Background: an optimization exercise with open tools, aiming at small area, a short achievable clock period and few clock cycles. Do not read the settings as production practice.
Function was checked by simulation only, so behaviour that the tests miss may differ from the original.
The series may have gaps, and a smaller design here may also do less where the tests do not look.
Power is estimated from default activity; no workload was simulated.

`design/flow/run.sh`:
```
#!/bin/bash
# synth_recipe.tcl (not shown) runs the flow's synth.tcl, then flattens the netlist and writes it again
# the make line also repeats each setting of config.mk as NAME=value (left out here)
make -C /OpenROAD-flow-scripts/flow DESIGN_CONFIG=/design/flow/config.mk WORK_HOME=/design/flow/orfs CLKGATE_MAP_FILE= SYNTH_SCRIPT=/design/flow/synth_recipe.tcl finish
```
`design/flow/config.mk`:
```
export PLATFORM = sky130hd
export DESIGN_NAME = pipelined
export DESIGN_NICKNAME = pipelined
export VERILOG_FILES = /design/flow/design.v
export SDC_FILE = /design/flow/constraint.sdc
export NUM_CORES = 4
export LEC_CHECK = 0
export CAP_MARGIN = 20
export CORE_MARGIN = 2
export CORE_UTILIZATION = 40
export SLEW_MARGIN = 20
```
`design/flow/constraint.sdc`:
```
create_clock -name core_clock -period 15.0 [get_ports {i_clk}]
set_input_delay 3.0000 -clock core_clock [delete_from_list [all_inputs] [get_ports {i_clk}]]
set_output_delay 3.0000 -clock core_clock [all_outputs]
set_load 0.01 [all_outputs]
```
`design/flow/design.v`:
```
module full_adder (
	input logic a,
	input logic b,
	input logic cin,
	output logic sum,
	output logic cout
	);
	assign sum = a^b^cin;
	assign cout = (a&b) | cin&(a^b); 
endmodule
module fulladder_32(
	input logic [31:0] a,
	input logic [31:0] b,
	output logic [31:0] sum
	);
	logic [32:0] carry; 
	assign carry[0]=0;
    genvar i;
    generate
        for (i = 0; i < 32; i = i + 1) begin: adder_loop
            full_adder fa (
                .a(a[i]),
                .b(b[i]),
                .cin(carry[i]),
                .sum(sum[i]),
                .cout(carry[i+1])
            );
        end
    endgenerate
endmodule
module sub_32 (
	input logic [31:0] a,
	input logic [31:0] b,
	output logic [31:0] s,
	output logic cout
	);
	logic [31:0] b_inv;
	logic [32:0] carry;
    assign b_inv = ~b;   
    assign carry[0] = 1;  
	genvar i;
    generate
        for (i = 0; i < 32; i = i + 1) begin: adder_loop
            full_adder fa (
                .a(a[i]),
                .b(b_inv[i]),
                .cin(carry[i]),
                .sum(s[i]),
                .cout(carry[i+1])
            );
        end
    endgenerate
    assign cout = carry[32];
endmodule
module and_32 (
	input logic [31:0] a,
	input logic [31:0] b,
	output logic [31:0] c
	);
	assign c = a&b;
endmodule
module or_32 (
	input logic [31:0] a,
	input logic [31:0] b,
	output logic [31:0] c
	);
assign c = a|b;
endmodule
module xor_32 (
	input logic [31:0] a,
	input logic [31:0] b,
	output logic [31:0] c
	);
	assign c = a^b;
endmodule
module sll_32 (
    input  logic [31:0] a,     
    input  logic [31:0] b,     
    output logic [31:0] c      
);
    logic [31:0] stage1, stage2, stage3, stage4, stage5;
    logic [4:0] shift;
    assign shift = b[4:0];
    assign stage1 = shift[4] ? {a[15:0], 16'b0} : a;
    assign stage2 = shift[3] ? {stage1[23:0], 8'b0} : stage1;
    assign stage3 = shift[2] ? {stage2[27:0], 4'b0} : stage2;
    assign stage4 = shift[1] ? {stage3[29:0], 2'b0} : stage3;
    assign stage5 = shift[0] ? {stage4[30:0], 1'b0} : stage4;
    assign c = stage5;
endmodule
module srl_32 (
    input  logic [31:0] a,     
    input  logic [31:0] b,     
    output logic [31:0] c      
);
    logic [31:0] stage1, stage2, stage3, stage4, stage5;
    logic [4:0] shift;
    assign shift = b[4:0];
    assign stage1 = shift[4] ? {16'b0, a[31:16]} : a;
    assign stage2 = shift[3] ? {8'b0, stage1[31:8]} : stage1;
    assign stage3 = shift[2] ? {4'b0, stage2[31:4]} : stage2;
    assign stage4 = shift[1] ? {2'b0, stage3[31:2]} : stage3;
    assign stage5 = shift[0] ? {1'b0, stage4[31:1]} : stage4;
    assign c = stage5;
endmodule
module sra_32 (
    input  logic [31:0] a,     
    input  logic [31:0] b,     
    output logic [31:0] c      
);
    logic [31:0] stage1, stage2, stage3, stage4, stage5;
    logic [4:0] shift;
    logic sign_extend;  
    assign shift = b[4:0];
    assign sign_extend = a[31];  
    assign stage1 = shift[4] ? {{16{sign_extend}}, a[31:16]} : a;
    assign stage2 = shift[3] ? {{8{sign_extend}}, stage1[31:8]} : stage1;
    assign stage3 = shift[2] ? {{4{sign_extend}}, stage2[31:4]} : stage2;
    assign stage4 = shift[1] ? {{2{sign_extend}}, stage3[31:2]} : stage3;
    assign stage5 = shift[0] ? {{1{sign_extend}}, stage4[31:1]} : stage4;
    assign c = stage5;
endmodule
module comparator_32bit (
    input logic [31:0] a,
    input logic [31:0] b,
    output logic A_lt_B   
);
    logic [31:0] sub_result;
    logic cout;
    logic a_sign, b_sign;
    assign a_sign = a[31];
    assign b_sign = b[31];
    sub_32 sub (
        .a(a),
        .b(b),
        .s(sub_result),
        .cout(cout)
    );
    assign A_lt_B = (a_sign & ~b_sign) |   
                    (~(a_sign ^ b_sign) & ~cout);   
endmodule
module comparator_32bit_unsigned(
    input logic [31:0] a, b,   
    output logic a_lt_b       
);
    logic [31:0] sub_result;
    logic borrow;
    sub_32 subtractor (
        .a(a),
        .b(b),
        .s(sub_result),
        .cout(borrow) 
    );
    assign a_lt_b = ~borrow; 
endmodule
module mux2_1 (
	input logic a,
	input logic b,
	input logic s,
	output logic y
	);
	assign y = s ? b : a;
endmodule
module mux2_1_32bit (
	input  logic [31:0] a,
	input  logic [31:0] b,
	input  logic        s,
	output logic [31:0] y 
);
	assign y = s ? b : a;
endmodule
module mux4_1_32bit (
	input logic [31:0] a,
	input logic [31:0] b,
	input logic [31:0] c,
	input logic [31:0] d,
	input logic [1:0] s,
	output logic [31:0] y
);
	assign y = (s == 2'b00) ? a :
              (s == 2'b01) ? b :
              (s == 2'b10) ? c :
			d;
endmodule
module mux16_1 (
    input  logic [15:0][31:0] in,  
    input  logic [3:0] sel,         
    output logic [31:0] out         
);
    assign out = (in[0]  & {32{~sel[3] & ~sel[2] & ~sel[1] & ~sel[0]}}) |
                 (in[1]  & {32{~sel[3] & ~sel[2] & ~sel[1] &  sel[0]}}) |
                 (in[2]  & {32{~sel[3] & ~sel[2] &  sel[1] & ~sel[0]}}) |
                 (in[3]  & {32{~sel[3] & ~sel[2] &  sel[1] &  sel[0]}}) |
                 (in[4]  & {32{~sel[3] &  sel[2] & ~sel[1] & ~sel[0]}}) |
                 (in[5]  & {32{~sel[3] &  sel[2] & ~sel[1] &  sel[0]}}) |
                 (in[6]  & {32{~sel[3] &  sel[2] &  sel[1] & ~sel[0]}}) |
                 (in[7]  & {32{~sel[3] &  sel[2] &  sel[1] &  sel[0]}}) |
                 (in[8]  & {32{ sel[3] & ~sel[2] & ~sel[1] & ~sel[0]}}) |
                 (in[9]  & {32{ sel[3] & ~sel[2] & ~sel[1] &  sel[0]}}) |
                 (in[10] & {32{ sel[3] & ~sel[2] &  sel[1] & ~sel[0]}}) |
                 (in[11] & {32{ sel[3] & ~sel[2] &  sel[1] &  sel[0]}}) |
                 (in[12] & {32{ sel[3] &  sel[2] & ~sel[1] & ~sel[0]}}) |
                 (in[13] & {32{ sel[3] &  sel[2] & ~sel[1] &  sel[0]}}) |
                 (in[14] & {32{ sel[3] &  sel[2] &  sel[1] & ~sel[0]}}) |
                 (in[15] & {32{ sel[3] &  sel[2] &  sel[1] &  sel[0]}});
endmodule
module alu (
	input logic [31:0] i_op_a,
	input logic [31:0] i_op_b,
	input logic [3:0] i_alu_op,
	output logic [31:0] o_alu_data
	);
	logic cout;
	logic [31:0] o_add;
	logic [31:0] o_sub;
	logic [31:0] o_slt;
	logic [31:0] o_sltu;
	logic [31:0] o_xor;
	logic [31:0] o_or;
	logic [31:0] o_and;
	logic [31:0] o_sll;
	logic [31:0] o_srl;
	logic [31:0] o_sra;
	logic [15:0][31:0] mux_inputs;
	assign mux_inputs[0]  = o_add;
	assign mux_inputs[1]  = o_sub;
	assign mux_inputs[2]  = o_slt;
	assign mux_inputs[3]  = o_sltu;
	assign mux_inputs[4]  = o_xor;
	assign mux_inputs[5]  = o_or;
	assign mux_inputs[6]  = o_and;
	assign mux_inputs[7]  = o_sll;
	assign mux_inputs[8]  = o_srl;
	assign mux_inputs[9]  = o_sra;
	assign mux_inputs[10] = 32'b0;   
	assign mux_inputs[11] = 32'b0;
	assign mux_inputs[12] = 32'b0;
	assign mux_inputs[13] = 32'b0;
	assign mux_inputs[14] = 32'b0;
	assign mux_inputs[15] = 32'b0;
	assign o_slt[31:1] = 31'b0;
	assign o_sltu[31:1] = 31'b0;
	fulladder_32 ADD (.a (i_op_a),
							.b (i_op_b),
							.sum (o_add));
	sub_32 SUB (.a (i_op_a),
					.b (i_op_b),
					.s (o_sub),
					.cout (cout));  
	comparator_32bit SLT (.a (i_op_a),
								 .b (i_op_b),
								 .A_lt_B (o_slt[0]));
	comparator_32bit_unsigned SLTU (.a (i_op_a),
											  .b (i_op_b),
											  .a_lt_b (o_sltu[0]));
	xor_32 XOR (.a (i_op_a),
					.b (i_op_b),
					.c (o_xor));
	or_32 OR (.a (i_op_a),
				 .b (i_op_b),
				 .c (o_or));
	and_32 AND (.a (i_op_a),
					.b (i_op_b),
					.c (o_and));
	sll_32 SLL (.a (i_op_a),
					.b (i_op_b),
					.c (o_sll));
	srl_32 SRL (.a (i_op_a),
					.b (i_op_b),
					.c (o_srl));
	sra_32 SRA (.a (i_op_a),
					.b (i_op_b),
					.c (o_sra));
	mux16_1 MUX (.in(mux_inputs),
						.sel(i_alu_op),
						.out(o_alu_data));
endmodule
module brc_comparator_signed(
	input logic [31:0] a,
	input logic [31:0] b,
	output logic A_eq_B,
	output logic A_lt_B 
);
	logic [31:0] sub_result;
	logic cout;
	logic a_sign, b_sign;
	assign a_sign = a[31];
	assign b_sign = b[31];
	sub_32 sub (
		.a(a),
		.b(b),
		.s(sub_result),
		.cout(cout)
	);
	assign A_eq_B = (sub_result == 0);
	assign A_lt_B = (a_sign & ~b_sign) |   
                    (~(a_sign ^ b_sign) & ~cout);   
endmodule
module brc_comparator_unsigned(
    input logic [31:0] a, b,     
    output logic A_eq_B,         
    output logic A_lt_B        
);
    logic [31:0] sub_result;
    logic borrow;
    sub_32 subtractor (
        .a(a),
        .b(b),
        .s(sub_result),
        .cout(borrow)  
    );
    assign A_eq_B = (sub_result == 32'b0);  
    assign A_lt_B = ~borrow;                
endmodule
module brc (
	input logic [31:0] i_rs1_data,  
	input logic [31:0] i_rs2_data,  
	input logic i_br_un,           
	output logic o_br_less,        
	output logic o_br_equal        
);
	logic signed_eq, signed_lt;
	logic unsigned_eq, unsigned_lt;
	brc_comparator_signed comp_signed (
		.a(i_rs1_data),
		.b(i_rs2_data),
		.A_eq_B(signed_eq),
		.A_lt_B(signed_lt)
	);
	brc_comparator_unsigned comp_unsigned (
		.a(i_rs1_data),
		.b(i_rs2_data),
		.A_eq_B(unsigned_eq),
		.A_lt_B(unsigned_lt)
	);
	mux2_1 mux_eq (
		.a(unsigned_eq),
		.b(signed_eq),
		.s(i_br_un),
		.y(o_br_equal)
	);
	mux2_1 mux_lt (
		.a(unsigned_lt),
		.b(signed_lt),
		.s(i_br_un),
		.y(o_br_less)
	);
endmodule
module branch_decision (
    input logic [2:0] fun3,            
    input logic branch,                
    input logic br_equal, br_less,     
    output logic branch_taken                 
);
    always_comb begin
		 if (branch) begin
        case (fun3)
				  3'b000: branch_taken = br_equal;         
				  3'b001: branch_taken = !br_equal;        
				  3'b100: branch_taken = br_less;          
				  3'b101: branch_taken = !br_less;         
				  3'b110: branch_taken = br_less;          
				  3'b111: branch_taken = !br_less;         
            default: branch_taken = 1'b0;
        endcase
		end
		else branch_taken = 1'b0;
	end
endmodule
module immgenn (
    input  logic [31:0] i_inst,   
    output logic [31:0] o_imm     
);
    logic [4:0] opcode;           
    assign opcode = i_inst[6:2];
    always_comb begin
        case (opcode)
            5'b00100: begin
                o_imm = {{21{i_inst[31]}}, i_inst[30:20]};  
            end
            5'b00000: begin
                o_imm = {{21{i_inst[31]}}, i_inst[30:20]};
            end
            5'b01000: begin
                o_imm = {{21{i_inst[31]}}, i_inst[30:25], i_inst[11:7]};
            end
            5'b11000: begin
                o_imm = {{20{i_inst[31]}} , i_inst[7], i_inst[30:25], i_inst[11:8], 1'b0};  
            end
            5'b11011: begin
                o_imm = {{12{i_inst[31]}}, i_inst[19:12], i_inst[20], i_inst[30:21], 1'b0};  
            end
            5'b01101: begin
                o_imm = {i_inst[31:12], 12'b0};  
            end
            5'b00101: begin
                o_imm = {i_inst[31:12], 12'b0};  
            end
            5'b11001: begin
                o_imm = {{21{i_inst[31]}}, i_inst[30:20]};
            end
            default: begin
                o_imm = 32'b0;
            end
        endcase
    end
endmodule
module controlunit (
    input logic [31:0] i_instr,
    output logic pc_sel, rd_wren, br_un, opa_sel, opb_sel, mem_wren, inst_vld,
    output logic [3:0] alu_op,
    output logic [1:0] wb_sel,
    output logic [3:0] lsu_op,
    output logic branch,   
    output logic [2:0] fun3   
);
    logic [4:0] opcode;
    logic fun7;
    logic br_unte;
    always_comb begin 
        opcode = i_instr[6:2];
        fun3   = i_instr[14:12];  
        fun7   = i_instr[30];
        br_unte = i_instr[13];
    end
    always_comb begin
        pc_sel    = 1'b0;     
        br_un     = 1'b0;     
        rd_wren   = 1'b0;     
        opa_sel   = 1'b0;     
        opb_sel   = 1'b1;     
        mem_wren  = 1'b0;     
        alu_op    = 4'b0000;  
        wb_sel    = 2'b00;    
        lsu_op    = 4'b0100;  
        inst_vld  = 1'b1;
        branch    = 1'b0;     
	inst_vld = (i_instr == 32'h00000013) ? 1'b0 : 1'b1;
        case (opcode)
				5'b01100: begin
					pc_sel  = 1'b0;
					rd_wren = 1'b1;
					opa_sel = 1'b0;
					opb_sel = 1'b0;  
					wb_sel  = 2'b00;  
					inst_vld = 1'b0;
								case  (fun3)
										3'b000: begin
															case  (fun7)
																1'b0: alu_op = 4'b0000;  
																1'b1: alu_op = 4'b0001;  
															endcase
													end
										3'b001: alu_op = 4'b0111;  
										3'b010: alu_op = 4'b0010;  
										3'b011: alu_op = 4'b0011;  
										3'b100: alu_op = 4'b0100;  
										3'b101: begin
															case (fun7)
																1'b0: alu_op = 4'b1000;  
																1'b1: alu_op = 4'b1001;  
															endcase
													end
										3'b110: alu_op = 4'b0101;  
										3'b111: alu_op = 4'b0110;  
								endcase													
						end
				5'b00100: begin
					pc_sel  = 1'b0;
					rd_wren = 1'b1;
					opa_sel = 1'b0;
					opb_sel = 1'b1;  
					wb_sel  = 2'b00;  
					inst_vld = 1'b0;
									case (fun3)
											3'b000: alu_op = 4'b0000;  
											3'b001: alu_op = 4'b0111;  
											3'b010: alu_op = 4'b0010;  
											3'b011: alu_op = 4'b0011;  
											3'b100: alu_op = 4'b0100;  
											3'b101: begin
															case (fun7)
																1'b0: alu_op = 4'b1000;  
																1'b1: alu_op = 4'b1001;  
															endcase
														end
											3'b110: alu_op = 4'b0101;  
											3'b111: alu_op = 4'b0110;  
									endcase
							end
            5'b11000: begin
                opa_sel   = 1'b1;
                opb_sel   = 1'b1;  
                rd_wren   = 1'b0;
                mem_wren  = 1'b0;
                inst_vld  = 1'b0;
                branch    = 1'b1;   
                case (br_unte)
                    1'b0: br_un = 1'b1;  
                    1'b1: br_un = 1'b0;  
                endcase
            end
				5'b01000: begin
					pc_sel   = 1'b0;
					rd_wren  = 1'b0;
					opa_sel  = 1'b0;
					opb_sel  = 1'b1;  
					mem_wren = 1'b1;
					wb_sel   = 2'b01;  
					inst_vld = 1'b0;
					case (fun3)
							3'b000: lsu_op = 4'b1000;  
							3'b001: lsu_op = 4'b1001;  
							3'b010: lsu_op = 4'b1010;  
							default: begin
										end
					endcase
							 end
				5'b00000: begin
					pc_sel   = 1'b0;
					rd_wren  = 1'b1;
					opa_sel  = 1'b0;
					opb_sel  = 1'b1;  
					mem_wren = 1'b0;
					wb_sel   = 2'b01;  
					inst_vld = 1'b0;
					case (fun3)
							3'b000: lsu_op = 4'b0000;  
							3'b001: lsu_op = 4'b0010;  
							3'b010: lsu_op = 4'b0100;  
							3'b100: lsu_op = 4'b0001;  
							3'b101: lsu_op = 4'b0011;  
							default: begin
										end
					endcase
							 end			
				5'b11011: begin    
					pc_sel   = 1'b1;
					rd_wren  = 1'b1;
					opa_sel  = 1'b1;
					opb_sel  = 1'b1;  
					mem_wren = 1'b0;
					wb_sel   = 2'b10;  
					inst_vld = 1'b0;
							 end
				5'b11001: begin 	 
					pc_sel   = 1'b1;
					rd_wren  = 1'b1;
					opa_sel  = 1'b0;
					opb_sel  = 1'b1;  
					mem_wren = 1'b0;
					wb_sel   = 2'b10;  
					inst_vld = 1'b0;
							end
				5'b01101: begin 
					pc_sel   = 1'b0;
					rd_wren  = 1'b1;
					mem_wren = 1'b0;
					opb_sel  = 1'b1;
					wb_sel   = 2'b11;   
					inst_vld = 1'b0;
						end
				5'b00101: begin
					pc_sel   = 1'b0;
					rd_wren  = 1'b1;
					opa_sel  = 1'b1;
					opb_sel  = 1'b1;  
					mem_wren = 1'b0;
					wb_sel   = 2'b00;  
					inst_vld = 1'b0;
						end
				default: begin
				end
			endcase
			if (i_instr == 32'h00000013) inst_vld = 1'b1;
		end
endmodule
module regfile (
    input  logic        i_clk,
    input  logic        i_reset,
    input  logic [4:0]  i_rs1_addr,   
    input  logic [4:0]  i_rs2_addr,   
    input  logic [4:0]  i_rd_addr,    
    input  logic [31:0] i_rd_data,    
    input  logic        i_rd_wren,    
	 output logic [31:0] o_rs1_data,   
    output logic [31:0] o_rs2_data   
);
    logic [31:0] registers [31:0];
    assign o_rs1_data = (i_rs1_addr == 5'd0) ? 32'd0 : registers[i_rs1_addr];
    assign o_rs2_data = (i_rs2_addr == 5'd0) ? 32'd0 : registers[i_rs2_addr];
    always_ff @(posedge i_clk) begin
        if (!i_reset) begin
            for (int i = 0; i < 32; i = i + 1) begin
                registers[i] <= 32'd0;
            end
        end else if (i_rd_wren && i_rd_addr != 5'd0) begin
            registers[i_rd_addr] <= i_rd_data;  
        end
    end
endmodule
module stageif (
	input logic i_clk, i_reset, 
	input logic pc_sel_ex,
	input logic i_reset_pc, i_enable_pc,
	input logic [31:0] alu_data,
	input logic [31:0] i_imem_rdata,
	output logic [8:0] o_imem_addr,
	output logic [31:0] instr,
	output logic [31:0] pc,
	output logic [31:0] pc_four
);
	logic [31:0] pc_next ;
	   assign pc_four = pc + 32'd4;
    always_comb begin
        if (pc_sel_ex) begin  
            pc_next = alu_data;
        end
        else begin
            pc_next = pc_four;
        end
    end
    always_ff @(posedge i_clk) begin
        if (!i_reset) begin 
		  pc <= 32'h0;
		  end
        else if (i_enable_pc) begin
		  pc <= pc_next;
		  end
		  else begin
		  pc <= pc;
		  end
    end
	assign o_imem_addr = pc[10:2];
	assign instr = i_imem_rdata;
endmodule
module if_ff (
		input logic i_clk, i_enable_if, i_reset_if,
		input logic [31:0] instr,
		input logic [31:0] pc,
		input logic [31:0] pc_four,
		output logic [31:0] instr_id,
		output logic [31:0] pc_id,
		output logic [31:0] pc_four_id
);
	always_ff @(posedge i_clk) begin
		if (!i_reset_if) begin
			instr_id 	<= 32'h0000_0013;
			pc_id 		<= 32'h0;
			pc_four_id	<= 32'h0;
			end
		else if (i_enable_if) begin
			instr_id 	<= instr;
			pc_id 		<= pc;
			pc_four_id	<= pc_four;
			end
		end
endmodule
module stageid(
	input logic i_clk, i_reset,
	input logic rd_wren_wb,
	input logic [31:0] instr_id, pc_id, pc_four_id, instr_wb, wb_data,
	output logic pc_sel, rd_wren, inst_vld, opa_sel, opb_sel, mem_wren,
	output logic [3:0] alu_op, lsu_op,
	output logic [1:0] wb_sel,
	output logic [31:0] rs1_data, rs2_data, immgen,
	output logic branch,
	output logic [2:0] fun3,
	output logic br_un,
			input logic [31:0] alu_data_mem, alu_data,
		input logic [1:0] forward_a, forward_b
);
	logic [31:0] rs1_data_src, rs2_data_src;
    regfile regfile (
        .i_clk          (i_clk),
        .i_reset        (i_reset),
        .i_rs1_addr     (instr_id [19:15]),
        .i_rs2_addr     (instr_id [24:20]),
        .i_rd_addr      (instr_wb [11:7]),
        .i_rd_data      (wb_data),
        .i_rd_wren      (rd_wren_wb),
        .o_rs1_data     (rs1_data_src),
        .o_rs2_data     (rs2_data_src)
);
	    immgenn immgenn (
        .i_inst (instr_id),
        .o_imm (immgen)
);
    controlunit controlunit (
        .i_instr    (instr_id),
        .pc_sel     (pc_sel),
        .rd_wren    (rd_wren),
		  .inst_vld		(inst_vld),
        .br_un      (br_un),
        .opa_sel    (opa_sel),
        .opb_sel    (opb_sel),
        .mem_wren   (mem_wren),
        .alu_op     (alu_op),
        .wb_sel     (wb_sel),
		  .lsu_op      (lsu_op),
		  .branch		(branch),  
		  .fun3			(fun3)	  
    );
	 	mux4_1_32bit rs1_sel (
		.a (rs1_data_src),
		.b (wb_data),
		.c	(alu_data_mem),
		.d	(alu_data),
		.s	(forward_a),
		.y	(rs1_data)
	);
	mux4_1_32bit rs2_sel (
		.a (rs2_data_src),
		.b (wb_data),
		.c	(alu_data_mem),
		.d	(alu_data),
		.s	(forward_b),
		.y	(rs2_data)
	);
endmodule
module id_ff (
		input logic i_clk, i_reset_id, i_enable_id,
		input logic pc_sel, rd_wren, inst_vld, opa_sel, opb_sel, mem_wren,
		input logic [3:0] alu_op,
		input logic [1:0] wb_sel,
		input logic [31:0] rs1_data,
		input logic [31:0] rs2_data,
		input logic [31:0] immgen,
		input logic [31:0] instr_id,
		input logic [31:0] pc_id,
		input logic [31:0] pc_four_id,
		input logic [3:0] lsu_op,
		input logic branch,		 
		input logic [2:0] fun3,  
		input logic	br_un,
		output logic pc_sel_ex_temp, rd_wren_ex, inst_vld_ex, opa_sel_ex, opb_sel_ex, mem_wren_ex,  
		output logic [3:0] alu_op_ex,
		output logic [1:0] wb_sel_ex,
		output logic [31:0] rs1_data_ex,
		output logic [31:0] rs2_data_ex,
		output logic [31:0] immgen_ex,
		output logic [31:0] instr_ex,
		output logic [31:0] pc_ex,
		output logic [31:0] pc_four_ex,
		output logic [3:0] lsu_op_ex,
		output logic branch_ex,
		output logic [2:0] fun3_ex,
		output logic br_un_ex
);
		always_ff @(posedge i_clk) begin
			if (!i_reset_id) begin
				pc_sel_ex_temp	<= 1'b0;
				rd_wren_ex 		<= 1'b0;
				inst_vld_ex 	<= 1'b1;
				br_un_ex			<= 1'b0;
				opa_sel_ex 		<= 1'b0;
				opb_sel_ex 		<= 1'b0;
				mem_wren_ex		<= 1'b0;
				alu_op_ex		<= 4'b0000;
				wb_sel_ex		<= 2'b00;
				rs1_data_ex		<= 32'h0;
				rs2_data_ex		<= 32'h0;
				immgen_ex		<= 32'h0;
				instr_ex			<= 32'h0000_0013;
				pc_ex				<= 32'h0;
				pc_four_ex		<= 32'h0;
				lsu_op_ex		<= 4'b0000;
				branch_ex		<= 1'b0;
				fun3_ex			<= 3'b000;
			end
		else if (i_enable_id) begin
				pc_sel_ex_temp	<= pc_sel;
				rd_wren_ex 		<= rd_wren;
				inst_vld_ex 	<= inst_vld;
				br_un_ex			<= br_un;
				opa_sel_ex 		<= opa_sel;
				opb_sel_ex 		<= opb_sel;
				mem_wren_ex		<= mem_wren;
				alu_op_ex		<= alu_op;
				wb_sel_ex		<= wb_sel;
				rs1_data_ex		<= rs1_data;
				rs2_data_ex		<= rs2_data;
				immgen_ex		<= immgen;
				instr_ex			<= instr_id;
				pc_ex				<= pc_id;
				pc_four_ex		<= pc_four_id;
				lsu_op_ex		<= lsu_op;
				branch_ex		<= branch;
				fun3_ex			<= fun3;
			end
		end
endmodule
module stageex (
		input logic br_un_ex, opa_sel_ex, opb_sel_ex,
		input logic [31:0] pc_ex, rs1_data_ex, rs2_data_ex, immgen_ex,
		input logic [3:0] alu_op_ex,
		output logic br_less, br_equal,
		output logic [31:0] alu_data,
		input logic branch_ex,		
		input logic [2:0] fun3_ex, 
		input logic pc_sel_ex_temp, 
		input logic control_hazard,
		output logic branch_taken,
		output logic pc_sel_ex
);
		logic [31:0] operand_a, operand_b;
    brc brc (
        .i_rs1_data      (rs1_data_ex),
        .i_rs2_data      (rs2_data_ex),
        .i_br_un         (br_un_ex),
        .o_br_less       (br_less),
        .o_br_equal      (br_equal)
    );
    alu alu (
        .i_op_a      (operand_a),
        .i_op_b      (operand_b),
        .i_alu_op    (alu_op_ex),
        .o_alu_data  (alu_data)
    );
    mux2_1_32bit opa (
        .a (rs1_data_ex),
        .b (pc_ex),
        .s (opa_sel_ex),
        .y (operand_a)
    );
    mux2_1_32bit opb (
        .a (rs2_data_ex),
        .b (immgen_ex),
        .s (opb_sel_ex),
        .y (operand_b)
    );
	 branch_decision branch_decision (
		.fun3 			(fun3_ex),            
		.branch			(branch_ex),                
		.br_equal		(br_equal), 
		.br_less			(br_less),     
		.branch_taken  (branch_taken)
	);
	mux2_1 pc_sel_mux (
		.a (pc_sel_ex_temp),
		.b (1'b1),
		.s (control_hazard),
		.y (pc_sel_ex)
	);
endmodule
module ex_ff (
		input logic i_clk, i_reset_ex, i_enable_ex,
		input logic pc_sel_ex, rd_wren_ex, inst_vld_ex, mem_wren_ex,
		input logic [1:0] wb_sel_ex,
		input logic [31:0] alu_data,
		input logic [31:0] rs2_data_ex,
		input logic [31:0] immgen_ex,
		input logic [31:0] instr_ex,
		input logic [31:0] pc_ex,
		input logic [31:0] pc_four_ex,
		input logic [3:0] lsu_op_ex,
		output logic pc_sel_mem, rd_wren_mem, inst_vld_mem, mem_wren_mem,
		output logic [1:0] wb_sel_mem,
		output logic [31:0] alu_data_mem,
		output logic [31:0] rs2_data_mem,
		output logic [31:0] immgen_mem,
		output logic [31:0] instr_mem,
		output logic [31:0] pc_mem,
		output logic [31:0] pc_four_mem,
		output logic [3:0] lsu_op_mem
);
		always_ff @(posedge i_clk) begin
			if (!i_reset_ex) begin
				pc_sel_mem		<= 1'b0;
				rd_wren_mem 	<= 1'b0;
				inst_vld_mem 	<= 1'b1;
				mem_wren_mem	<= 1'b0;
				wb_sel_mem		<= 2'b00;
				alu_data_mem	<= 32'h0;
				rs2_data_mem	<= 32'h0;
				immgen_mem		<= 32'h0;
				instr_mem		<= 32'h0000_0013;
				pc_mem			<= 32'h0;
				pc_four_mem		<= 32'h0;
				lsu_op_mem 		<= 4'b0000;
				end
			else if (i_enable_ex) begin
				pc_sel_mem		<= pc_sel_ex;
				rd_wren_mem 	<= rd_wren_ex;
				inst_vld_mem 	<= inst_vld_ex;
				mem_wren_mem	<= mem_wren_ex;
				wb_sel_mem		<= wb_sel_ex;
				alu_data_mem	<=	alu_data;
				rs2_data_mem	<= rs2_data_ex;
				immgen_mem		<=	immgen_ex;
				instr_mem		<=	instr_ex;
				pc_mem			<= pc_ex;
				pc_four_mem		<= pc_four_ex;
				lsu_op_mem		<= lsu_op_ex;
				end
			end
endmodule
module lsu (
    input  logic        i_clk,
    input  logic        i_reset,
    input  logic [31:0] i_addr,
    input  logic [31:0] i_wdata,
    input  logic [3:0]  i_bmask,
    input  logic        i_wren,
    output logic [31:0] o_rdata,
    input  logic [31:0] i_dmem_rdata,
    output logic [8:0]  o_dmem_addr,
    output logic [31:0] o_dmem_wdata,
    output logic [3:0]  o_dmem_wmask,
    output logic        o_dmem_we,
    output logic [31:0] o_io_ledr,     
    output logic [31:0] o_io_ledg,     
    output logic [6:0]  o_io_hex0,     
    output logic [6:0]  o_io_hex1,     
    output logic [6:0]  o_io_hex2,     
    output logic [6:0]  o_io_hex3,     
    output logic [6:0]  o_io_hex4,     
    output logic [6:0]  o_io_hex5,     
    output logic [6:0]  o_io_hex6,     
    output logic [6:0]  o_io_hex7,     
    output logic [31:0] o_io_lcd,      
    input  logic [31:0] i_io_sw        
);
    logic [31:0] lcd_reg;               
    logic [31:0] ledr_reg;              
    logic [31:0] ledg_reg;              
    logic [6:0]  hex_reg [0:7];         
    logic is_ram_access;     
    logic is_ledr_access;    
    logic is_ledg_access;    
    logic is_hex0_3_access;  
    logic is_hex4_7_access;  
    logic is_lcd_access;     
    logic is_sw_access;      
    logic [3:0]  byte_en;    
    logic [31:0] st_data;    
    logic [31:0] rd_word;    
    always_comb begin
        is_ram_access    = (i_addr[31:11] == 21'b0);           
        is_ledr_access   = (i_addr[31:12] == 20'h10000);      
        is_ledg_access   = (i_addr[31:12] == 20'h10001);      
        is_hex0_3_access = (i_addr[31:12] == 20'h10002);      
        is_hex4_7_access = (i_addr[31:12] == 20'h10003);      
        is_lcd_access    = (i_addr[31:12] == 20'h10004);      
        is_sw_access     = (i_addr[31:12] == 20'h10010);      
    end
    always_comb begin
        case (i_bmask)
            4'b1000: begin
                byte_en = 4'b0001 << i_addr[1:0];
                st_data = {4{i_wdata[7:0]}};
            end
            4'b1001: begin
                byte_en = i_addr[1] ? 4'b1100 : 4'b0011;
                st_data = {2{i_wdata[15:0]}};
            end
            4'b1010: begin
                byte_en = 4'b1111;
                st_data = i_wdata;
            end
            default: begin
                byte_en = 4'b0000;
                st_data = i_wdata;
            end
        endcase
    end
    assign o_dmem_addr  = i_addr[10:2];
    assign o_dmem_wdata = st_data;
    assign o_dmem_wmask = byte_en;
    assign o_dmem_we    = i_wren && is_ram_access && (byte_en != 4'b0000);
    always_comb begin
        case (1'b1)
            is_ram_access:    rd_word = i_dmem_rdata;
            is_ledr_access:   rd_word = ledr_reg;
            is_ledg_access:   rd_word = ledg_reg;
            is_hex0_3_access: rd_word = {1'b0, hex_reg[3], 1'b0, hex_reg[2], 1'b0, hex_reg[1], 1'b0, hex_reg[0]};
            is_hex4_7_access: rd_word = {1'b0, hex_reg[7], 1'b0, hex_reg[6], 1'b0, hex_reg[5], 1'b0, hex_reg[4]};
            is_lcd_access:    rd_word = lcd_reg;
            is_sw_access:     rd_word = i_io_sw;
            default:          rd_word = 32'h0;
        endcase
    end
    always_comb begin
        case (i_bmask)
            4'b0000: case (i_addr[1:0])
                2'b00: o_rdata = {{24{rd_word[7]}},  rd_word[7:0]};
                2'b01: o_rdata = {{24{rd_word[15]}}, rd_word[15:8]};
                2'b10: o_rdata = {{24{rd_word[23]}}, rd_word[23:16]};
                2'b11: o_rdata = {{24{rd_word[31]}}, rd_word[31:24]};
            endcase
            4'b0001: case (i_addr[1:0])
                2'b00: o_rdata = {24'h0, rd_word[7:0]};
                2'b01: o_rdata = {24'h0, rd_word[15:8]};
                2'b10: o_rdata = {24'h0, rd_word[23:16]};
                2'b11: o_rdata = {24'h0, rd_word[31:24]};
            endcase
            4'b0010: o_rdata = i_addr[1] ? {{16{rd_word[31]}}, rd_word[31:16]}
                                         : {{16{rd_word[15]}}, rd_word[15:0]};
            4'b0011: o_rdata = i_addr[1] ? {16'h0, rd_word[31:16]} : {16'h0, rd_word[15:0]};
            default: o_rdata = rd_word;
        endcase
    end
    always_ff @(posedge i_clk) begin
        if (!i_reset) begin
            lcd_reg <= 0;
            ledr_reg <= 0;
            ledg_reg <= 0;
            for (int i = 0; i < 8; i++) begin
                hex_reg[i] <= 0;
            end
        end
        else if (i_wren) begin
            for (int b = 0; b < 4; b++) begin
                if (byte_en[b]) begin
                    if (is_ledr_access) ledr_reg[8*b +: 8] <= st_data[8*b +: 8];
                    if (is_ledg_access) ledg_reg[8*b +: 8] <= st_data[8*b +: 8];
                    if (is_lcd_access)  lcd_reg[8*b +: 8]  <= st_data[8*b +: 8];
                    if (is_hex0_3_access) hex_reg[b]   <= st_data[8*b +: 7];
                    if (is_hex4_7_access) hex_reg[b+4] <= st_data[8*b +: 7];
                end
            end
        end
    end
    assign o_io_ledr = ledr_reg;
    assign o_io_ledg = ledg_reg;
    assign o_io_lcd  = lcd_reg;
    assign o_io_hex0 = hex_reg[0];
    assign o_io_hex1 = hex_reg[1];
    assign o_io_hex2 = hex_reg[2];
    assign o_io_hex3 = hex_reg[3];
    assign o_io_hex4 = hex_reg[4];
    assign o_io_hex5 = hex_reg[5];
    assign o_io_hex6 = hex_reg[6];
    assign o_io_hex7 = hex_reg[7];
endmodule
module stagemem (
		input logic i_clk, i_reset,
		input logic mem_wren_mem,
		input logic [3:0] lsu_op_mem,
		input logic [31:0] alu_data_mem, rs2_data_mem,
		input logic [31:0] i_io_sw_wb,
		input logic [31:0] i_dmem_rdata,
		output logic [8:0] o_dmem_addr,
		output logic [31:0] o_dmem_wdata,
		output logic [3:0] o_dmem_wmask,
		output logic o_dmem_we,
		output logic [31:0] ld_data, o_io_lcd_mem, o_io_ledg_mem, o_io_ledr_mem,
		output logic [6:0] o_io_hex0_mem, o_io_hex1_mem, o_io_hex2_mem, o_io_hex3_mem, o_io_hex4_mem, o_io_hex5_mem, o_io_hex6_mem, o_io_hex7_mem
);     
    lsu lsu (
		.i_clk 	(i_clk),
		.i_reset (i_reset),
		.i_addr 	(alu_data_mem),
		.i_wdata (rs2_data_mem),
		.i_bmask (lsu_op_mem),
		.i_wren	(mem_wren_mem),
		.o_rdata (ld_data),
		.i_dmem_rdata (i_dmem_rdata),
		.o_dmem_addr  (o_dmem_addr),
		.o_dmem_wdata (o_dmem_wdata),
		.o_dmem_wmask (o_dmem_wmask),
		.o_dmem_we    (o_dmem_we),
       .o_io_ledr     (o_io_ledr_mem),
        .o_io_ledg     (o_io_ledg_mem),
        .o_io_hex0     (o_io_hex0_mem),
        .o_io_hex1     (o_io_hex1_mem),
        .o_io_hex2     (o_io_hex2_mem),
        .o_io_hex3     (o_io_hex3_mem),
        .o_io_hex4     (o_io_hex4_mem),
        .o_io_hex5     (o_io_hex5_mem),
        .o_io_hex6     (o_io_hex6_mem),
        .o_io_hex7     (o_io_hex7_mem),
        .o_io_lcd      (o_io_lcd_mem),
        .i_io_sw       (i_io_sw_wb)
    );
endmodule
module mem_ff (
		input logic i_clk, i_reset_mem, i_enable_mem,
		input logic pc_sel_mem, rd_wren_mem, inst_vld_mem,
		input logic [1:0] wb_sel_mem,
		input logic [31:0] ld_data,
		input logic [31:0] alu_data_mem,
		input logic [31:0] immgen_mem,
		input logic [31:0] instr_mem,
		input logic [31:0] pc_four_mem,
		input logic [31:0] pc_mem,
		input logic [31:0] i_io_sw,
		input logic [31:0] o_io_lcd_mem,
		input logic [31:0] o_io_ledg_mem,
		input logic [31:0] o_io_ledr_mem,
		input logic [6:0] o_io_hex0_mem,
		input logic [6:0] o_io_hex1_mem,
		input logic [6:0] o_io_hex2_mem,
		input logic [6:0] o_io_hex3_mem,
		input logic [6:0] o_io_hex4_mem,
		input logic [6:0] o_io_hex5_mem,
		input logic [6:0] o_io_hex6_mem,
		input logic [6:0] o_io_hex7_mem,
		output logic pc_sel_wb, rd_wren_wb, inst_vld_wb,
		output logic [1:0] wb_sel_wb,
		output logic [31:0] ld_data_wb,
		output logic [31:0] alu_data_wb,
		output logic [31:0] immgen_wb,
		output logic [31:0] instr_wb,
		output logic [31:0] pc_four_wb,
		output logic [31:0] pc_wb,
		output logic [31:0] o_io_lcd,
		output logic [31:0] o_io_ledg,
		output logic [31:0] o_io_ledr,
		output logic [6:0] o_io_hex0,
		output logic [6:0] o_io_hex1,
		output logic [6:0] o_io_hex2,
		output logic [6:0] o_io_hex3,
		output logic [6:0] o_io_hex4,
		output logic [6:0] o_io_hex5,
		output logic [6:0] o_io_hex6,
		output logic [6:0] o_io_hex7,
		output logic [31:0] i_io_sw_wb
);
		always_ff @(posedge i_clk) begin
			if (!i_reset_mem) begin
				pc_sel_wb 		<= 1'b0;
				rd_wren_wb 		<= 1'b0;
				inst_vld_wb		<= 1'b1;
				wb_sel_wb		<= 2'b00;
				ld_data_wb		<= 32'h0;
				alu_data_wb		<= 32'h0;
				immgen_wb		<= 32'h0;
				instr_wb			<= 32'h0000_0013;
				pc_four_wb		<= 32'h0;
				pc_wb				<= 32'h0;
				o_io_lcd		<= 32'h0;
				o_io_ledg	<= 32'h0;
				o_io_ledr	<= 32'h0;
				o_io_hex0	<= 7'b0000_000;
				o_io_hex1	<= 7'b0000_000;
				o_io_hex2	<= 7'b0000_000;
				o_io_hex3	<= 7'b0000_000;
				o_io_hex4	<= 7'b0000_000;
				o_io_hex5	<= 7'b0000_000;
				o_io_hex6	<= 7'b0000_000;
				o_io_hex7	<= 7'b0000_000;
				i_io_sw_wb		<= 32'h0;
				end
			else if (i_enable_mem) begin
				pc_sel_wb 		<= pc_sel_mem;
				rd_wren_wb 		<= rd_wren_mem;
				inst_vld_wb		<= inst_vld_mem;
				wb_sel_wb		<= wb_sel_mem;
				ld_data_wb		<= ld_data;
				alu_data_wb		<= alu_data_mem;
				immgen_wb		<= immgen_mem;
				instr_wb			<= instr_mem;
				pc_four_wb		<= pc_four_mem;
				pc_wb				<= pc_mem;
				o_io_lcd		<= o_io_lcd_mem;
				o_io_ledg	<= o_io_ledg_mem;
				o_io_ledr	<= o_io_ledr_mem;
				o_io_hex0	<= o_io_hex0_mem;
				o_io_hex1	<= o_io_hex1_mem;
				o_io_hex2	<= o_io_hex2_mem;
				o_io_hex3	<= o_io_hex3_mem;
				o_io_hex4	<= o_io_hex4_mem;
				o_io_hex5	<= o_io_hex5_mem;
				o_io_hex6	<= o_io_hex6_mem;
				o_io_hex7	<= o_io_hex7_mem;
				i_io_sw_wb		<= i_io_sw;
				end
			end
endmodule
module stagewb (
		input logic [31:0] pc_four_wb, alu_data_wb, ld_data_wb, immgen_wb,
		input logic [1:0] wb_sel_wb,
		output logic [31:0] wb_data
);
    mux4_1_32bit wb (
	    .a (alu_data_wb),
	    .b (ld_data_wb),
	    .c (pc_four_wb),
        .d (immgen_wb),
        .s (wb_sel_wb),
        .y (wb_data)
    );
endmodule
module hdu (
	input logic 		 i_clk,
	input logic 		 i_reset,
	input logic [31:0] instr_id,
	input logic [31:0] instr_ex,
	input logic [31:0] instr_mem,
	input logic [31:0] instr_wb,
	input logic rd_wren_ex, rd_wren_mem, rd_wren_wb,
	input logic pc_sel_ex_temp,
	input logic branch_taken,
	input logic [3:0] lsu_op_ex,
	input logic mem_wren_ex,
	input logic mem_wren_mem,
	output logic i_reset_pc, i_enable_pc,
	output logic i_reset_if, i_enable_if,	
	output logic i_reset_id, i_enable_id,
	output logic i_reset_ex, i_enable_ex,
	output logic i_reset_mem, i_enable_mem,
	output logic control_hazard,
	output logic [1:0] forward_a, forward_b
);
	logic [4:0] rs1_addr_id, rs2_addr_id, rd_addr_ex, rd_addr_mem, rd_addr_wb, rs1_addr_ex, rs2_addr_ex;
	logic is_rs2_addr_id;
	logic data_hazard_ex;
	logic [4:0] opcode_ex, opcode_mem;
	logic load_use_hazard;
	assign opcode_ex = instr_ex[6:2];
	assign opcode_mem = instr_mem[6:2];
	assign is_rs2_addr_id = ((instr_id[6:0] == 7'b0110011) ||    
							 (instr_id[6:0] == 7'b0100011) ||    
							 (instr_id[6:0] == 7'b1100011));     
	assign rs1_addr_id = instr_id[19:15];
	assign rs2_addr_id = instr_id[24:20];
	assign rs1_addr_ex = instr_ex[19:15];
	assign rs2_addr_ex = instr_ex[24:20];
	assign rd_addr_ex	 = instr_ex[11:7];
	assign rd_addr_mem = instr_mem[11:7];
	assign rd_addr_wb	 = instr_wb[11:7];
	assign data_hazard_ex = (rd_wren_ex && (rd_addr_ex != 5'd0) &&((rd_addr_ex == rs1_addr_id) || (rd_addr_ex == rs2_addr_id && is_rs2_addr_id)));
	assign control_hazard = branch_taken || pc_sel_ex_temp;
	assign load_use_hazard = (rd_wren_ex && (rd_addr_ex != 5'd0) && 
                             !mem_wren_ex && (opcode_ex ==5'b0000) && ((rd_addr_ex == rs1_addr_id) || (rd_addr_ex == rs2_addr_id && is_rs2_addr_id))) ||
									  (rd_wren_mem && (rd_addr_mem != 5'd0) && 
                             !mem_wren_mem && (opcode_mem ==5'b0000) && ((rd_addr_mem == rs1_addr_id) || (rd_addr_mem == rs2_addr_id && is_rs2_addr_id)))
									  || (opcode_ex == 5'b01101) || (opcode_mem == 5'b01101);
	always_comb begin
		 if ((rd_wren_ex) && (rd_addr_ex != 5'h0) && (rd_addr_ex == rs1_addr_id)) begin
			  forward_a = 2'b11;  
		 end else if ((rd_wren_mem) && (rd_addr_mem != 5'h0) && (rd_addr_mem == rs1_addr_id)) begin
			  forward_a = 2'b10;  
		 end else if ((rd_wren_wb) && (rd_addr_wb != 5'h0) && (rd_addr_wb == rs1_addr_id)) begin
        forward_a = 2'b01;  
		 end else begin
			  forward_a = 2'b00;  
		 end
		 if ((rd_wren_ex) && (rd_addr_ex != 5'h0) && (rd_addr_ex == rs2_addr_id) && is_rs2_addr_id) begin
			  forward_b = 2'b11;  
		 end else if ((rd_wren_mem) && (rd_addr_mem != 5'h0) && (rd_addr_mem == rs2_addr_id) && is_rs2_addr_id) begin
			  forward_b = 2'b10;  
		 end else if ((rd_wren_wb) && (rd_addr_wb != 5'h0) && (rd_addr_wb == rs2_addr_id) && is_rs2_addr_id) begin
			  forward_b = 2'b01;  
		 end else begin
			  forward_b = 2'b00;  
		 end
	end
	always_comb begin
		i_reset_pc   = i_reset;
		i_reset_if   = i_reset;
		i_reset_id   = i_reset;
		i_reset_ex   = i_reset;
		i_reset_mem  = i_reset;
		i_enable_pc  = 1'b1;
		i_enable_if  = 1'b1;
		i_enable_id  = 1'b1;
		i_enable_ex  = 1'b1;
		i_enable_mem = 1'b1;
		if (load_use_hazard) begin
            i_enable_pc = 1'b0;   
            i_enable_if = 1'b0;   
            i_enable_id = 1'b0;   
            i_reset_id  = 1'b0;   
		end
		if (control_hazard) begin
			i_reset_if  = 1'b0;
			i_reset_id  = 1'b0;
			i_enable_pc = 1'b1;
		end
	end
endmodule
module pipelined (
    input logic i_clk,
    input logic i_reset,
    input logic [31:0] i_io_sw,
    output logic [8:0]  o_imem_addr,
    input  logic [31:0] i_imem_rdata,
    output logic [8:0]  o_dmem_addr,
    output logic [31:0] o_dmem_wdata,
    output logic [3:0]  o_dmem_wmask,
    output logic        o_dmem_we,
    input  logic [31:0] i_dmem_rdata,
    output logic [31:0] o_io_lcd,
    output logic [31:0] o_io_ledg,
    output logic [31:0] o_io_ledr,
    output logic [6:0] o_io_hex0,
    output logic [6:0] o_io_hex1,
    output logic [6:0] o_io_hex2,
    output logic [6:0] o_io_hex3,
    output logic [6:0] o_io_hex4,
    output logic [6:0] o_io_hex5,
    output logic [6:0] o_io_hex6,
    output logic [6:0] o_io_hex7,
    output logic [31:0] o_pc_debug,
    output logic	o_insn_vld
);
	logic i_reset_pc,i_reset_if, i_reset_id, i_reset_ex, i_reset_mem;
	logic i_enable_pc, i_enable_if, i_enable_id, i_enable_ex, i_enable_mem;
   logic pc_sel_wb;
	logic [31:0] alu_data_mem, pc_four, pc, instr;
   logic pc_sel, rd_wren, inst_vld, br_un, opa_sel, opb_sel, mem_wren;
	logic [31:0] instr_id, pc_id, pc_four_id, rs1_data, rs2_data, immgen;
	logic [3:0] alu_op, lsu_op; 
	logic [1:0] wb_sel;
	logic branch;
	logic [2:0] fun3;
	logic pc_sel_ex, rd_wren_ex, inst_vld_ex, mem_wren_ex, br_un_ex,br_equal, br_less, opa_sel_ex, opb_sel_ex;
	logic [31:0] alu_data, rs1_data_ex, rs2_data_ex, immgen_ex, pc_ex, pc_four_ex, instr_ex;
	logic [3:0] alu_op_ex, lsu_op_ex;
	logic [1:0] wb_sel_ex;
	logic branch_ex;
	logic [2:0] fun3_ex;
	logic pc_sel_ex_temp;
	logic control_hazard;
	logic branch_taken;
	logic pc_sel_mem, rd_wren_mem, inst_vld_mem, mem_wren_mem;
	logic [31:0] rs2_data_mem, immgen_mem , pc_mem, pc_four_mem, instr_mem, ld_data;
	logic [3:0] lsu_op_mem;
	logic [1:0] wb_sel_mem;
	logic rd_wren_wb, inst_vld_wb;
	logic [31:0] pc_four_wb, alu_data_wb, ld_data_wb, immgen_wb, wb_data, pc_wb, instr_wb;
	logic [1:0] wb_sel_wb;
	logic [31:0] o_io_lcd_mem, o_io_ledg_mem, o_io_ledr_mem, i_io_sw_wb;
	logic [6:0] o_io_hex0_mem, o_io_hex1_mem, o_io_hex2_mem, o_io_hex3_mem, o_io_hex4_mem, o_io_hex5_mem, o_io_hex6_mem, o_io_hex7_mem; 
	logic [1:0] forward_a, forward_b;
		stageif stageif(
		.i_clk		(i_clk),
		.i_reset		(i_reset),
		.i_reset_pc	(i_reset_pc),
		.i_enable_pc (i_enable_pc),
		.pc_sel_ex	(pc_sel_ex),
		.alu_data	(alu_data),
		.i_imem_rdata	(i_imem_rdata),
		.o_imem_addr	(o_imem_addr),
		.instr 			(instr),
		.pc				(pc),
		.pc_four			(pc_four)
		);
	if_ff if_ff(
		.i_clk 				(i_clk),
		.i_reset_if 		(i_reset_if),
		.i_enable_if		(i_enable_if),
		.instr 				(instr),
		.pc					(pc),
		.pc_four				(pc_four),
		.instr_id 			(instr_id),
		.pc_id 				(pc_id),
		.pc_four_id 		(pc_four_id)
	);
		stageid stageid(
		.i_clk          (i_clk),
		.i_reset        (i_reset),
		.rd_wren_wb  	  (rd_wren_wb),
		.instr_id 			(instr_id),
		.pc_id 				(pc_id),
		.pc_four_id 		(pc_four_id),
		.instr_wb			(instr_wb),
		.wb_data				(wb_data),
		.alu_data_mem	(alu_data_mem),
		.alu_data		(alu_data),
		.forward_a		(forward_a),
		.forward_b		(forward_b),
        .pc_sel     (pc_sel),
        .rd_wren    (rd_wren),
		  .inst_vld		(inst_vld),
        .br_un      (br_un),
        .opa_sel    (opa_sel),
        .opb_sel    (opb_sel),
        .mem_wren   (mem_wren),
        .alu_op     (alu_op),
        .wb_sel     (wb_sel),
		  .lsu_op      (lsu_op),
        .rs1_data     (rs1_data),
        .rs2_data     (rs2_data),
		  .immgen		 (immgen),
		  .branch		(branch),
		  .fun3			(fun3)
		);
		id_ff id_ff(
		  .i_clk			(i_clk),
		  .i_reset_id 	(i_reset_id),
		  .i_enable_id	(i_enable_id),
        .pc_sel     (pc_sel),
        .rd_wren    (rd_wren),
		  .inst_vld		(inst_vld),
        .br_un      (br_un),
        .opa_sel    (opa_sel),
        .opb_sel    (opb_sel),
        .mem_wren   (mem_wren),
        .alu_op     (alu_op),
        .wb_sel     (wb_sel),
		  .lsu_op     (lsu_op),
		  .rs1_data	  (rs1_data),
		  .rs2_data		(rs2_data),
		  .immgen		(immgen),
		  .instr_id		(instr_id),
		  .pc_id			(pc_id),
		  .pc_four_id	(pc_four_id),
		  .branch		(branch),
		  .fun3			(fun3),
		  .pc_sel_ex_temp     (pc_sel_ex_temp),
        .rd_wren_ex    (rd_wren_ex),
		  .inst_vld_ex		(inst_vld_ex),
        .br_un_ex      (br_un_ex),
        .opa_sel_ex    (opa_sel_ex),
        .opb_sel_ex    (opb_sel_ex),
        .mem_wren_ex   (mem_wren_ex),
        .alu_op_ex     (alu_op_ex),
        .wb_sel_ex     (wb_sel_ex),
		  .lsu_op_ex     (lsu_op_ex),
		  .rs1_data_ex	  (rs1_data_ex),
		  .rs2_data_ex		(rs2_data_ex),
		  .immgen_ex		(immgen_ex),
		  .instr_ex		(instr_ex),
		  .pc_ex			(pc_ex),
		  .pc_four_ex	(pc_four_ex),
		  .branch_ex	(branch_ex),
		  .fun3_ex		(fun3_ex)
		);
		stageex stageex (
		.br_un_ex      (br_un_ex),
		.opa_sel_ex    (opa_sel_ex),
		.opb_sel_ex    (opb_sel_ex),
		.pc_ex			(pc_ex),
		.rs1_data_ex	(rs1_data_ex),
		.rs2_data_ex	(rs2_data_ex),
		.immgen_ex		(immgen_ex),
		.alu_op_ex     (alu_op_ex),
		.branch_ex		(branch_ex),		
		.fun3_ex			(fun3_ex), 
		.pc_sel_ex_temp (pc_sel_ex_temp), 
		.control_hazard (control_hazard),
		.br_less  	 	 (br_less),
		.br_equal   	(br_equal),
		.alu_data		(alu_data),
		.branch_taken	(branch_taken),
		.pc_sel_ex		(pc_sel_ex)
		);
	 ex_ff ex_ff (
				.i_clk 				(i_clk),
				.i_reset_ex			(i_reset_ex),
				.i_enable_ex		(i_enable_ex),
				.pc_sel_ex			(pc_sel_ex),
				.rd_wren_ex 		(rd_wren_ex),
				.inst_vld_ex		(inst_vld_ex),
				.mem_wren_ex		(mem_wren_ex),
				.wb_sel_ex			(wb_sel_ex),
				.alu_data			(alu_data),
				.rs2_data_ex		(rs2_data_ex),
				.immgen_ex			(immgen_ex),
				.instr_ex			(instr_ex),
				.pc_ex				(pc_ex),
				.pc_four_ex			(pc_four_ex),
				.lsu_op_ex 			(lsu_op_ex),
				.pc_sel_mem			(pc_sel_mem),
				.rd_wren_mem 		(rd_wren_mem),
				.inst_vld_mem		(inst_vld_mem),
				.mem_wren_mem		(mem_wren_mem),
				.wb_sel_mem			(wb_sel_mem),
				.alu_data_mem		(alu_data_mem),
				.rs2_data_mem		(rs2_data_mem),
				.immgen_mem			(immgen_mem),
				.instr_mem			(instr_mem),
				.pc_mem				(pc_mem),
				.pc_four_mem		(pc_four_mem),
				.lsu_op_mem 		(lsu_op_mem)
				);
		stagemem stagemem (
		.i_clk			(i_clk),
		.i_reset 		(i_reset),
		.mem_wren_mem	(mem_wren_mem),
		.lsu_op_mem		(lsu_op_mem),
		.alu_data_mem	(alu_data_mem),
		.rs2_data_mem	(rs2_data_mem),
		.i_io_sw_wb		(i_io_sw_wb),
		.i_dmem_rdata	(i_dmem_rdata),
		.o_dmem_addr	(o_dmem_addr),
		.o_dmem_wdata	(o_dmem_wdata),
		.o_dmem_wmask	(o_dmem_wmask),
		.o_dmem_we		(o_dmem_we),
		.ld_data 		(ld_data),
		.o_io_lcd_mem	(o_io_lcd_mem),
		.o_io_ledg_mem	(o_io_ledg_mem),
		.o_io_ledr_mem	(o_io_ledr_mem),
		.o_io_hex0_mem	(o_io_hex0_mem),
		.o_io_hex1_mem	(o_io_hex1_mem),
		.o_io_hex2_mem	(o_io_hex2_mem),
		.o_io_hex3_mem	(o_io_hex3_mem),
		.o_io_hex4_mem	(o_io_hex4_mem),
		.o_io_hex5_mem	(o_io_hex5_mem),
		.o_io_hex6_mem	(o_io_hex6_mem),
		.o_io_hex7_mem	(o_io_hex7_mem)
    );
			mem_ff mem_ff (
				.i_clk			(i_clk),
				.i_reset_mem	(i_reset_mem),
				.i_enable_mem	(i_enable_mem),
				.pc_sel_mem		(pc_sel_mem),
				.rd_wren_mem	(rd_wren_mem),
				.inst_vld_mem  (inst_vld_mem),
				.wb_sel_mem		(wb_sel_mem),		
				.ld_data			(ld_data),
				.alu_data_mem	(alu_data_mem),
				.immgen_mem		(immgen_mem),
				.instr_mem		(instr_mem),
				.pc_four_mem	(pc_four_mem),
				.pc_mem			(pc_mem),
        .o_io_ledr_mem     (o_io_ledr_mem),
        .o_io_ledg_mem     (o_io_ledg_mem),
        .o_io_hex0_mem     (o_io_hex0_mem),
        .o_io_hex1_mem     (o_io_hex1_mem),
        .o_io_hex2_mem     (o_io_hex2_mem),
        .o_io_hex3_mem     (o_io_hex3_mem),
        .o_io_hex4_mem     (o_io_hex4_mem),
        .o_io_hex5_mem     (o_io_hex5_mem),
        .o_io_hex6_mem     (o_io_hex6_mem),
        .o_io_hex7_mem     (o_io_hex7_mem),
        .o_io_lcd_mem      (o_io_lcd_mem),
        .i_io_sw       (i_io_sw),
				.pc_sel_wb		(pc_sel_wb),
				.rd_wren_wb		(rd_wren_wb),
				.inst_vld_wb  (inst_vld_wb),
				.wb_sel_wb		(wb_sel_wb),		
				.ld_data_wb		(ld_data_wb),
				.alu_data_wb	(alu_data_wb),
				.immgen_wb		(immgen_wb),
				.instr_wb		(instr_wb),
				.pc_four_wb		(pc_four_wb),
				.pc_wb			(pc_wb),
        .o_io_ledr     (o_io_ledr),
        .o_io_ledg    (o_io_ledg),
        .o_io_hex0     (o_io_hex0),
        .o_io_hex1    (o_io_hex1),
        .o_io_hex2     (o_io_hex2),
        .o_io_hex3    (o_io_hex3),
        .o_io_hex4     (o_io_hex4),
        .o_io_hex5     (o_io_hex5),
        .o_io_hex6     (o_io_hex6),
        .o_io_hex7    (o_io_hex7),
        .o_io_lcd     (o_io_lcd),
        .i_io_sw_wb       (i_io_sw_wb)
			);
		stagewb stagewb(
	    .alu_data_wb	 (alu_data_wb),
	    .ld_data_wb	 (ld_data_wb),
	    .pc_four_wb	 (pc_four_wb),
       .immgen_wb		 (immgen_wb),
       .wb_sel_wb		 (wb_sel_wb),
       .wb_data (wb_data)
		);
	assign o_pc_debug = pc_wb;
	assign o_insn_vld = !inst_vld_wb;
	hdu hdu (
		.i_clk			(i_clk),
		.i_reset			(i_reset),
		.instr_id 		(instr_id),
		.instr_ex 		(instr_ex),
		.instr_mem		(instr_mem),
		.instr_wb		(instr_wb),
		.rd_wren_ex		(rd_wren_ex),
		.rd_wren_mem	(rd_wren_mem),
		.rd_wren_wb		(rd_wren_wb),
		.i_reset_pc 	(i_reset_pc),
		.i_reset_if		(i_reset_if),
		.i_reset_id		(i_reset_id),
		.i_reset_ex		(i_reset_ex),
		.i_reset_mem	(i_reset_mem),
		.i_enable_pc	(i_enable_pc),
		.i_enable_if	(i_enable_if),
		.i_enable_id	(i_enable_id),		
		.i_enable_ex	(i_enable_ex),		
		.i_enable_mem	(i_enable_mem),
		.control_hazard (control_hazard),
		.branch_taken	(branch_taken),
		.pc_sel_ex_temp (pc_sel_ex_temp),
		.forward_a 		(forward_a),
		.forward_b		(forward_b),
		.lsu_op_ex		(lsu_op_ex),
		.mem_wren_ex	(mem_wren_ex),
		.mem_wren_mem	(mem_wren_mem)
	);
endmodule
```
### Floorplan with the power grid, run 1

(1 px per um) Pins as bars on the die edge.
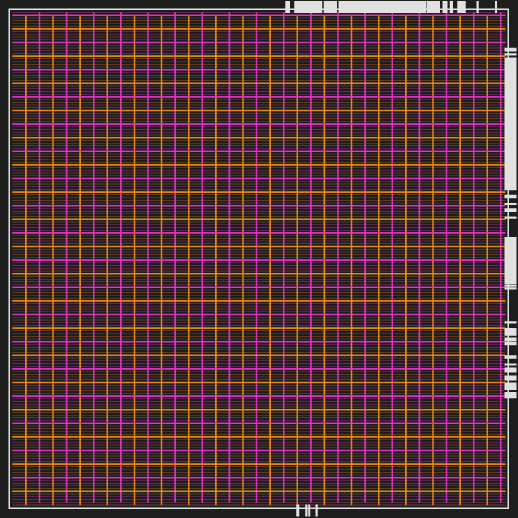
Key: VDD = magenta; VSS = orange
36 straps on met4. 36 straps on met5. The core has 181 rows. 338 signal pins sit on the boundary.
Die X-Extent: 498 um
core area: 0.243 mm^2
DIE HEIGHT: 498 um
Peak VDD IR: 0.000102 V

### Cell classes on the final placement, run 1

(1 px per um)
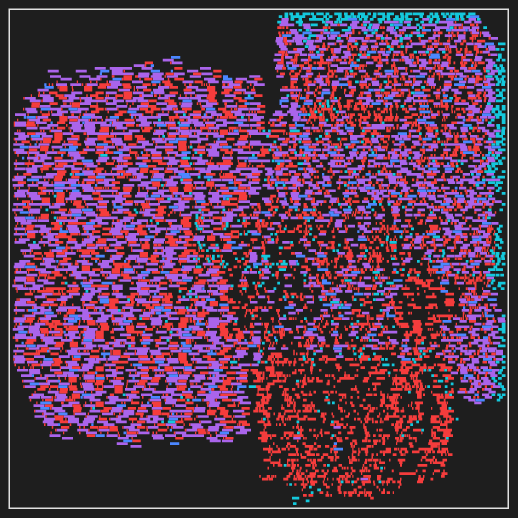
Key: remaining logic cells = red [cells 5548, share of their area 41%]; remaining buffers and delay cells = cyan [cells 660, share of their area 5.6%]; clock drivers and dummy loads = blue [cells 392, share of their area 6.4%]; registers = purple [cells 2029, share of their area 47%]
Seq/total area: 45.4%
std cell rows: 181
Layout Utilization: 46.2%
design area: 0.112 mm^2

==> impl_metrics.json, run 1 <==
{
  "wl_met2_mm": 182,
  "ys_seq_area_share_pct": 52.2,
  "synth_top_cells_by_area": "edfxtp_1, dfxtp_1, mux4_2",
  "max_stage_delay_ps": 500,
  "synth-warning-count": 12,
  "die_area_mm2": 0.248,
  "finalSetupViolCount": 0,
  "hpwl_mm": 272,
  "post_cts_buffers": 2,
  "outcome": "timing/DRC/antenna clean",
  "fill_cells": 22033,
  "whs_ps": 404,
  "cp_max_fo": 6,
  "powerDensity_mw_per_mm2": 123,
  "cp.required_ps": 15790,
  "rrSetupSlack_ps": 310,
  "endpoint": "id_ff.rs2_data_ex[14]",
  "mostFrequentLayoutCells": "nor2_1, edfxtp_1, dfxtp_1",
  "met2_usage_pct": 49.1,
  "inverters": 150,
  "critPathSlowestCell": "fa_1",
  "synth_area_leader_cell": "edfxtp_1",
  "p_comb_share_pct": 16.5,
  "yosysMostFrequentCell": "nor2_1",
  "max-cap-violations": 0,
  "synth-edff-count": 1024,
  "firstDrtPassIters": 9,
  "dp_slack_ps": -529,
  "setup_tns_ps": 0,
  "power_leader": "sequential cells",
  "drc_errors": 0,
  "setup_ws_ps": 311,
  "power_frac_seq_pct": 45.1,
  "design.seq.count": 2029,
  "wl_met3_mm": 45.8,
  "antenna_found_initial": 22,
  "synth-simple-area-share_pct": 13.9,
  "power_switching_share_pct": 29.4,
  "synth-adder-area-share_pct": 2.80,
  "gp_congestion": 1.01,
  "yosys-top-cells-count": "nor2_1, edfxtp_1, dfxtp_1",
  "cts_tree": "built",
  "use_met3_pct": 8.59,
  "worstSetupStartpoint": "id_ff.rs1_data_ex[0]",
  "synthToLayoutAreaGrowth_pct": 15.1,
  "nClkBuffers": 297,
  "drt-wirelength-per-cell_um": 34.4,
  "cts_sinks": 2029,
  "clockBufferDepth": 3,
  "syn_area_mm2": 0.0975,
  "clkCellAreaFrac_pct": 6.14,
  "layout_min_cycle_time_ps": 14690,
  "fin_cells": 11839,
  "n_antenna_cell": 8,
  "place_area_mm2": 0.105,
  "hold-path-cell-count": 1,
  "yosys.area_share.xor_xnor_pct": 0.791,
  "cts_hold_buffers": 0,
  "critPathTopFamily": "adder cells",
  "overflow": 0,
  "relSlewSlack_pct": 19.8,
  "final-seq-area_mm2": 0.0509,
  "synthFlopType": "edfxtp_1",
  "ctsHtreeMaxLevel": 4,
  "root_buffer": "clkbuf_16",
  "min_to": "mem_ff.immgen_wb[1]",
  "synth_area_per_cell_um2": 11.7,
  "max_freq_ghz": 0.0681,
  "ios": 338,
  "crit_cells": 45,
  "pg_comb_mw": 2.27,
  "worstMarginPinSlew_ps": 1190,
  "use_met1_pct": 41.2,
  "vias": 73093,
  "yosysUniqueCellTypes": 104,
  "multi_input_area_share_pct": 39.0,
  "hp-class": "flip-flop to flip-flop",
  "r2r_cells": 45,
  "viasPerCell": 6.17,
  "totalWireLength_mm": 407,
  "cts_resized": 9,
  "muxShareOfSynthArea_pct": 19.1,
  "cts_made_buffers": 209,
  "nMultiInputCombCells": 5398,
  "hold_violations": 0,
  "r2r-end": "id_ff.rs2_data_ex[14]",
  "end_kind": "flip-flop",
  "multi_input_area_mm2": 0.0437,
  "min_from": "ex_ff.immgen_mem[1]",
  "worstPathArrival_ps": 15480,
  "synth.top_cell.area_share_pct": 31.5,
  "ys_ff_latch": 2029,
  "n_tap_cell": 3202,
  "rsz0062_at_grt": "yes",
  "track_usage_pct": 32.0,
  "r2r-start": "id_ff.rs1_data_ex[0]",
  "synth_top_family_by_area": "multiplexers",
  "switching_power_mw": 4.05
}
Testbench counts for the RTL of run 1, summed over its fixed seeds: cycles 102,311.
### Clock distribution, run 1

(1 px per um)
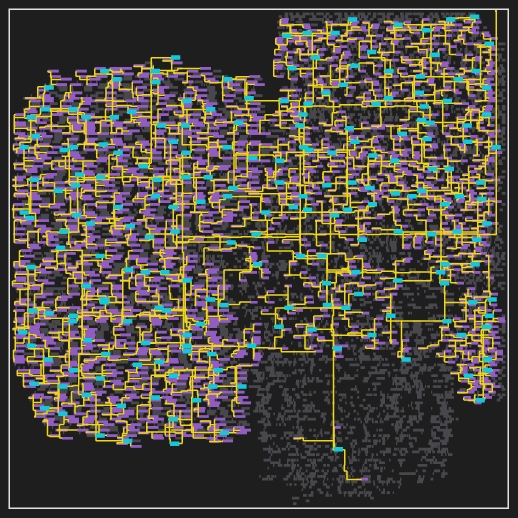
Key: clock-net drivers = cyan [count 209]; clock wires = yellow [length 25.5 mm]; flip-flops = purple [count 2029]
There are 210 routed clock nets. Position of the flops: widely spread.
P_clk: 5.28 mW
Clock Skews: 52.8 ps
clock network power share: 38.3%
worst skew pair latency: 900 ps

### Wiring by layer, run 1

(1.5 px per um) Two of the layers only.
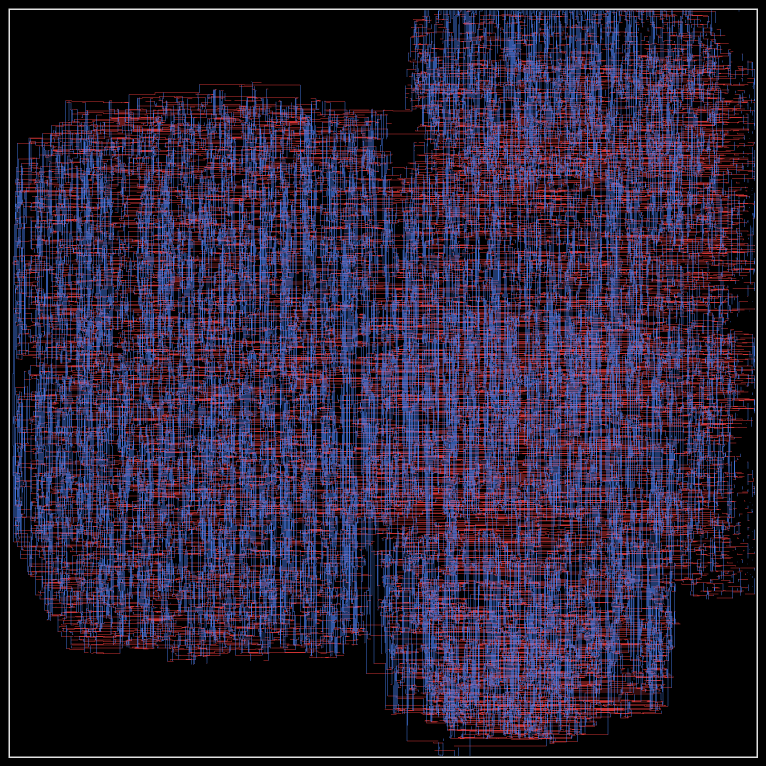

## Run 2: files that changed since run 1, shown whole
==> design/flow/design.v <==
module pipelined (
    input  logic        i_clk,
    input  logic        i_reset,
    input  logic [31:0] i_io_sw,
    output logic [8:0]  o_imem_addr,
    input  logic [31:0] i_imem_rdata,
    output logic [8:0]  o_dmem_addr,
    output logic [31:0] o_dmem_wdata,
    output logic [3:0]  o_dmem_wmask,
    output logic        o_dmem_we,
    input  logic [31:0] i_dmem_rdata,
    output logic [31:0] o_io_lcd,
    output logic [31:0] o_io_ledg,
    output logic [31:0] o_io_ledr,
    output logic [6:0]  o_io_hex0,
    output logic [6:0]  o_io_hex1,
    output logic [6:0]  o_io_hex2,
    output logic [6:0]  o_io_hex3,
    output logic [6:0]  o_io_hex4,
    output logic [6:0]  o_io_hex5,
    output logic [6:0]  o_io_hex6,
    output logic [6:0]  o_io_hex7,
    output logic [31:0] o_pc_debug,
    output logic        o_insn_vld
);
  logic [31:0] pc_f;
  logic        v_e;
  logic [31:0] ir_e, pc_e;
  logic        v_m;        
  logic        wr_m;       
  logic        ld_m;       
  logic        st_m;       
  logic        we_m;       
  logic [4:0]  rd_m;
  logic [2:0]  f3_m;
  logic [31:0] pc_m, res_m, sd_m;
  logic [3:0]  mask_m;
  logic [31:0] rf [1:31];
  logic [31:0] rv;         
  logic [31:0] ledr_q, ledg_q, lcd_q;
  logic [6:0]  hex_q [0:7];
  wire [4:0] opc = ir_e[6:2];
  wire [4:0] rs1 = ir_e[19:15];
  wire [4:0] rs2 = ir_e[24:20];
  wire [4:0] rd  = ir_e[11:7];
  wire [2:0] f3  = ir_e[14:12];
  wire d_lui   = opc == 5'b01101;
  wire d_auipc = opc == 5'b00101;
  wire d_jal   = opc == 5'b11011;
  wire d_jalr  = opc == 5'b11001;
  wire d_br    = opc == 5'b11000;
  wire d_ld    = opc == 5'b00000;
  wire d_st    = opc == 5'b01000;
  wire d_opi   = opc == 5'b00100;
  wire d_op    = opc == 5'b01100;
  wire known   = d_lui | d_auipc | d_jal | d_jalr | d_br | d_ld | d_st | d_opi | d_op;
  wire d_wr    = d_lui | d_auipc | d_jal | d_jalr | d_ld | d_opi | d_op;
  wire use1    = d_jalr | d_br | d_ld | d_st | d_opi | d_op;
  wire use2    = d_br | d_st | d_op;
  wire [31:0] imm_i = {{20{ir_e[31]}}, ir_e[31:20]};
  wire [31:0] imm_s = {{20{ir_e[31]}}, ir_e[31:25], ir_e[11:7]};
  wire [31:0] imm_b = {{20{ir_e[31]}}, ir_e[7], ir_e[30:25], ir_e[11:8], 1'b0};
  wire [31:0] imm_u = {ir_e[31:12], 12'b0};
  wire [31:0] imm_j = {{12{ir_e[31]}}, ir_e[19:12], ir_e[20], ir_e[30:21], 1'b0};
  wire [31:0] r1 = rv[rs1] ? rf[rs1] : 32'd0;
  wire [31:0] r2 = rv[rs2] ? rf[rs2] : 32'd0;
  wire fw1 = wr_m & ~ld_m & (rd_m == rs1);
  wire fw2 = wr_m & ~ld_m & (rd_m == rs2);
  wire [31:0] a  = fw1 ? res_m : r1;
  wire [31:0] rb = fw2 ? res_m : r2;
  wire stall = v_e & ld_m & wr_m & (((rd_m == rs1) & use1) | ((rd_m == rs2) & use2));
  wire go    = v_e & ~stall;
  wire [31:0] b = (d_op | d_br) ? rb : (d_st ? imm_s : imm_i);
  wire [31:0] sum = a + b;
  wire [32:0] dif = {1'b0, a} - {1'b0, b};
  wire ltu = dif[32];
  wire lt  = (a[31] ^ b[31]) ? a[31] : ltu;
  wire eq  = a == b;
  wire [4:0]  sh  = b[4:0];
  wire [31:0] sll = a << sh;
  wire        fill = ir_e[30] & a[31];
  wire [31:0] sr1 = sh[4] ? {{16{fill}}, a[31:16]}  : a;
  wire [31:0] sr2 = sh[3] ? {{8{fill}},  sr1[31:8]} : sr1;
  wire [31:0] sr3 = sh[2] ? {{4{fill}},  sr2[31:4]} : sr2;
  wire [31:0] sr4 = sh[1] ? {{2{fill}},  sr3[31:2]} : sr3;
  wire [31:0] srx = sh[0] ? {fill,       sr4[31:1]} : sr4;
  logic [31:0] alu;
  always_comb begin
    case (f3)
      3'b000:  alu = (d_op & ir_e[30]) ? dif[31:0] : sum;
      3'b001:  alu = sll;
      3'b010:  alu = {31'd0, lt};
      3'b011:  alu = {31'd0, ltu};
      3'b100:  alu = a ^ b;
      3'b101:  alu = srx;
      3'b110:  alu = a | b;
      default: alu = a & b;
    endcase
  end
  wire [31:0] pc_imm = d_jal ? imm_j : (d_auipc ? imm_u : imm_b);
  wire [31:0] pc_tgt = pc_e + pc_imm;
  wire [31:0] pc_lnk = pc_e + 32'd4;
  logic [31:0] res_e;
  always_comb begin
    if (d_lui)                res_e = imm_u;
    else if (d_auipc)         res_e = pc_tgt;
    else if (d_jal | d_jalr)  res_e = pc_lnk;
    else if (d_op | d_opi)    res_e = alu;
    else                      res_e = sum;       
  end
  logic br_t;
  always_comb begin
    case (f3)
      3'b000:  br_t = eq;
      3'b001:  br_t = ~eq;
      3'b100:  br_t = lt;
      3'b101:  br_t = ~lt;
      3'b110:  br_t = ltu;
      3'b111:  br_t = ~ltu;
      default: br_t = 1'b0;
    endcase
  end
  wire redirect = go & (d_jal | d_jalr | (d_br & br_t));
  wire [31:0] target = d_jalr ? {sum[31:1], 1'b0} : pc_tgt;
  logic [3:0]  mask_e;
  logic [31:0] sd_e;
  always_comb begin
    case (f3)
      3'b000:  begin mask_e = 4'b0001 << sum[1:0];            sd_e = {4{rb[7:0]}};  end
      3'b001:  begin mask_e = sum[1] ? 4'b1100 : 4'b0011;     sd_e = {2{rb[15:0]}}; end
      3'b010:  begin mask_e = 4'b1111;                        sd_e = rb;            end
      default: begin mask_e = 4'b0000;                        sd_e = rb;            end
    endcase
  end
  wire ram_e = sum[31:11] == 21'd0;
  assign o_imem_addr = pc_f[10:2];
  always_ff @(posedge i_clk) begin
    if (!i_reset)      pc_f <= 32'd0;
    else if (redirect) pc_f <= target;
    else if (!stall)   pc_f <= pc_f + 32'd4;
  end
  always_ff @(posedge i_clk) begin
    if (!i_reset)      v_e <= 1'b0;
    else if (redirect) v_e <= 1'b0;
    else if (!stall)   v_e <= 1'b1;
  end
  always_ff @(posedge i_clk) begin
    if (!stall) begin
      ir_e <= i_imem_rdata;
      pc_e <= pc_f;
    end
  end
  always_ff @(posedge i_clk) begin
    if (!i_reset) begin
      v_m  <= 1'b0;
      wr_m <= 1'b0;
      ld_m <= 1'b0;
      st_m <= 1'b0;
      we_m <= 1'b0;
    end else begin
      v_m  <= go & known & (ir_e != 32'h00000013);
      wr_m <= go & d_wr & (rd != 5'd0);
      ld_m <= go & d_ld;
      st_m <= go & d_st;
      we_m <= go & d_st & ram_e & (mask_e != 4'b0000);
    end
  end
  always_ff @(posedge i_clk) begin
    rd_m   <= rd;
    f3_m   <= f3;
    pc_m   <= pc_e;
    res_m  <= res_e;
    sd_m   <= sd_e;
    mask_m <= mask_e;
  end
  assign o_dmem_addr  = res_m[10:2];
  assign o_dmem_wdata = sd_m;
  assign o_dmem_wmask = mask_m;
  assign o_dmem_we    = we_m;
  wire [19:0] pg = res_m[31:12];
  wire m_ram  = res_m[31:11] == 21'd0;
  wire m_ledr = pg == 20'h10000;
  wire m_ledg = pg == 20'h10001;
  wire m_hexl = pg == 20'h10002;
  wire m_hexh = pg == 20'h10003;
  wire m_lcd  = pg == 20'h10004;
  wire m_sw   = pg == 20'h10010;
  logic [31:0] io_word;
  always_comb begin
    io_word = 32'd0;
    if (m_ledr) io_word = ledr_q;
    if (m_ledg) io_word = ledg_q;
    if (m_hexl) io_word = {1'b0, hex_q[3], 1'b0, hex_q[2], 1'b0, hex_q[1], 1'b0, hex_q[0]};
    if (m_hexh) io_word = {1'b0, hex_q[7], 1'b0, hex_q[6], 1'b0, hex_q[5], 1'b0, hex_q[4]};
    if (m_lcd)  io_word = lcd_q;
    if (m_sw)   io_word = i_io_sw;
  end
  wire [31:0] word = m_ram ? i_dmem_rdata : io_word;
  logic [7:0]  ld_b;
  logic [15:0] ld_h;
  logic [31:0] ld_v;
  always_comb begin
    case (res_m[1:0])
      2'b00:   ld_b = word[7:0];
      2'b01:   ld_b = word[15:8];
      2'b10:   ld_b = word[23:16];
      default: ld_b = word[31:24];
    endcase
    ld_h = res_m[1] ? word[31:16] : word[15:0];
    case (f3_m)
      3'b000:  ld_v = {{24{ld_b[7]}}, ld_b};
      3'b100:  ld_v = {24'd0, ld_b};
      3'b001:  ld_v = {{16{ld_h[15]}}, ld_h};
      3'b101:  ld_v = {16'd0, ld_h};
      default: ld_v = word;
    endcase
  end
  wire [31:0] wb = ld_m ? ld_v : res_m;
  always_ff @(posedge i_clk) begin
    if (wr_m) rf[rd_m] <= wb;
  end
  always_ff @(posedge i_clk) begin
    if (!i_reset)  rv <= 32'd0;
    else if (wr_m) rv[rd_m] <= 1'b1;
  end
  always_ff @(posedge i_clk) begin
    if (!i_reset) begin
      ledr_q <= 32'd0;
      ledg_q <= 32'd0;
      lcd_q  <= 32'd0;
      for (int i = 0; i < 8; i++) hex_q[i] <= 7'd0;
    end else if (st_m) begin
      for (int k = 0; k < 4; k++) begin
        if (mask_m[k]) begin
          if (m_ledr) ledr_q[8*k +: 8] <= sd_m[8*k +: 8];
          if (m_ledg) ledg_q[8*k +: 8] <= sd_m[8*k +: 8];
          if (m_lcd)  lcd_q[8*k +: 8]  <= sd_m[8*k +: 8];
          if (m_hexl) hex_q[k]         <= sd_m[8*k +: 7];
          if (m_hexh) hex_q[k+4]       <= sd_m[8*k +: 7];
        end
      end
    end
  end
  assign o_io_ledr = ledr_q;
  assign o_io_ledg = ledg_q;
  assign o_io_lcd  = lcd_q;
  assign o_io_hex0 = hex_q[0];
  assign o_io_hex1 = hex_q[1];
  assign o_io_hex2 = hex_q[2];
  assign o_io_hex3 = hex_q[3];
  assign o_io_hex4 = hex_q[4];
  assign o_io_hex5 = hex_q[5];
  assign o_io_hex6 = hex_q[6];
  assign o_io_hex7 = hex_q[7];
  assign o_pc_debug = pc_m;
  assign o_insn_vld = v_m;
endmodule
==> design/flow/config.mk <==
export PLATFORM = sky130hd
export DESIGN_NAME = pipelined
export DESIGN_NICKNAME = pipelined
export VERILOG_FILES = /design/flow/design.v
export SDC_FILE = /design/flow/constraint.sdc
export NUM_CORES = 4
export LEC_CHECK = 0
export ABC_CLOCK_PERIOD_IN_PS = 4000
export CAP_MARGIN = 20
export CORE_MARGIN = 2
export CORE_UTILIZATION = 55
export SETUP_SLACK_MARGIN = 5
export SLEW_MARGIN = 20
### Wiring by layer, run 2

(2 px per um) Two of the layers only.
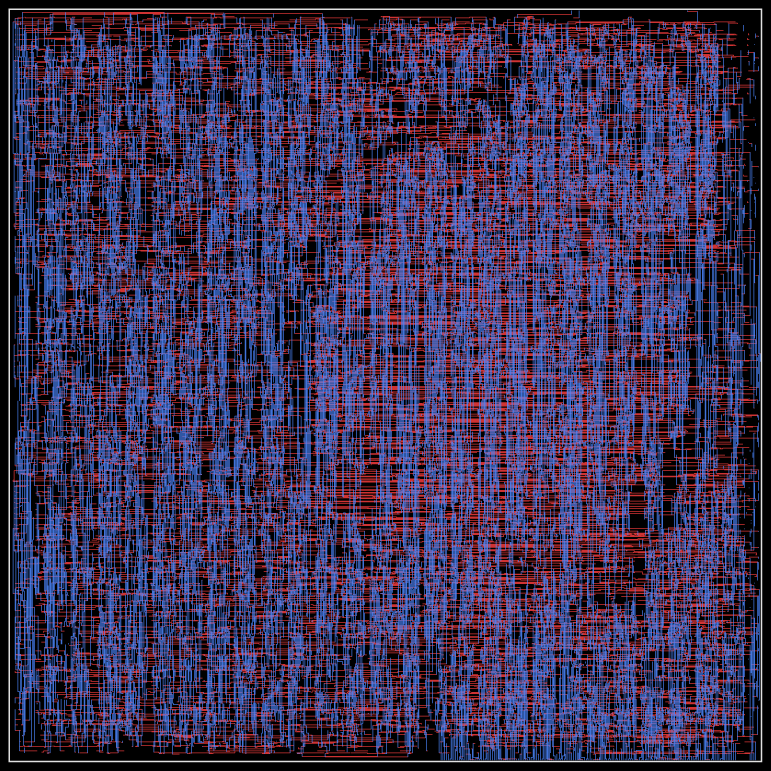
Key: M2 = blue [wire length 136 mm]; M1 = red [wire length 112 mm]
Total Routing Usage GR: 43.0%
final wirelength: 306 mm
routed len/inst: 36.8 um

==> impl_metrics.json, run 2 <==
{
  "n_antenna_cell": 12,
  "hold_violations": 0,
  "outcome": "timing/DRC/antenna clean",
  "grt_pass1_wl_mm": 430,
  "post-route-util_pct": 62.9,
  "root_buffer": "clkbuf_16",
  "endpoint": "pc_f[14]",
  "core_mm2": 0.137,
  "firstDrtPassIters": 6,
  "place_area_mm2": 0.0812,
  "use_met3_pct": 10.1,
  "rsz0062_at_grt": "no",
  "cp_max_fo": 86,
  "critPathKind": "flip-flop to flip-flop",
  "cts_sinks": 1396,
  "ys_seq_area_share_pct": 50.8,
  "synth_area_leader_cell": "edfxtp_1",
  "async_flop_share_pct": 0,
  "worstMarginPinSlew_ps": 1300,
  "drc_errors": 0,
  "cts_resized": 0,
  "rrSetupSlack_ps": 5660,
  "ys_ff_latch": 1396,
  "max_stage_delay_ps": 700,
  "p_comb_share_pct": 12.0,
  "critical_path.most_common_cell": "o21ai_0",
  "setup_tns_ps": 0,
  "portBuffers": 337,
  "yosysUniqueCellTypes": 96,
  "gp_congestion": 1.06,
  "r2r_cells": 20,
  "fp.dieH_um": 375,
  "die_area_mm2": 0.141,
  "synth_area_per_cell_um2": 12.3,
  "crit_path_start_kind": "flip-flop",
  "vdd_drop_max_v": 0.000161,
  "buf_share_pct": 5.58,
  "grt_max_degree": 144,
  "cts_hold_buffers": 0,
  "top_layer_used": "met5",
  "cp.required_ps": 15730,
  "vias": 60008,
  "worstPathArrival_ps": 10060,
  "use_met1_pct": 57.2,
  "clk_pin_slew_ps": 70,
  "max_freq_ghz": 0.107,
  "multi_input_area_share_pct": 40.8,
  "clkCellAreaFrac_pct": 5.74,
  "synth-adder-area-share_pct": 2.27,
  "regMostFlops": "rf",
  "syn_inst": 6163,
  "critPathSlowestCell": "nand2_1",
  "m1WireLength_mm": 112,
  "post_cts_buffers": 0,
  "ios": 338,
  "synth-edff-count": 1056,
  "multi_input_area_mm2": 0.0352,
  "p_int_mw": 6.80,
  "dp.cells": 8020,
  "die_x_um": 375,
  "min_to": "pc_e[0]",
  "fin_cells": 8300,
  "hpwl_mm": 202,
  "synth_top_cells_by_area": "edfxtp_1, mux4_2, dfxtp_1",
  "min_from": "pc_f[0]",
  "inverters": 127,
  "final-seq-area_mm2": 0.0386,
  "synth-simple-area-share_pct": 9.40,
  "synth_top_family_by_area": "multiplexers",
  "synthFlopType": "edfxtp_1",
  "end_kind": "flip-flop",
  "yosys-top-cells-count": "edfxtp_1, nand2_1, mux4_2",
  "power_leader": "sequential cells",
  "relSlewSlack_pct": 13.5,
  "pg_comb_mw": 1.11,
  "nets": 6612,
  "powerSeq_mw": 4.37,
  "antenna_found_initial": 24,
  "sh_seq_area_pct": 44.7,
  "drv_slew": 0,
  "nClkBuffers": 185,
  "overflow": 0,
  "layout_min_cycle_time_ps": 9340,
  "ctsHtreeMaxLevel": 4,
  "power_frac_seq_pct": 47.3,
  "wl_met3_mm": 36.6,
  "drive_gt1_share_pct": 17.8,
  "viasPerCell": 7.23,
  "floorplan.initialDensity_pct": 55.3,
  "max-cap-violations": 0,
  "r2r-end": "pc_f[14]",
  "whs_ps": 404,
  "n_tap_cell": 1794,
  "finalSetupViolCount": 0,
  "power_switching_share_pct": 26.5,
  "grt_pass1_vias": 57320,
  "dp_slack_ps": 5610,
  "synth_compound_area_share_pct": 12.3,
  "mostFrequentLayoutCells": "edfxtp_1, nand2_1, mux4_2",
  "yosysMostFrequentCell": "edfxtp_1",
  "critPathTopFamily": "compound AO/OA/AOI/OAI gates",
  "syn_area_mm2": 0.0758,
  "muxShareOfSynthArea_pct": 20.4,
  "top_usage_layer": "met2",
  "hp-class": "flip-flop to flip-flop",
  "switching_power_mw": 2.45,
  "path_cells": "buf_12 > buf_6 > mux4_2 > mux4_2 > mux2i_1 > o21ai_0 > nand2_1 > o21ai_0 > ha_1 > a21oi_1 > o21ai_0 > a211oi_1 > o21ai_0 > a311oi_1 > o21ai_0 > a31oi_1 > mux2i_2 > nand2_1 > mux2_2 > a221oi_1",
  "met2_usage_pct": 64.6,
  "crit_cells": 20,
  "largestClassByArea": "flip-flops and latches",
  "fill_cells": 10369,
  "hold-path-cell-count": 0,
  "yosys.area_share.xor_xnor_pct": 1.41,
  "nMultiInputCombCells": 4187,
  "synth-warning-count": 2,
  "wl_met2_mm": 136,
  "final_common_cell": "edfxtp_1",
  "clockBufferDepth": 3,
  "drt_iter0_markers": 9309,
  "post-route-period-util_pct": 62.2,
  "p_leak_nw": 29.5,
  "stdcell_area_mm2": 0.0863,
  "power_mw": 9.25,
  "signal_buffers": 518,
  "largest_register_ffs": 992,
  "rows": 136,
  "crit_buf_inv": 2,
  "cts_made_buffers": 148,
  "synthToLayoutAreaGrowth_pct": 13.8,
  "setup_ws_ps": 5660,
  "design.seq.count": 1396,
  "cts_tree": "built",
  "powerDensity_mw_per_mm2": 107,
  "synth.top_cell.area_share_pct": 41.8,
  "drtAntennaViolNets": 0
}
Testbench counts for the RTL of run 2, summed over its fixed seeds: cycles 84,444.
### Clock distribution, run 2

(1 px per um)
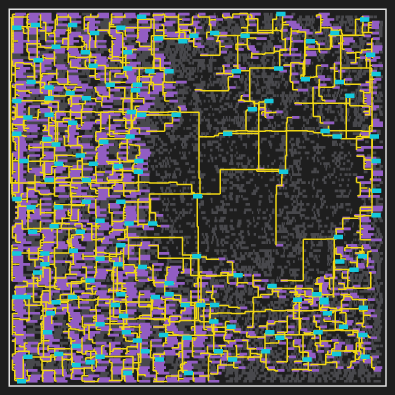
Key: clock-net drivers = cyan [count 148]; flip-flops = purple [count 1396]; clock wires = yellow [length 16900 um]
There are 149 routed clock nets. Position of the flops: widely spread.
worst skew pair latency: 820 ps
clock network power share: 40.8%
Clock Skews: 60.8 ps
P_clk: 3.77 mW

### Cell classes on the final placement, run 2

(1.5 px per um)
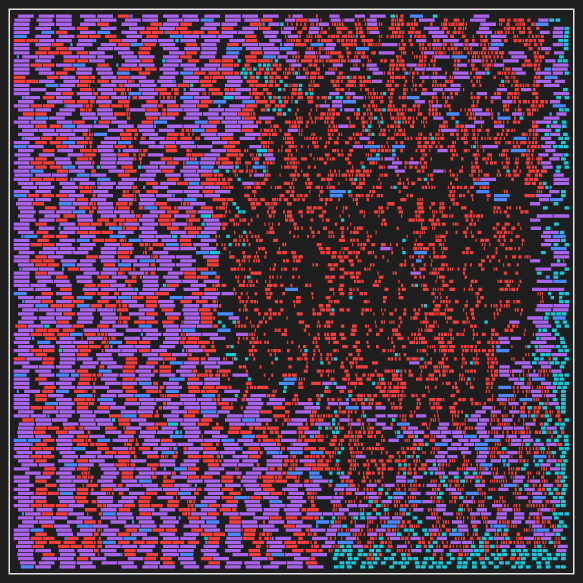

==> inputs of run 3 (changes only) <==
==> design/flow/config.mk (replaced) <==
export PLATFORM = sky130hd
export DESIGN_NAME = pipelined
export DESIGN_NICKNAME = pipelined
export VERILOG_FILES = /design/flow/design.v
export SDC_FILE = /design/flow/constraint.sdc
export NUM_CORES = 4
export LEC_CHECK = 0
export CAP_MARGIN = 20
export CORE_MARGIN = 2
export CORE_UTILIZATION = 40
export SLEW_MARGIN = 20
### Cell classes on the final placement, run 3

(1 px per um)
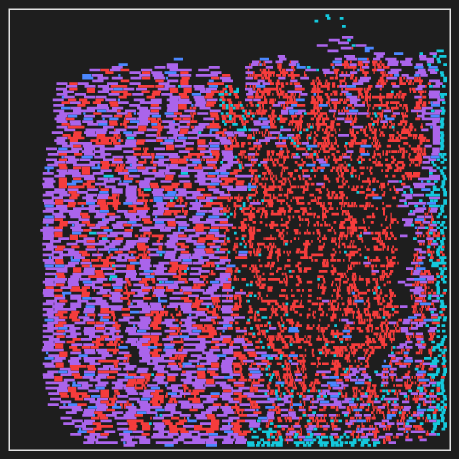
Key: remaining buffers and delay cells = cyan [cells 537, share of their area 5.9%]; registers = purple [cells 1396, share of their area 46%]; clock drivers and dummy loads = blue [cells 283, share of their area 6.0%]; remaining logic cells = red [cells 4314, share of their area 42%]
design area: 0.0875 mm^2
std cell rows: 159
Seq/total area: 44.1%
core area: 0.188 mm^2

### Floorplan with the power grid, run 3

(1 px per um) Pins as bars on the die edge.
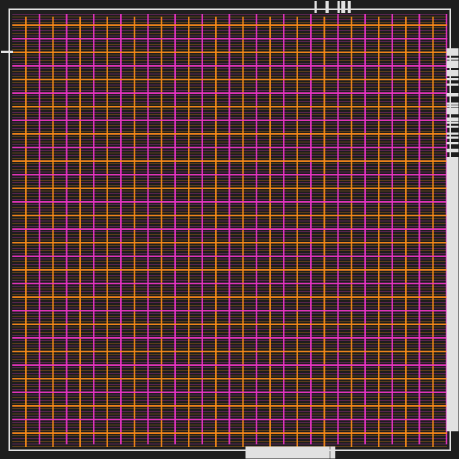
Key: VDD = magenta; VSS = orange
338 signal pins sit on the boundary. 160 met1 rails follow the rows. 31 straps on met5. 32 straps on met4. The core has 159 rows.
Die X-Extent: 439 um
DIE HEIGHT: 439 um
Peak VDD IR: 0.000135 V

==> impl_metrics.json, run 3 <==
{
  "clk_latency_ps": 840,
  "r2r-end": "pc_f[20]",
  "async_flop_share_pct": 0,
  "muxShareOfSynthArea_pct": 20.4,
  "firstDrtPassIters": 8,
  "largest_register_ffs": 992,
  "powerSeq_mw": 4.37,
  "m1WireLength_mm": 118,
  "viasPerCell": 6.53,
  "nets": 6637,
  "drtAntennaViolNets": 0,
  "inverters": 127,
  "multi_input_area_mm2": 0.0352,
  "layout_min_cycle_time_ps": 9210,
  "cts_made_buffers": 154,
  "power_mw": 9.31,
  "nMultiInputCombCells": 4187,
  "p_clk_mw": 3.83,
  "relSlewSlack_pct": 7.46,
  "outcome": "timing/DRC/antenna clean",
  "clockBufferDepth": 3,
  "synth.top_cell.area_share_pct": 41.8,
  "use_met1_pct": 41.1,
  "max-cap-violations": 0,
  "post-route-util_pct": 46.5,
  "antenna_found_initial": 17,
  "synth_area_leader_cell": "edfxtp_1",
  "worstPathArrival_ps": 9940,
  "vias": 58979,
  "dp_slack_ps": 5640,
  "synth_top_cells_by_area": "edfxtp_1, mux4_2, dfxtp_1",
  "synth-adder-area-share_pct": 2.27,
  "drt-wirelength-per-cell_um": 34.2,
  "wl_met2_mm": 138,
  "drc_errors": 0,
  "totalWireLength_mm": 309,
  "die_area_mm2": 0.193,
  "setup_tns_ps": 0,
  "min_from": "pc_f[0]",
  "grt_max_degree": 117,
  "p_int_mw": 6.85,
  "ys_seq_area_share_pct": 50.8,
  "synthToLayoutAreaGrowth_pct": 15.3,
  "clock_skew_ps": 29.2,
  "drv_slew": 0,
  "cts_sinks": 1396,
  "top_usage_layer": "met2",
  "syn_inst": 6163,
  "yosysMostFrequentCell": "edfxtp_1",
  "yosys.area_share.xor_xnor_pct": 1.41,
  "critPathKind": "flip-flop to flip-flop",
  "hold_violations": 0,
  "regMostFlops": "rf",
  "synth_area_per_cell_um2": 12.3,
  "cts_tree": "built",
  "synthFlopType": "edfxtp_1",
  "grt_pass1_vias": 56275,
  "clkPwrFrac_pct": 41.1,
  "cts_resized": 0,
  "synth-simple-area-share_pct": 9.40,
  "track_usage_pct": 31.3,
  "met2_usage_pct": 47.8,
  "nClkBuffers": 201,
  "multi_input_area_share_pct": 40.3,
  "buf_share_pct": 5.68,
  "root_buffer": "clkbuf_16",
  "drt_iter0_markers": 8606,
  "floorplan.initialDensity_pct": 40.3,
  "top_layer_used": "met5",
  "p_comb_share_pct": 11.9,
  "power_frac_seq_pct": 46.9,
  "synth_top_family_by_area": "multiplexers",
  "dp.cells": 8740,
  "n_antenna_cell": 9,
  "overflow": 0,
  "min_to": "pc_e[0]",
  "mostFrequentLayoutCells": "edfxtp_1, nand2_1, mux4_2",
  "fill_cells": 16805,
  "drive_gt1_share_pct": 18.2,
  "critPathSlowestCell": "dfxtp_4",
  "max_freq_ghz": 0.109,
  "critPathTopFamily": "compound AO/OA/AOI/OAI gates",
  "critical_path.most_common_cell": "buf_4",
  "end_kind": "flip-flop",
  "whs_ps": 432,
  "signal_buffers": 537,
  "cts_hold_buffers": 0,
  "clk_pin_slew_ps": 60,
  "power_leader": "sequential cells",
  "powerDensity_mw_per_mm2": 107,
  "wl_met3_mm": 31.6,
  "gp_congestion": 1.06,
  "post_cts_buffers": 0,
  "ys_ff_latch": 1396,
  "power_switching_share_pct": 26.4,
  "clkCellAreaFrac_pct": 5.82,
  "hpwl_mm": 210,
  "setup_ws_ps": 5790,
  "ctsHtreeMaxLevel": 4,
  "max_stage_delay_ps": 840,
  "design.seq.count": 1396,
  "finalSetupViolCount": 0,
  "yosysUniqueCellTypes": 96,
  "endpoint": "pc_f[20]",
  "synth-warning-count": 2,
  "n_tap_cell": 2495,
  "final_common_cell": "edfxtp_1",
  "synth_compound_area_share_pct": 12.3,
  "crit_cells": 22,
  "worstMarginPinSlew_ps": 1390,
  "yosys-top-cells-count": "edfxtp_1, nand2_1, mux4_2",
  "cp.required_ps": 15730,
  "synth-edff-count": 1056
}
### Wiring by layer, run 3

(1.5 px per um) Two of the layers only.
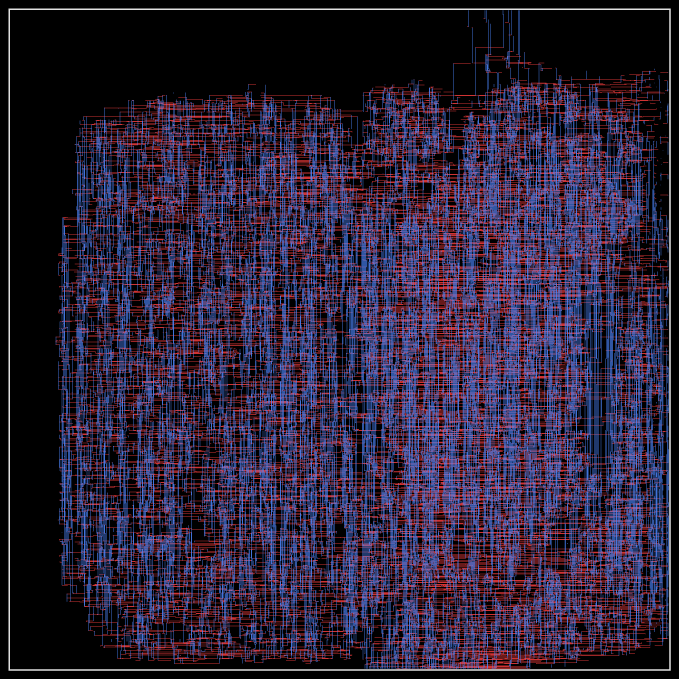

==> inputs of run 4 (changes only) <==
==> design/flow/flow/run.sh (new file) <==
#!/bin/bash
# The standard layout (standard.sh, standard synthesis unchanged), with the
# timing repair steps asked to leave extra setup slack so that they work the
# critical paths down further than the 15 ns clock alone requires.
set -euo pipefail
MARGIN=$(cat flow/margin.txt)
bash standard.sh synth > synth.log 2>&1
bash standard.sh SETUP_SLACK_MARGIN=$MARGIN finish > layout.log 2>&1
==> design/flow/flow/margin.txt (new file) <==
10
==> design/flow/standard.sh (new file) <==
#!/bin/bash
# synth_recipe.tcl (not shown) runs the flow's synth.tcl, then flattens the netlist and writes it again
# the make line also repeats each setting of config.mk as NAME=value (left out here)
make -C /OpenROAD-flow-scripts/flow DESIGN_CONFIG=/design/flow/config.mk WORK_HOME=/design/flow/orfs CLKGATE_MAP_FILE= SYNTH_SCRIPT=/design/flow/synth_recipe.tcl "${@:-finish}"
--- a/design/flow/config.mk
+++ b/design/flow/config.mk
@@ -5,7 +5,8 @@
 export SDC_FILE = /design/flow/constraint.sdc
 export NUM_CORES = 4
 export LEC_CHECK = 0
+export ABC_CLOCK_PERIOD_IN_PS = 4000
 export CAP_MARGIN = 20
 export CORE_MARGIN = 2
-export CORE_UTILIZATION = 40
+export CORE_UTILIZATION = 55
 export SLEW_MARGIN = 20
removed: design/flow/run.sh
### Wiring by layer, run 4

(2 px per um) Two of the layers only.
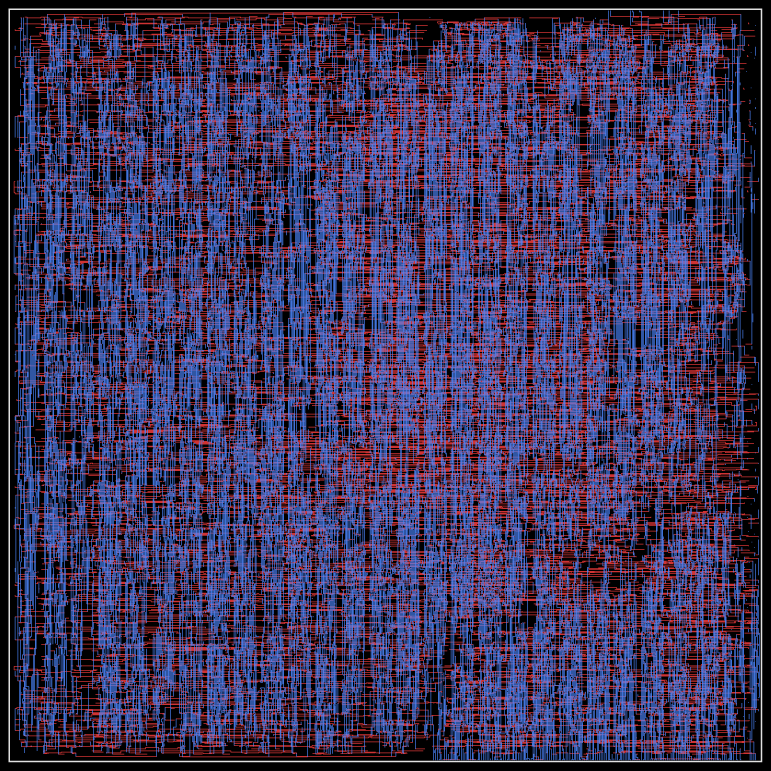
Key: M2 = blue [wire length 147 mm]; M1 = red [wire length 115 mm]
Total Routing Usage GR: 47.3%
final wirelength: 339 mm
via count: 64474
routed len/inst: 39.0 um

### Clock distribution, run 4

(1 px per um)
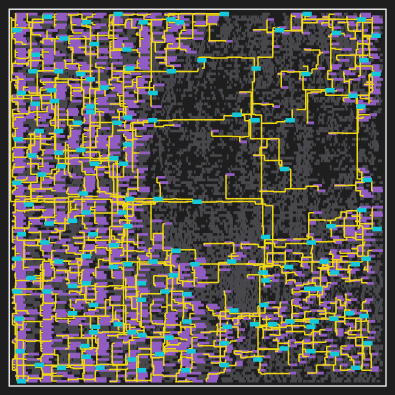
Key: clock-net drivers = cyan [count 149]; flip-flops = purple [count 1396]; clock wires = yellow [length 17500 um]
There are 150 routed clock nets.
clock network power share: 39.2%
P_clk: 3.75 mW
worst skew pair latency: 830 ps
Clock Skews: 39.5 ps

==> impl_metrics.json, run 4 <==
{
  "outcome": "timing/DRC/antenna clean",
  "clkCellAreaFrac_pct": 5.13,
  "firstDrtPassIters": 13,
  "end_kind": "flip-flop",
  "met2_usage_pct": 69.0,
  "signal_buffers": 880,
  "multi_input_area_share_pct": 40.5,
  "synth_area_leader_cell": "edfxtp_1",
  "sh_seq_area_pct": 40.6,
  "post-route-util_pct": 69.3,
  "synth-warning-count": 2,
  "portBuffers": 337,
  "ios": 338,
  "synthFlopType": "edfxtp_1",
  "use_met1_pct": 60.0,
  "post-route-period-util_pct": 41.0,
  "ys_seq_area_share_pct": 50.8,
  "crit_path_start_kind": "flip-flop",
  "clockBufferDepth": 3,
  "switching_power_mw": 2.61,
  "hpwl_mm": 200,
  "hold-path-cell-count": 0,
  "p_comb_share_pct": 15.1,
  "worstMarginPinSlew_ps": 1210,
  "layout_min_cycle_time_ps": 6150,
  "n_tap_cell": 1794,
  "pg_comb_mw": 1.44,
  "cts_made_buffers": 149,
  "final_common_cell": "edfxtp_1",
  "power_mw": 9.56,
  "power_leader": "sequential cells",
  "rsz0062_at_grt": "yes",
  "fp.dieH_um": 375,
  "core_mm2": 0.137,
  "gp_congestion": 1.06,
  "crit_buf_inv": 6,
  "min_from": "pc_f[1]",
  "rrSetupSlack_ps": 8850,
  "top_usage_layer": "met2",
  "cts_tree": "built",
  "max_freq_ghz": 0.162,
  "critPathTopFamily": "compound AO/OA/AOI/OAI gates",
  "synth.top_cell.area_share_pct": 41.8,
  "viasPerCell": 7.43,
  "grt_pass1_vias": 61036,
  "nets": 6998,
  "drv_slew": 0,
  "powerSeq_mw": 4.37,
  "die_x_um": 375,
  "n_antenna_cell": 13,
  "synth-adder-area-share_pct": 2.27,
  "setup_ws_ps": 8850,
  "endpoint": "res_m[31]",
  "critPathSlowestCell": "mux4_2",
  "drc_errors": 0,
  "final-seq-area_mm2": 0.0386,
  "finalSetupViolCount": 0,
  "critPathKind": "flip-flop to flip-flop",
  "power_switching_share_pct": 27.3,
  "fin_cells": 8681,
  "use_met3_pct": 15.8,
  "muxShareOfSynthArea_pct": 20.4,
  "drive_gt1_share_pct": 28.5,
  "dp_slack_ps": 5870,
  "yosysUniqueCellTypes": 96,
  "place_area_mm2": 0.0813,
  "syn_inst": 6163,
  "cp_max_fo": 4,
  "inverters": 129,
  "synth_top_cells_by_area": "edfxtp_1, mux4_2, dfxtp_1",
  "r2r_cells": 23,
  "async_flop_share_pct": 0,
  "synthToLayoutAreaGrowth_pct": 25.3,
  "synth-simple-area-share_pct": 9.40,
  "m1WireLength_mm": 115,
  "cts_hold_buffers": 0,
  "drt_iter0_markers": 11170,
  "yosysMostFrequentCell": "edfxtp_1",
  "largestClassByArea": "flip-flops and latches",
  "syn_area_mm2": 0.0758,
  "setup_tns_ps": 0,
  "buf_share_pct": 10.8,
  "fill_cells": 9549,
  "cts_sinks": 1396,
  "p_int_mw": 6.95,
  "top_layer_used": "met5",
  "crit_cells": 23,
  "synth-edff-count": 1056,
  "mostFrequentLayoutCells": "edfxtp_1, nand2_1, mux4_2",
  "synth_top_family_by_area": "multiplexers",
  "power_frac_seq_pct": 45.7,
  "antenna_found_initial": 14,
  "relSlewSlack_pct": 18.8,
  "vdd_drop_max_v": 0.000121,
  "cts_resized": 634,
  "hold_violations": 0,
  "synth_compound_area_share_pct": 12.3,
  "die_area_mm2": 0.141,
  "stdcell_area_mm2": 0.0950,
  "worstPathArrival_ps": 6830,
  "p_leak_nw": 33.0,
  "grt_max_degree": 83,
  "hp-class": "flip-flop to flip-flop",
  "path_cells": "buf_12 > buf_12 > buf_16 > mux4_2 > mux4_2 > nand2_2 > o211ai_1 > a22oi_2 > inv_2 > ha_4 > a2111oi_4 > nor2b_4 > a221oi_4 > buf_6 > buf_6 > a21o_4 > a211o_4 > a2111oi_4 > o31ai_4 > xnor2_2 > a21oi_2 > a211oi_2 > a21oi_1",
  "synth_area_per_cell_um2": 12.3,
  "cp.required_ps": 15680,
  "multi_input_area_mm2": 0.0385,
  "r2r-end": "res_m[31]",
  "whs_ps": 446,
  "yosys-top-cells-count": "edfxtp_1, nand2_1, mux4_2",
  "wl_met3_mm": 49.0,
  "nClkBuffers": 186,
  "max-cap-violations": 0,
  "design.seq.count": 1396,
  "powerDensity_mw_per_mm2": 101,
  "clk_pin_slew_ps": 60,
  "rows": 136,
  "overflow": 0,
  "ys_ff_latch": 1396,
  "nMultiInputCombCells": 4208,
  "root_buffer": "clkbuf_16",
  "dp.cells": 8004,
  "yosys.area_share.xor_xnor_pct": 1.41,
  "grt_pass1_wl_mm": 468,
  "floorplan.initialDensity_pct": 55.3,
  "min_to": "pc_e[1]",
  "drtAntennaViolNets": 0,
  "regMostFlops": "rf",
  "wl_met2_mm": 147,
  "post_cts_buffers": 241,
  "ctsHtreeMaxLevel": 4,
  "max_stage_delay_ps": 520,
  "largest_register_ffs": 992
}
### Floorplan with the power grid, run 4

(1 px per um) Pins as bars on the die edge.
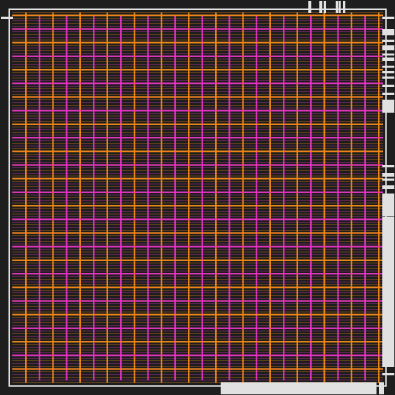

==> inputs of run 5 (changes only) <==
--- a/design/flow/design.v
+++ b/design/flow/design.v
@@ -35,8 +35,14 @@
   logic [2:0]  f3_m;
   logic [31:0] pc_m, res_m, sd_m;
   logic [3:0]  mask_m;
+  logic        wr_w;       
+  logic [4:0]  rd_w;
+  logic [31:0] wd_w;
   logic [31:0] rf [1:31];
   logic [31:0] rv;         
+  logic [31:1] oh1_e, oh2_e;   
+  logic        fm1_e, fm2_e;   
+  logic        fw1_e, fw2_e;   
   logic [31:0] ledr_q, ledg_q, lcd_q;
   logic [6:0]  hex_q [0:7];
   wire [4:0] opc = ir_e[6:2];
@@ -62,12 +68,15 @@
   wire [31:0] imm_b = {{20{ir_e[31]}}, ir_e[7], ir_e[30:25], ir_e[11:8], 1'b0};
   wire [31:0] imm_u = {ir_e[31:12], 12'b0};
   wire [31:0] imm_j = {{12{ir_e[31]}}, ir_e[19:12], ir_e[20], ir_e[30:21], 1'b0};
-  wire [31:0] r1 = rv[rs1] ? rf[rs1] : 32'd0;
-  wire [31:0] r2 = rv[rs2] ? rf[rs2] : 32'd0;
-  wire fw1 = wr_m & ~ld_m & (rd_m == rs1);
-  wire fw2 = wr_m & ~ld_m & (rd_m == rs2);
-  wire [31:0] a  = fw1 ? res_m : r1;
-  wire [31:0] rb = fw2 ? res_m : r2;
+  logic [31:0] a, rb;
+  always_comb begin
+    a  = ({32{fm1_e}} & res_m) | ({32{fw1_e}} & wd_w);
+    rb = ({32{fm2_e}} & res_m) | ({32{fw2_e}} & wd_w);
+    for (int i = 1; i < 32; i++) begin
+      a  = a  | ({32{oh1_e[i]}} & rf[i]);
+      rb = rb | ({32{oh2_e[i]}} & rf[i]);
+    end
+  end
   wire stall = v_e & ld_m & wr_m & (((rd_m == rs1) & use1) | ((rd_m == rs2) & use2));
   wire go    = v_e & ~stall;
   wire [31:0] b = (d_op | d_br) ? rb : (d_st ? imm_s : imm_i);
@@ -132,7 +141,11 @@
       default: begin mask_e = 4'b0000;                        sd_e = rb;            end
     endcase
   end
-  wire ram_e = sum[31:11] == 21'd0;
+  wire [11:0] lo11 = {1'b0, a[10:0]} + {1'b0, b[10:0]};
+  wire hi_zero = a[31:11] == 21'd0;
+  wire hi_one  = a[31:11] == 21'd1;
+  wire hi_ones = &a[31:11];
+  wire ram_e = b[11] ? (lo11[11] ? hi_zero : hi_one) : (lo11[11] ? hi_ones : hi_zero);
   assign o_imem_addr = pc_f[10:2];
   always_ff @(posedge i_clk) begin
     if (!i_reset)      pc_f <= 32'd0;
@@ -143,6 +156,29 @@
     if (!i_reset)      v_e <= 1'b0;
     else if (redirect) v_e <= 1'b0;
     else if (!stall)   v_e <= 1'b1;
+  end
+  wire [31:0] ir_n = stall ? ir_e : i_imem_rdata;
+  logic [31:0] rv_n;
+  always_comb begin
+    rv_n = rv;
+    if (wr_w) rv_n[rd_w] = 1'b1;
+  end
+  wire       wr_mn = go & d_wr & (rd != 5'd0);
+  wire [4:0] rs1_n = ir_n[19:15];
+  wire [4:0] rs2_n = ir_n[24:20];
+  wire fm1_n = wr_mn & (rd == rs1_n);
+  wire fm2_n = wr_mn & (rd == rs2_n);
+  wire fw1_n = wr_m & (rd_m == rs1_n) & ~fm1_n;
+  wire fw2_n = wr_m & (rd_m == rs2_n) & ~fm2_n;
+  always_ff @(posedge i_clk) begin
+    fm1_e <= fm1_n;
+    fm2_e <= fm2_n;
+    fw1_e <= fw1_n;
+    fw2_e <= fw2_n;
+    for (int i = 1; i < 32; i++) begin
+      oh1_e[i] <= (rs1_n == i[4:0]) & rv_n[i] & ~fm1_n & ~fw1_n;
+      oh2_e[i] <= (rs2_n == i[4:0]) & rv_n[i] & ~fm2_n & ~fw2_n;
+    end
   end
   always_ff @(posedge i_clk) begin
     if (!stall) begin
@@ -217,11 +253,18 @@
   end
   wire [31:0] wb = ld_m ? ld_v : res_m;
   always_ff @(posedge i_clk) begin
-    if (wr_m) rf[rd_m] <= wb;
+    if (!i_reset) wr_w <= 1'b0;
+    else          wr_w <= wr_m;
+    rd_w <= rd_m;
+    wd_w <= wb;
+  end
+  always_ff @(posedge i_clk) begin
+    for (int i = 1; i < 32; i++)
+      if (wr_w && rd_w == i[4:0]) rf[i] <= wd_w;
   end
   always_ff @(posedge i_clk) begin
     if (!i_reset)  rv <= 32'd0;
-    else if (wr_m) rv[rd_m] <= 1'b1;
+    else if (wr_w) rv[rd_w] <= 1'b1;
   end
   always_ff @(posedge i_clk) begin
     if (!i_reset) begin
==> design/flow/config.mk (replaced) <==
export PLATFORM = sky130hd
export DESIGN_NAME = pipelined
export DESIGN_NICKNAME = pipelined
export VERILOG_FILES = /design/flow/design.v
export SDC_FILE = /design/flow/constraint.sdc
export NUM_CORES = 4
export LEC_CHECK = 0
export CAP_MARGIN = 20
export CORE_MARGIN = 2
export CORE_UTILIZATION = 45
export SLEW_MARGIN = 20
### Floorplan with the power grid, run 5

(1 px per um) Pins as bars on the die edge.
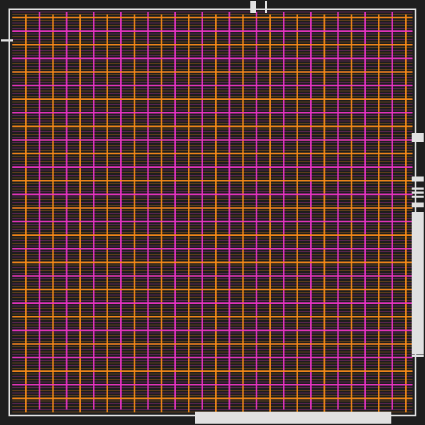
Key: VSS = orange; VDD = magenta
29 straps on met5. 148 met1 rails follow the rows.
Die X-Extent: 405 um
Peak VDD IR: 0.000131 V

### Signal routing as the flow saved it, run 5

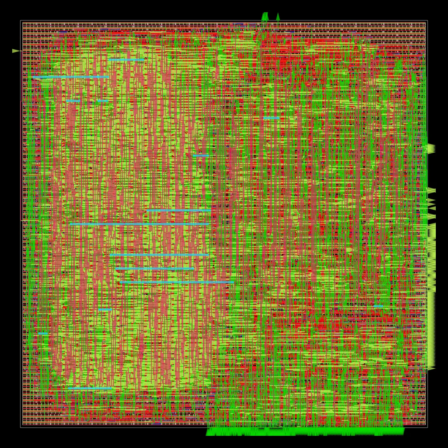
M1 WL: 141 mm
DR top layer: met5

==> impl_metrics.json, run 5 <==
{
  "p_clk_mw": 4.21,
  "p_int_mw": 7.23,
  "setup_ws_ps": 9660,
  "nClkBuffers": 203,
  "antenna_found_initial": 43,
  "synth.top_cell.area_share_pct": 43.5,
  "sh_seq_area_pct": 44.3,
  "ctsHtreeMaxLevel": 4,
  "cts_resized": 570,
  "r2r_cells": 20,
  "path_cells": "buf_4 > a22oi_1 > nand3_1 > nor4_2 > nand3_2 > ha_4 > buf_4 > nor3_2 > o31a_1 > o2111ai_2 > a311oi_2 > o31ai_4 > a31oi_4 > mux2i_4 > buf_6 > buf_4 > o21a_4 > o21ai_0 > a22oi_1 > nor2_1",
  "cp_max_fo": 32,
  "power_mw": 9.72,
  "synthFlopType": "edfxtp_1",
  "stdcell_area_mm2": 0.0914,
  "portBuffers": 337,
  "max_freq_ghz": 0.187,
  "design.seq.count": 1489,
  "wl_met2_mm": 169,
  "max_stage_delay_ps": 470,
  "async_flop_share_pct": 0,
  "worstPathArrival_ps": 6020,
  "endpoint": "pc_f[11]",
  "relSlewSlack_pct": 14.6,
  "nMultiInputCombCells": 4510,
  "drt_iter0_markers": 16910,
  "ys_seq_area_share_pct": 55.8,
  "synth-adder-area-share_pct": 2.42,
  "hpwl_mm": 256,
  "root_buffer": "clkbuf_16",
  "pg_comb_uw": 845,
  "n_tap_cell": 2086,
  "multi_input_area_mm2": 0.0324,
  "whs_ps": 447,
  "final-seq-area_mm2": 0.0405,
  "ys_ff_latch": 1489,
  "outcome": "timing/DRC/antenna clean",
  "post-route-period-util_pct": 35.6,
  "powerSeq_mw": 4.67,
  "power_leader": "sequential cells",
  "nets": 7434,
  "synth-warning-count": 3,
  "post-route-util_pct": 57.1,
  "clockBufferDepth": 3,
  "critical_path.most_common_cell": "buf_4",
  "critPathKind": "flip-flop to flip-flop",
  "grt_pass1_wl_mm": 559,
  "hp-class": "flip-flop to flip-flop",
  "cts_hold_buffers": 0,
  "synth-edff-count": 1046,
  "synth_top_family_by_area": "compound AO/OA/AOI/OAI gates",
  "top_usage_layer": "met2",
  "rsz0062_at_grt": "yes",
  "yosysMostFrequentCell": "edfxtp_1",
  "grt_max_degree": 93,
  "yosys-top-cells-count": "edfxtp_1, a22oi_1, nand2_1",
  "dp_slack_ps": 7720,
  "critPathTopFamily": "compound AO/OA/AOI/OAI gates",
  "synth_compound_area_share_pct": 22.5,
  "syn_inst": 6615,
  "power_switching_share_pct": 25.6,
  "r2r-end": "pc_f[11]",
  "synth_top_cells_by_area": "edfxtp_1, dfxtp_1, a22oi_1",
  "grt_pass1_vias": 66122,
  "overflow": 0,
  "rows": 147,
  "signal_buffers": 897,
  "floorplan.initialDensity_pct": 45.1,
  "synth_area_leader_cell": "edfxtp_1",
  "rrSetupSlack_ps": 9660,
  "buf_share_pct": 10.6,
  "met2_usage_pct": 69.5,
  "finalSetupViolCount": 0,
  "worstSetupStartpoint": "oh1_e[16]",
  "syn_area_mm2": 0.0722,
  "mostFrequentLayoutCells": "edfxtp_1, a22oi_1, nand2_1",
  "largest_register_ffs": 992,
  "drt-wirelength-per-cell_um": 44.9,
  "drtAntennaViolNets": 0,
  "n_antenna_cell": 49,
  "muxShareOfSynthArea_pct": 2.91,
  "clkPwrFrac_pct": 43.3,
  "firstDrtPassIters": 14,
  "worstMarginPinSlew_ps": 1280,
  "yosysUniqueCellTypes": 94,
  "totalWireLength_mm": 425,
  "inverters": 141,
  "r2r-start": "oh1_e[16]",
  "powerDensity_mw_per_mm2": 106,
  "regMostFlops": "rf",
  "die_area_mm2": 0.164,
  "cts_made_buffers": 159,
  "clock_skew_ps": 58.2,
  "gp_congestion": 1.02,
  "clk_pin_slew_ps": 60,
  "synthToLayoutAreaGrowth_pct": 26.5,
  "min_to": "pc_e[1]"
}
Testbench counts for the RTL of run 5, summed over its fixed seeds: cycles 84,444.
### Full-chip view from the flow's report step, run 5

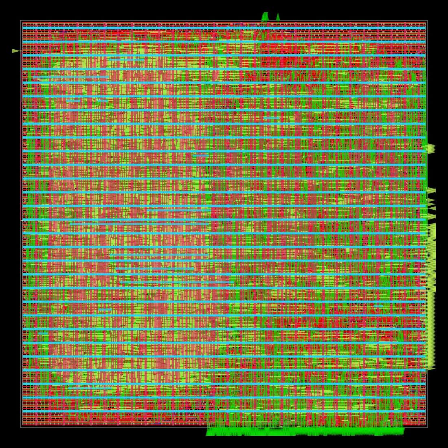

==> inputs of run 6 (changes only) <==
--- a/design/flow/design.v
+++ b/design/flow/design.v
@@ -108,7 +108,7 @@
   end
   wire [31:0] pc_imm = d_jal ? imm_j : (d_auipc ? imm_u : imm_b);
   wire [31:0] pc_tgt = pc_e + pc_imm;
-  wire [31:0] pc_lnk = pc_e + 32'd4;
+  wire [31:0] pc_lnk = pc_f;
   logic [31:0] res_e;
   always_comb begin
     if (d_lui)                res_e = imm_u;
--- a/design/flow/config.mk
+++ b/design/flow/config.mk
@@ -9,3 +9,4 @@
 export CORE_MARGIN = 2
 export CORE_UTILIZATION = 45
 export SLEW_MARGIN = 20
+export TNS_END_PERCENT = 0
### Full-chip view from the flow's report step, run 6

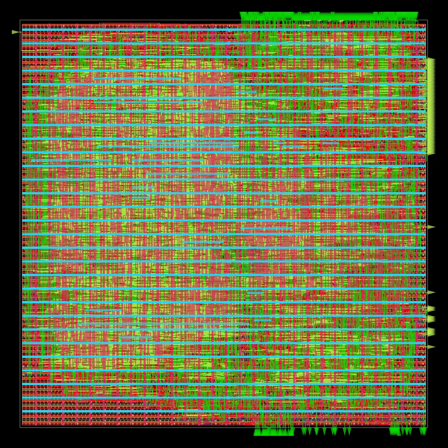
Layout Utilization: 55.6%
Die X-Extent: 407 um
Boundary Pins: 338
std cell rows: 147
Cell Count, Final, Fillers Out: 9577

==> impl_metrics.json, run 6 <==
{
  "outcome": "timing/DRC/antenna clean",
  "synth_area_leader_cell": "edfxtp_1",
  "top_layer_used": "met5",
  "synth_area_per_cell_um2": 10.8,
  "synth_top_family_by_area": "compound AO/OA/AOI/OAI gates",
  "synth.top_cell.area_share_pct": 43.0,
  "r2r-end": "pc_f[22]",
  "m1WireLength_mm": 140,
  "power_switching_share_pct": 26.5,
  "buf_share_pct": 9.56,
  "min_to": "pc_m[17]",
  "cts_tree": "built",
  "pg_comb_uw": 785,
  "r2r-start": "oh2_e[7]",
  "die_area_mm2": 0.166,
  "muxShareOfSynthArea_pct": 2.10,
  "critical_path.most_common_cell": "nor2_1",
  "antenna_found_initial": 45,
  "cts_resized": 483,
  "p_clk_mw": 4.08,
  "use_met3_pct": 25.6,
  "power_frac_seq_pct": 49.1,
  "min_from": "pc_e[17]",
  "drt_iter0_markers": 17392,
  "top_usage_layer": "met2",
  "drc_errors": 0,
  "synth-warning-count": 3,
  "sh_seq_area_pct": 45.2,
  "syn_inst": 6769,
  "end_kind": "flip-flop",
  "ys_seq_area_share_pct": 55.2,
  "signal_buffers": 799,
  "cp.required_ps": 15680,
  "viasPerCell": 7.72,
  "endpoint": "wd_w[20]",
  "drive_gt1_share_pct": 15.4,
  "vdd_drop_max_v": 0.000145,
  "final_common_cell": "edfxtp_1",
  "rrSetupSlack_ps": 9370,
  "ys_ff_latch": 1489,
  "p_comb_share_pct": 8.2,
  "multi_input_area_share_pct": 35.6,
  "synthFlopType": "edfxtp_1",
  "critPathTopFamily": "compound AO/OA/AOI/OAI gates",
  "drtAntennaViolNets": 0,
  "r2r_cells": 20,
  "ctsHtreeMaxLevel": 4,
  "worstPathArrival_ps": 6330,
  "switching_power_mw": 2.54,
  "power_mw": 9.56,
  "clkCellAreaFrac_pct": 5.92,
  "path_cells": "clkdlybuf4s50_1 > nor2_1 > a41oi_1 > mux2i_1 > nor3b_1 > o41ai_4 > buf_4 > a21oi_1 > nor2_1",
  "fill_cells": 13744,
  "critPathKind": "primary input to flip-flop",
  "async_flop_share_pct": 0,
  "dp_slack_ps": 7870,
  "nets": 7467,
  "multi_input_area_mm2": 0.0319,
  "powerDensity_mw_per_mm2": 107,
  "finalSetupViolCount": 0,
  "post-route-period-util_pct": 37.7,
  "synth-edff-count": 1046,
  "critPathSlowestCell": "nor2_1",
  "gp_congestion": 1.06,
  "largestClassByArea": "flip-flops and latches",
  "floorplan.initialDensity_pct": 45.4,
  "grt_pass1_wl_mm": 567,
  "use_met1_pct": 58.0,
  "portBuffers": 337,
  "cp_max_fo": 9,
  "worstMarginPinSlew_ps": 1370,
  "mostFrequentLayoutCells": "edfxtp_1, a22oi_1, nand2_1",
  "clkPwrFrac_pct": 42.7,
  "post_cts_buffers": 190,
  "clockBufferDepth": 3,
  "crit_cells": 9,
  "max-cap-violations": 0,
  "relSlewSlack_pct": 8.09,
  "drv_slew": 0,
  "syn_area_mm2": 0.0730,
  "largest_register_ffs": 992,
  "nMultiInputCombCells": 4646,
  "clock_skew_ps": 53.9,
  "setup_ws_ps": 9350,
  "firstDrtPassIters": 17,
  "setup_tns_ps": 0,
  "place_area_mm2": 0.0794,
  "cts_hold_buffers": 0,
  "p_leak_nw": 30.5,
  "hpwl_mm": 258,
  "hold-path-cell-count": 0,
  "whs_ps": 379,
  "core_mm2": 0.161,
  "stdcell_area_mm2": 0.0895,
  "cts_made_buffers": 159,
  "powerSeq_mw": 4.69,
  "totalWireLength_mm": 424,
  "n_tap_cell": 2160,
  "crit_path_start_kind": "primary input",
  "max_freq_ghz": 0.177,
  "synthToLayoutAreaGrowth_pct": 22.6,
  "synth-adder-area-share_pct": 2.36,
  "power_leader": "sequential cells",
  "max_stage_delay_ps": 690,
  "dp.cells": 9003,
  "clk_pin_slew_ps": 60,
  "p_int_mw": 7.02,
  "regMostFlops": "rf",
  "clk_latency_ps": 870,
  "grt_max_degree": 92,
  "synth-simple-area-share_pct": 12.3,
  "yosys-top-cells-count": "edfxtp_1, nand2_1, a22oi_1",
  "yosys.area_share.xor_xnor_pct": 1.44,
  "synth_top_cells_by_area": "edfxtp_1, dfxtp_1, a22oi_1",
  "wl_met2_mm": 168,
  "grt_pass1_vias": 67334,
  "crit_buf_inv": 2,
  "yosysUniqueCellTypes": 97,
  "nClkBuffers": 212,
  "final-seq-area_mm2": 0.0405,
  "layout_min_cycle_time_ps": 5650,
  "hold_violations": 0,
  "yosysMostFrequentCell": "edfxtp_1",
  "wl_met3_mm": 70.2,
  "n_antenna_cell": 50,
  "root_buffer": "clkbuf_16",
  "synth_compound_area_share_pct": 23.2,
  "design.seq.count": 1489,
  "cts_sinks": 1489,
  "worstSetupStartpoint": "i_dmem_rdata[23]",
  "hp-class": "flip-flop to flip-flop",
  "rsz0062_at_grt": "yes",
  "inverters": 138,
  "met2_usage_pct": 68.6,
  "overflow": 0
}
Testbench counts for the RTL of run 6, summed over its fixed seeds: cycles 84,444.
### Wiring by layer, run 6

(1.5 px per um) Two of the layers only.
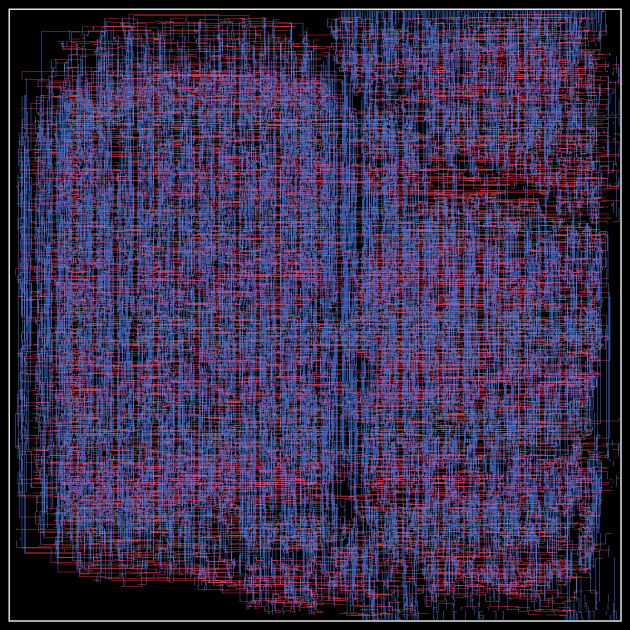
Key: M2 = blue [wire length 168 mm]; M1 = red [wire length 140 mm]
via count: 73897
routed len/inst: 44.3 um
Total Routing Usage GR: 49.9%


==> gallery <==
Cell classes on the final placement.
(1.5 px per um)
(a)
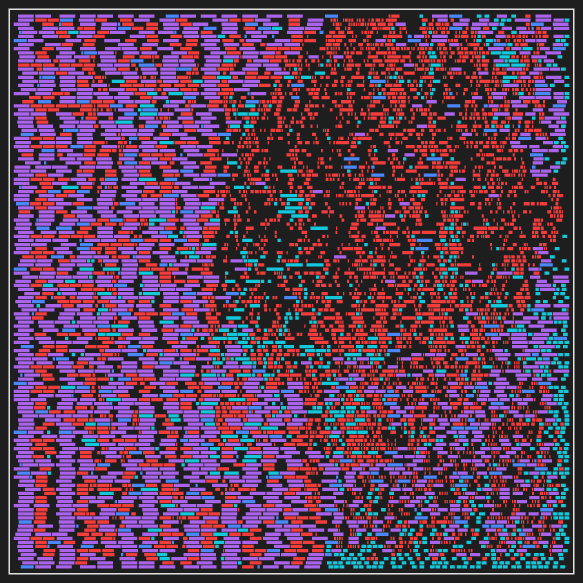
(b)
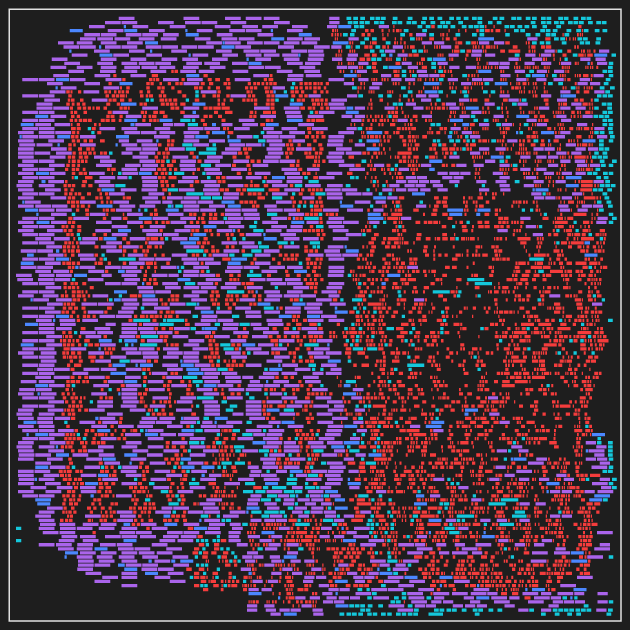
(c)
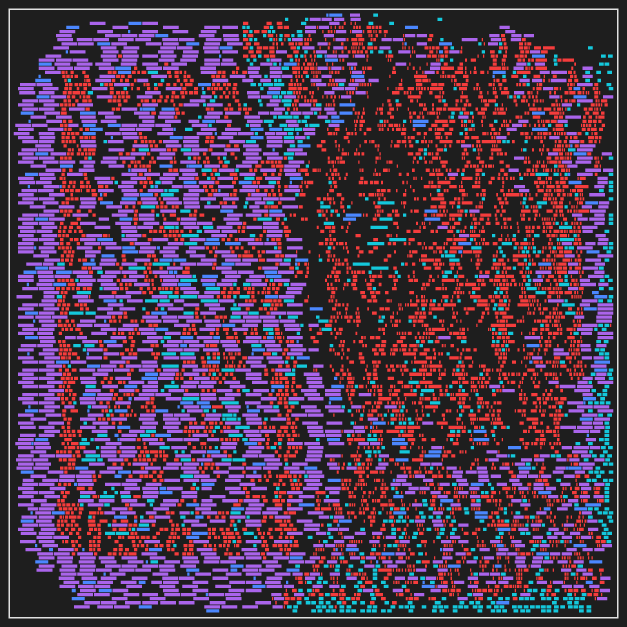
run 4 -> (a)
run 6 -> (b)
run 5 -> (c)
- smallest die: (a)
- highest utilization: (a)

Key to (b):
Key: remaining buffers and delay cells = cyan [cells 799, share of their area 9.9%]; registers = purple [cells 1489, share of their area 47%]; remaining logic cells = red [cells 4784, share of their area 37%]; clock drivers and dummy loads = blue [cells 295, share of their area 6.1%]


==> notes/layouts.md <==
Pictures saved along the way, in no particular order.

Clock distribution.
(1 px per um)
Plate I
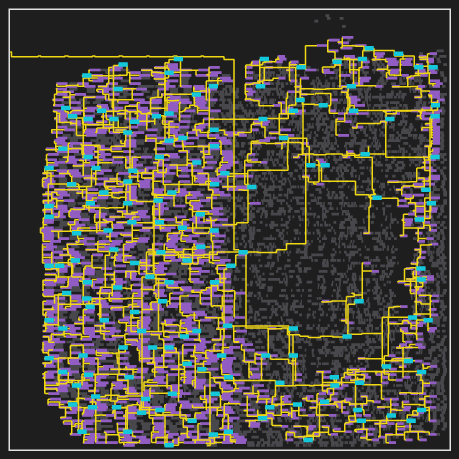
Plate II
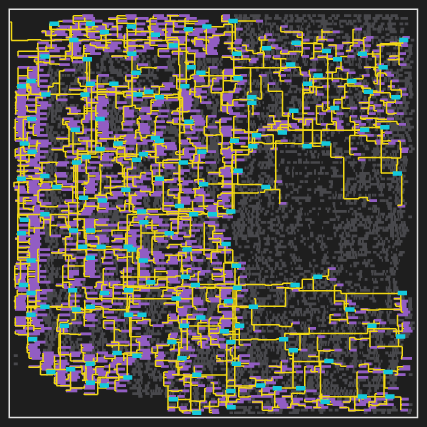
Plate III
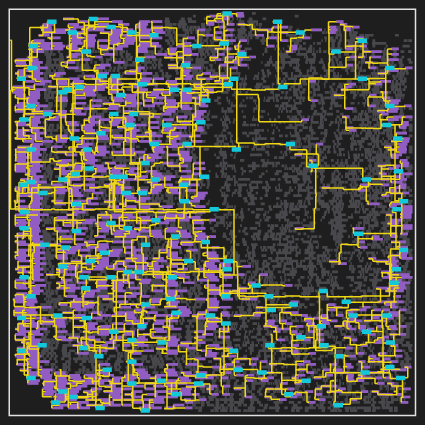
Run 6 is Plate II.
Run 3 is Plate I.
Run 5 is Plate III.
The one with the largest die is Plate I.

-- separate check: timing with driven ports --
How much do the figures lean on ideal ports? The routed layouts below were timed once more, with nothing changed but the port constraints.
Step 1: set_driving_cell puts a clkbuf_16 on i_clk and a buf_2 on each other input, an assumption about the parent block.
Step 2, shift: input delay + t, output delay - t, t = (earliest + latest rising clock arrival at the registers) / 2. This alone moves slack from input paths to output paths.
Slacks: ideal ports / drivers / drivers and shift; pairs: ideal ports / drivers.
run | t, ns | slack for setup (ns) | worst setup path after step 2 | worst register clock-pin slew, ns | worst data-port slew with drivers (ns)
run 1 | 0.978 | 0.311 / 0.311 / 0.311 | register to register | 0.07 / 0.07 | 0.10
run 2 | 0.875 | 5.663 / 5.663 / 5.663 | register to register | 0.08 / 0.08 | 0.10
run 3 | 0.907 | 5.787 / 5.787 / 5.787 | register to register | 0.07 / 0.07 | 0.11
run 4 | 0.897 | 8.846 / 8.846 / 8.553 | input to register | 0.08 / 0.08 | 0.10
run 5 | 0.926 | 9.659 / 9.659 / 9.049 | input to register | 0.08 / 0.08 | 0.20
run 6 | 0.933 | 9.349 / 9.370 / 8.481 | input to register | 0.08 / 0.08 | 0.12
After both steps setup and hold are still met in every run listed. For run 6, which loses most, drivers alone change the setup slack by +0.021 ns; drivers and shift together by -0.868 ns.
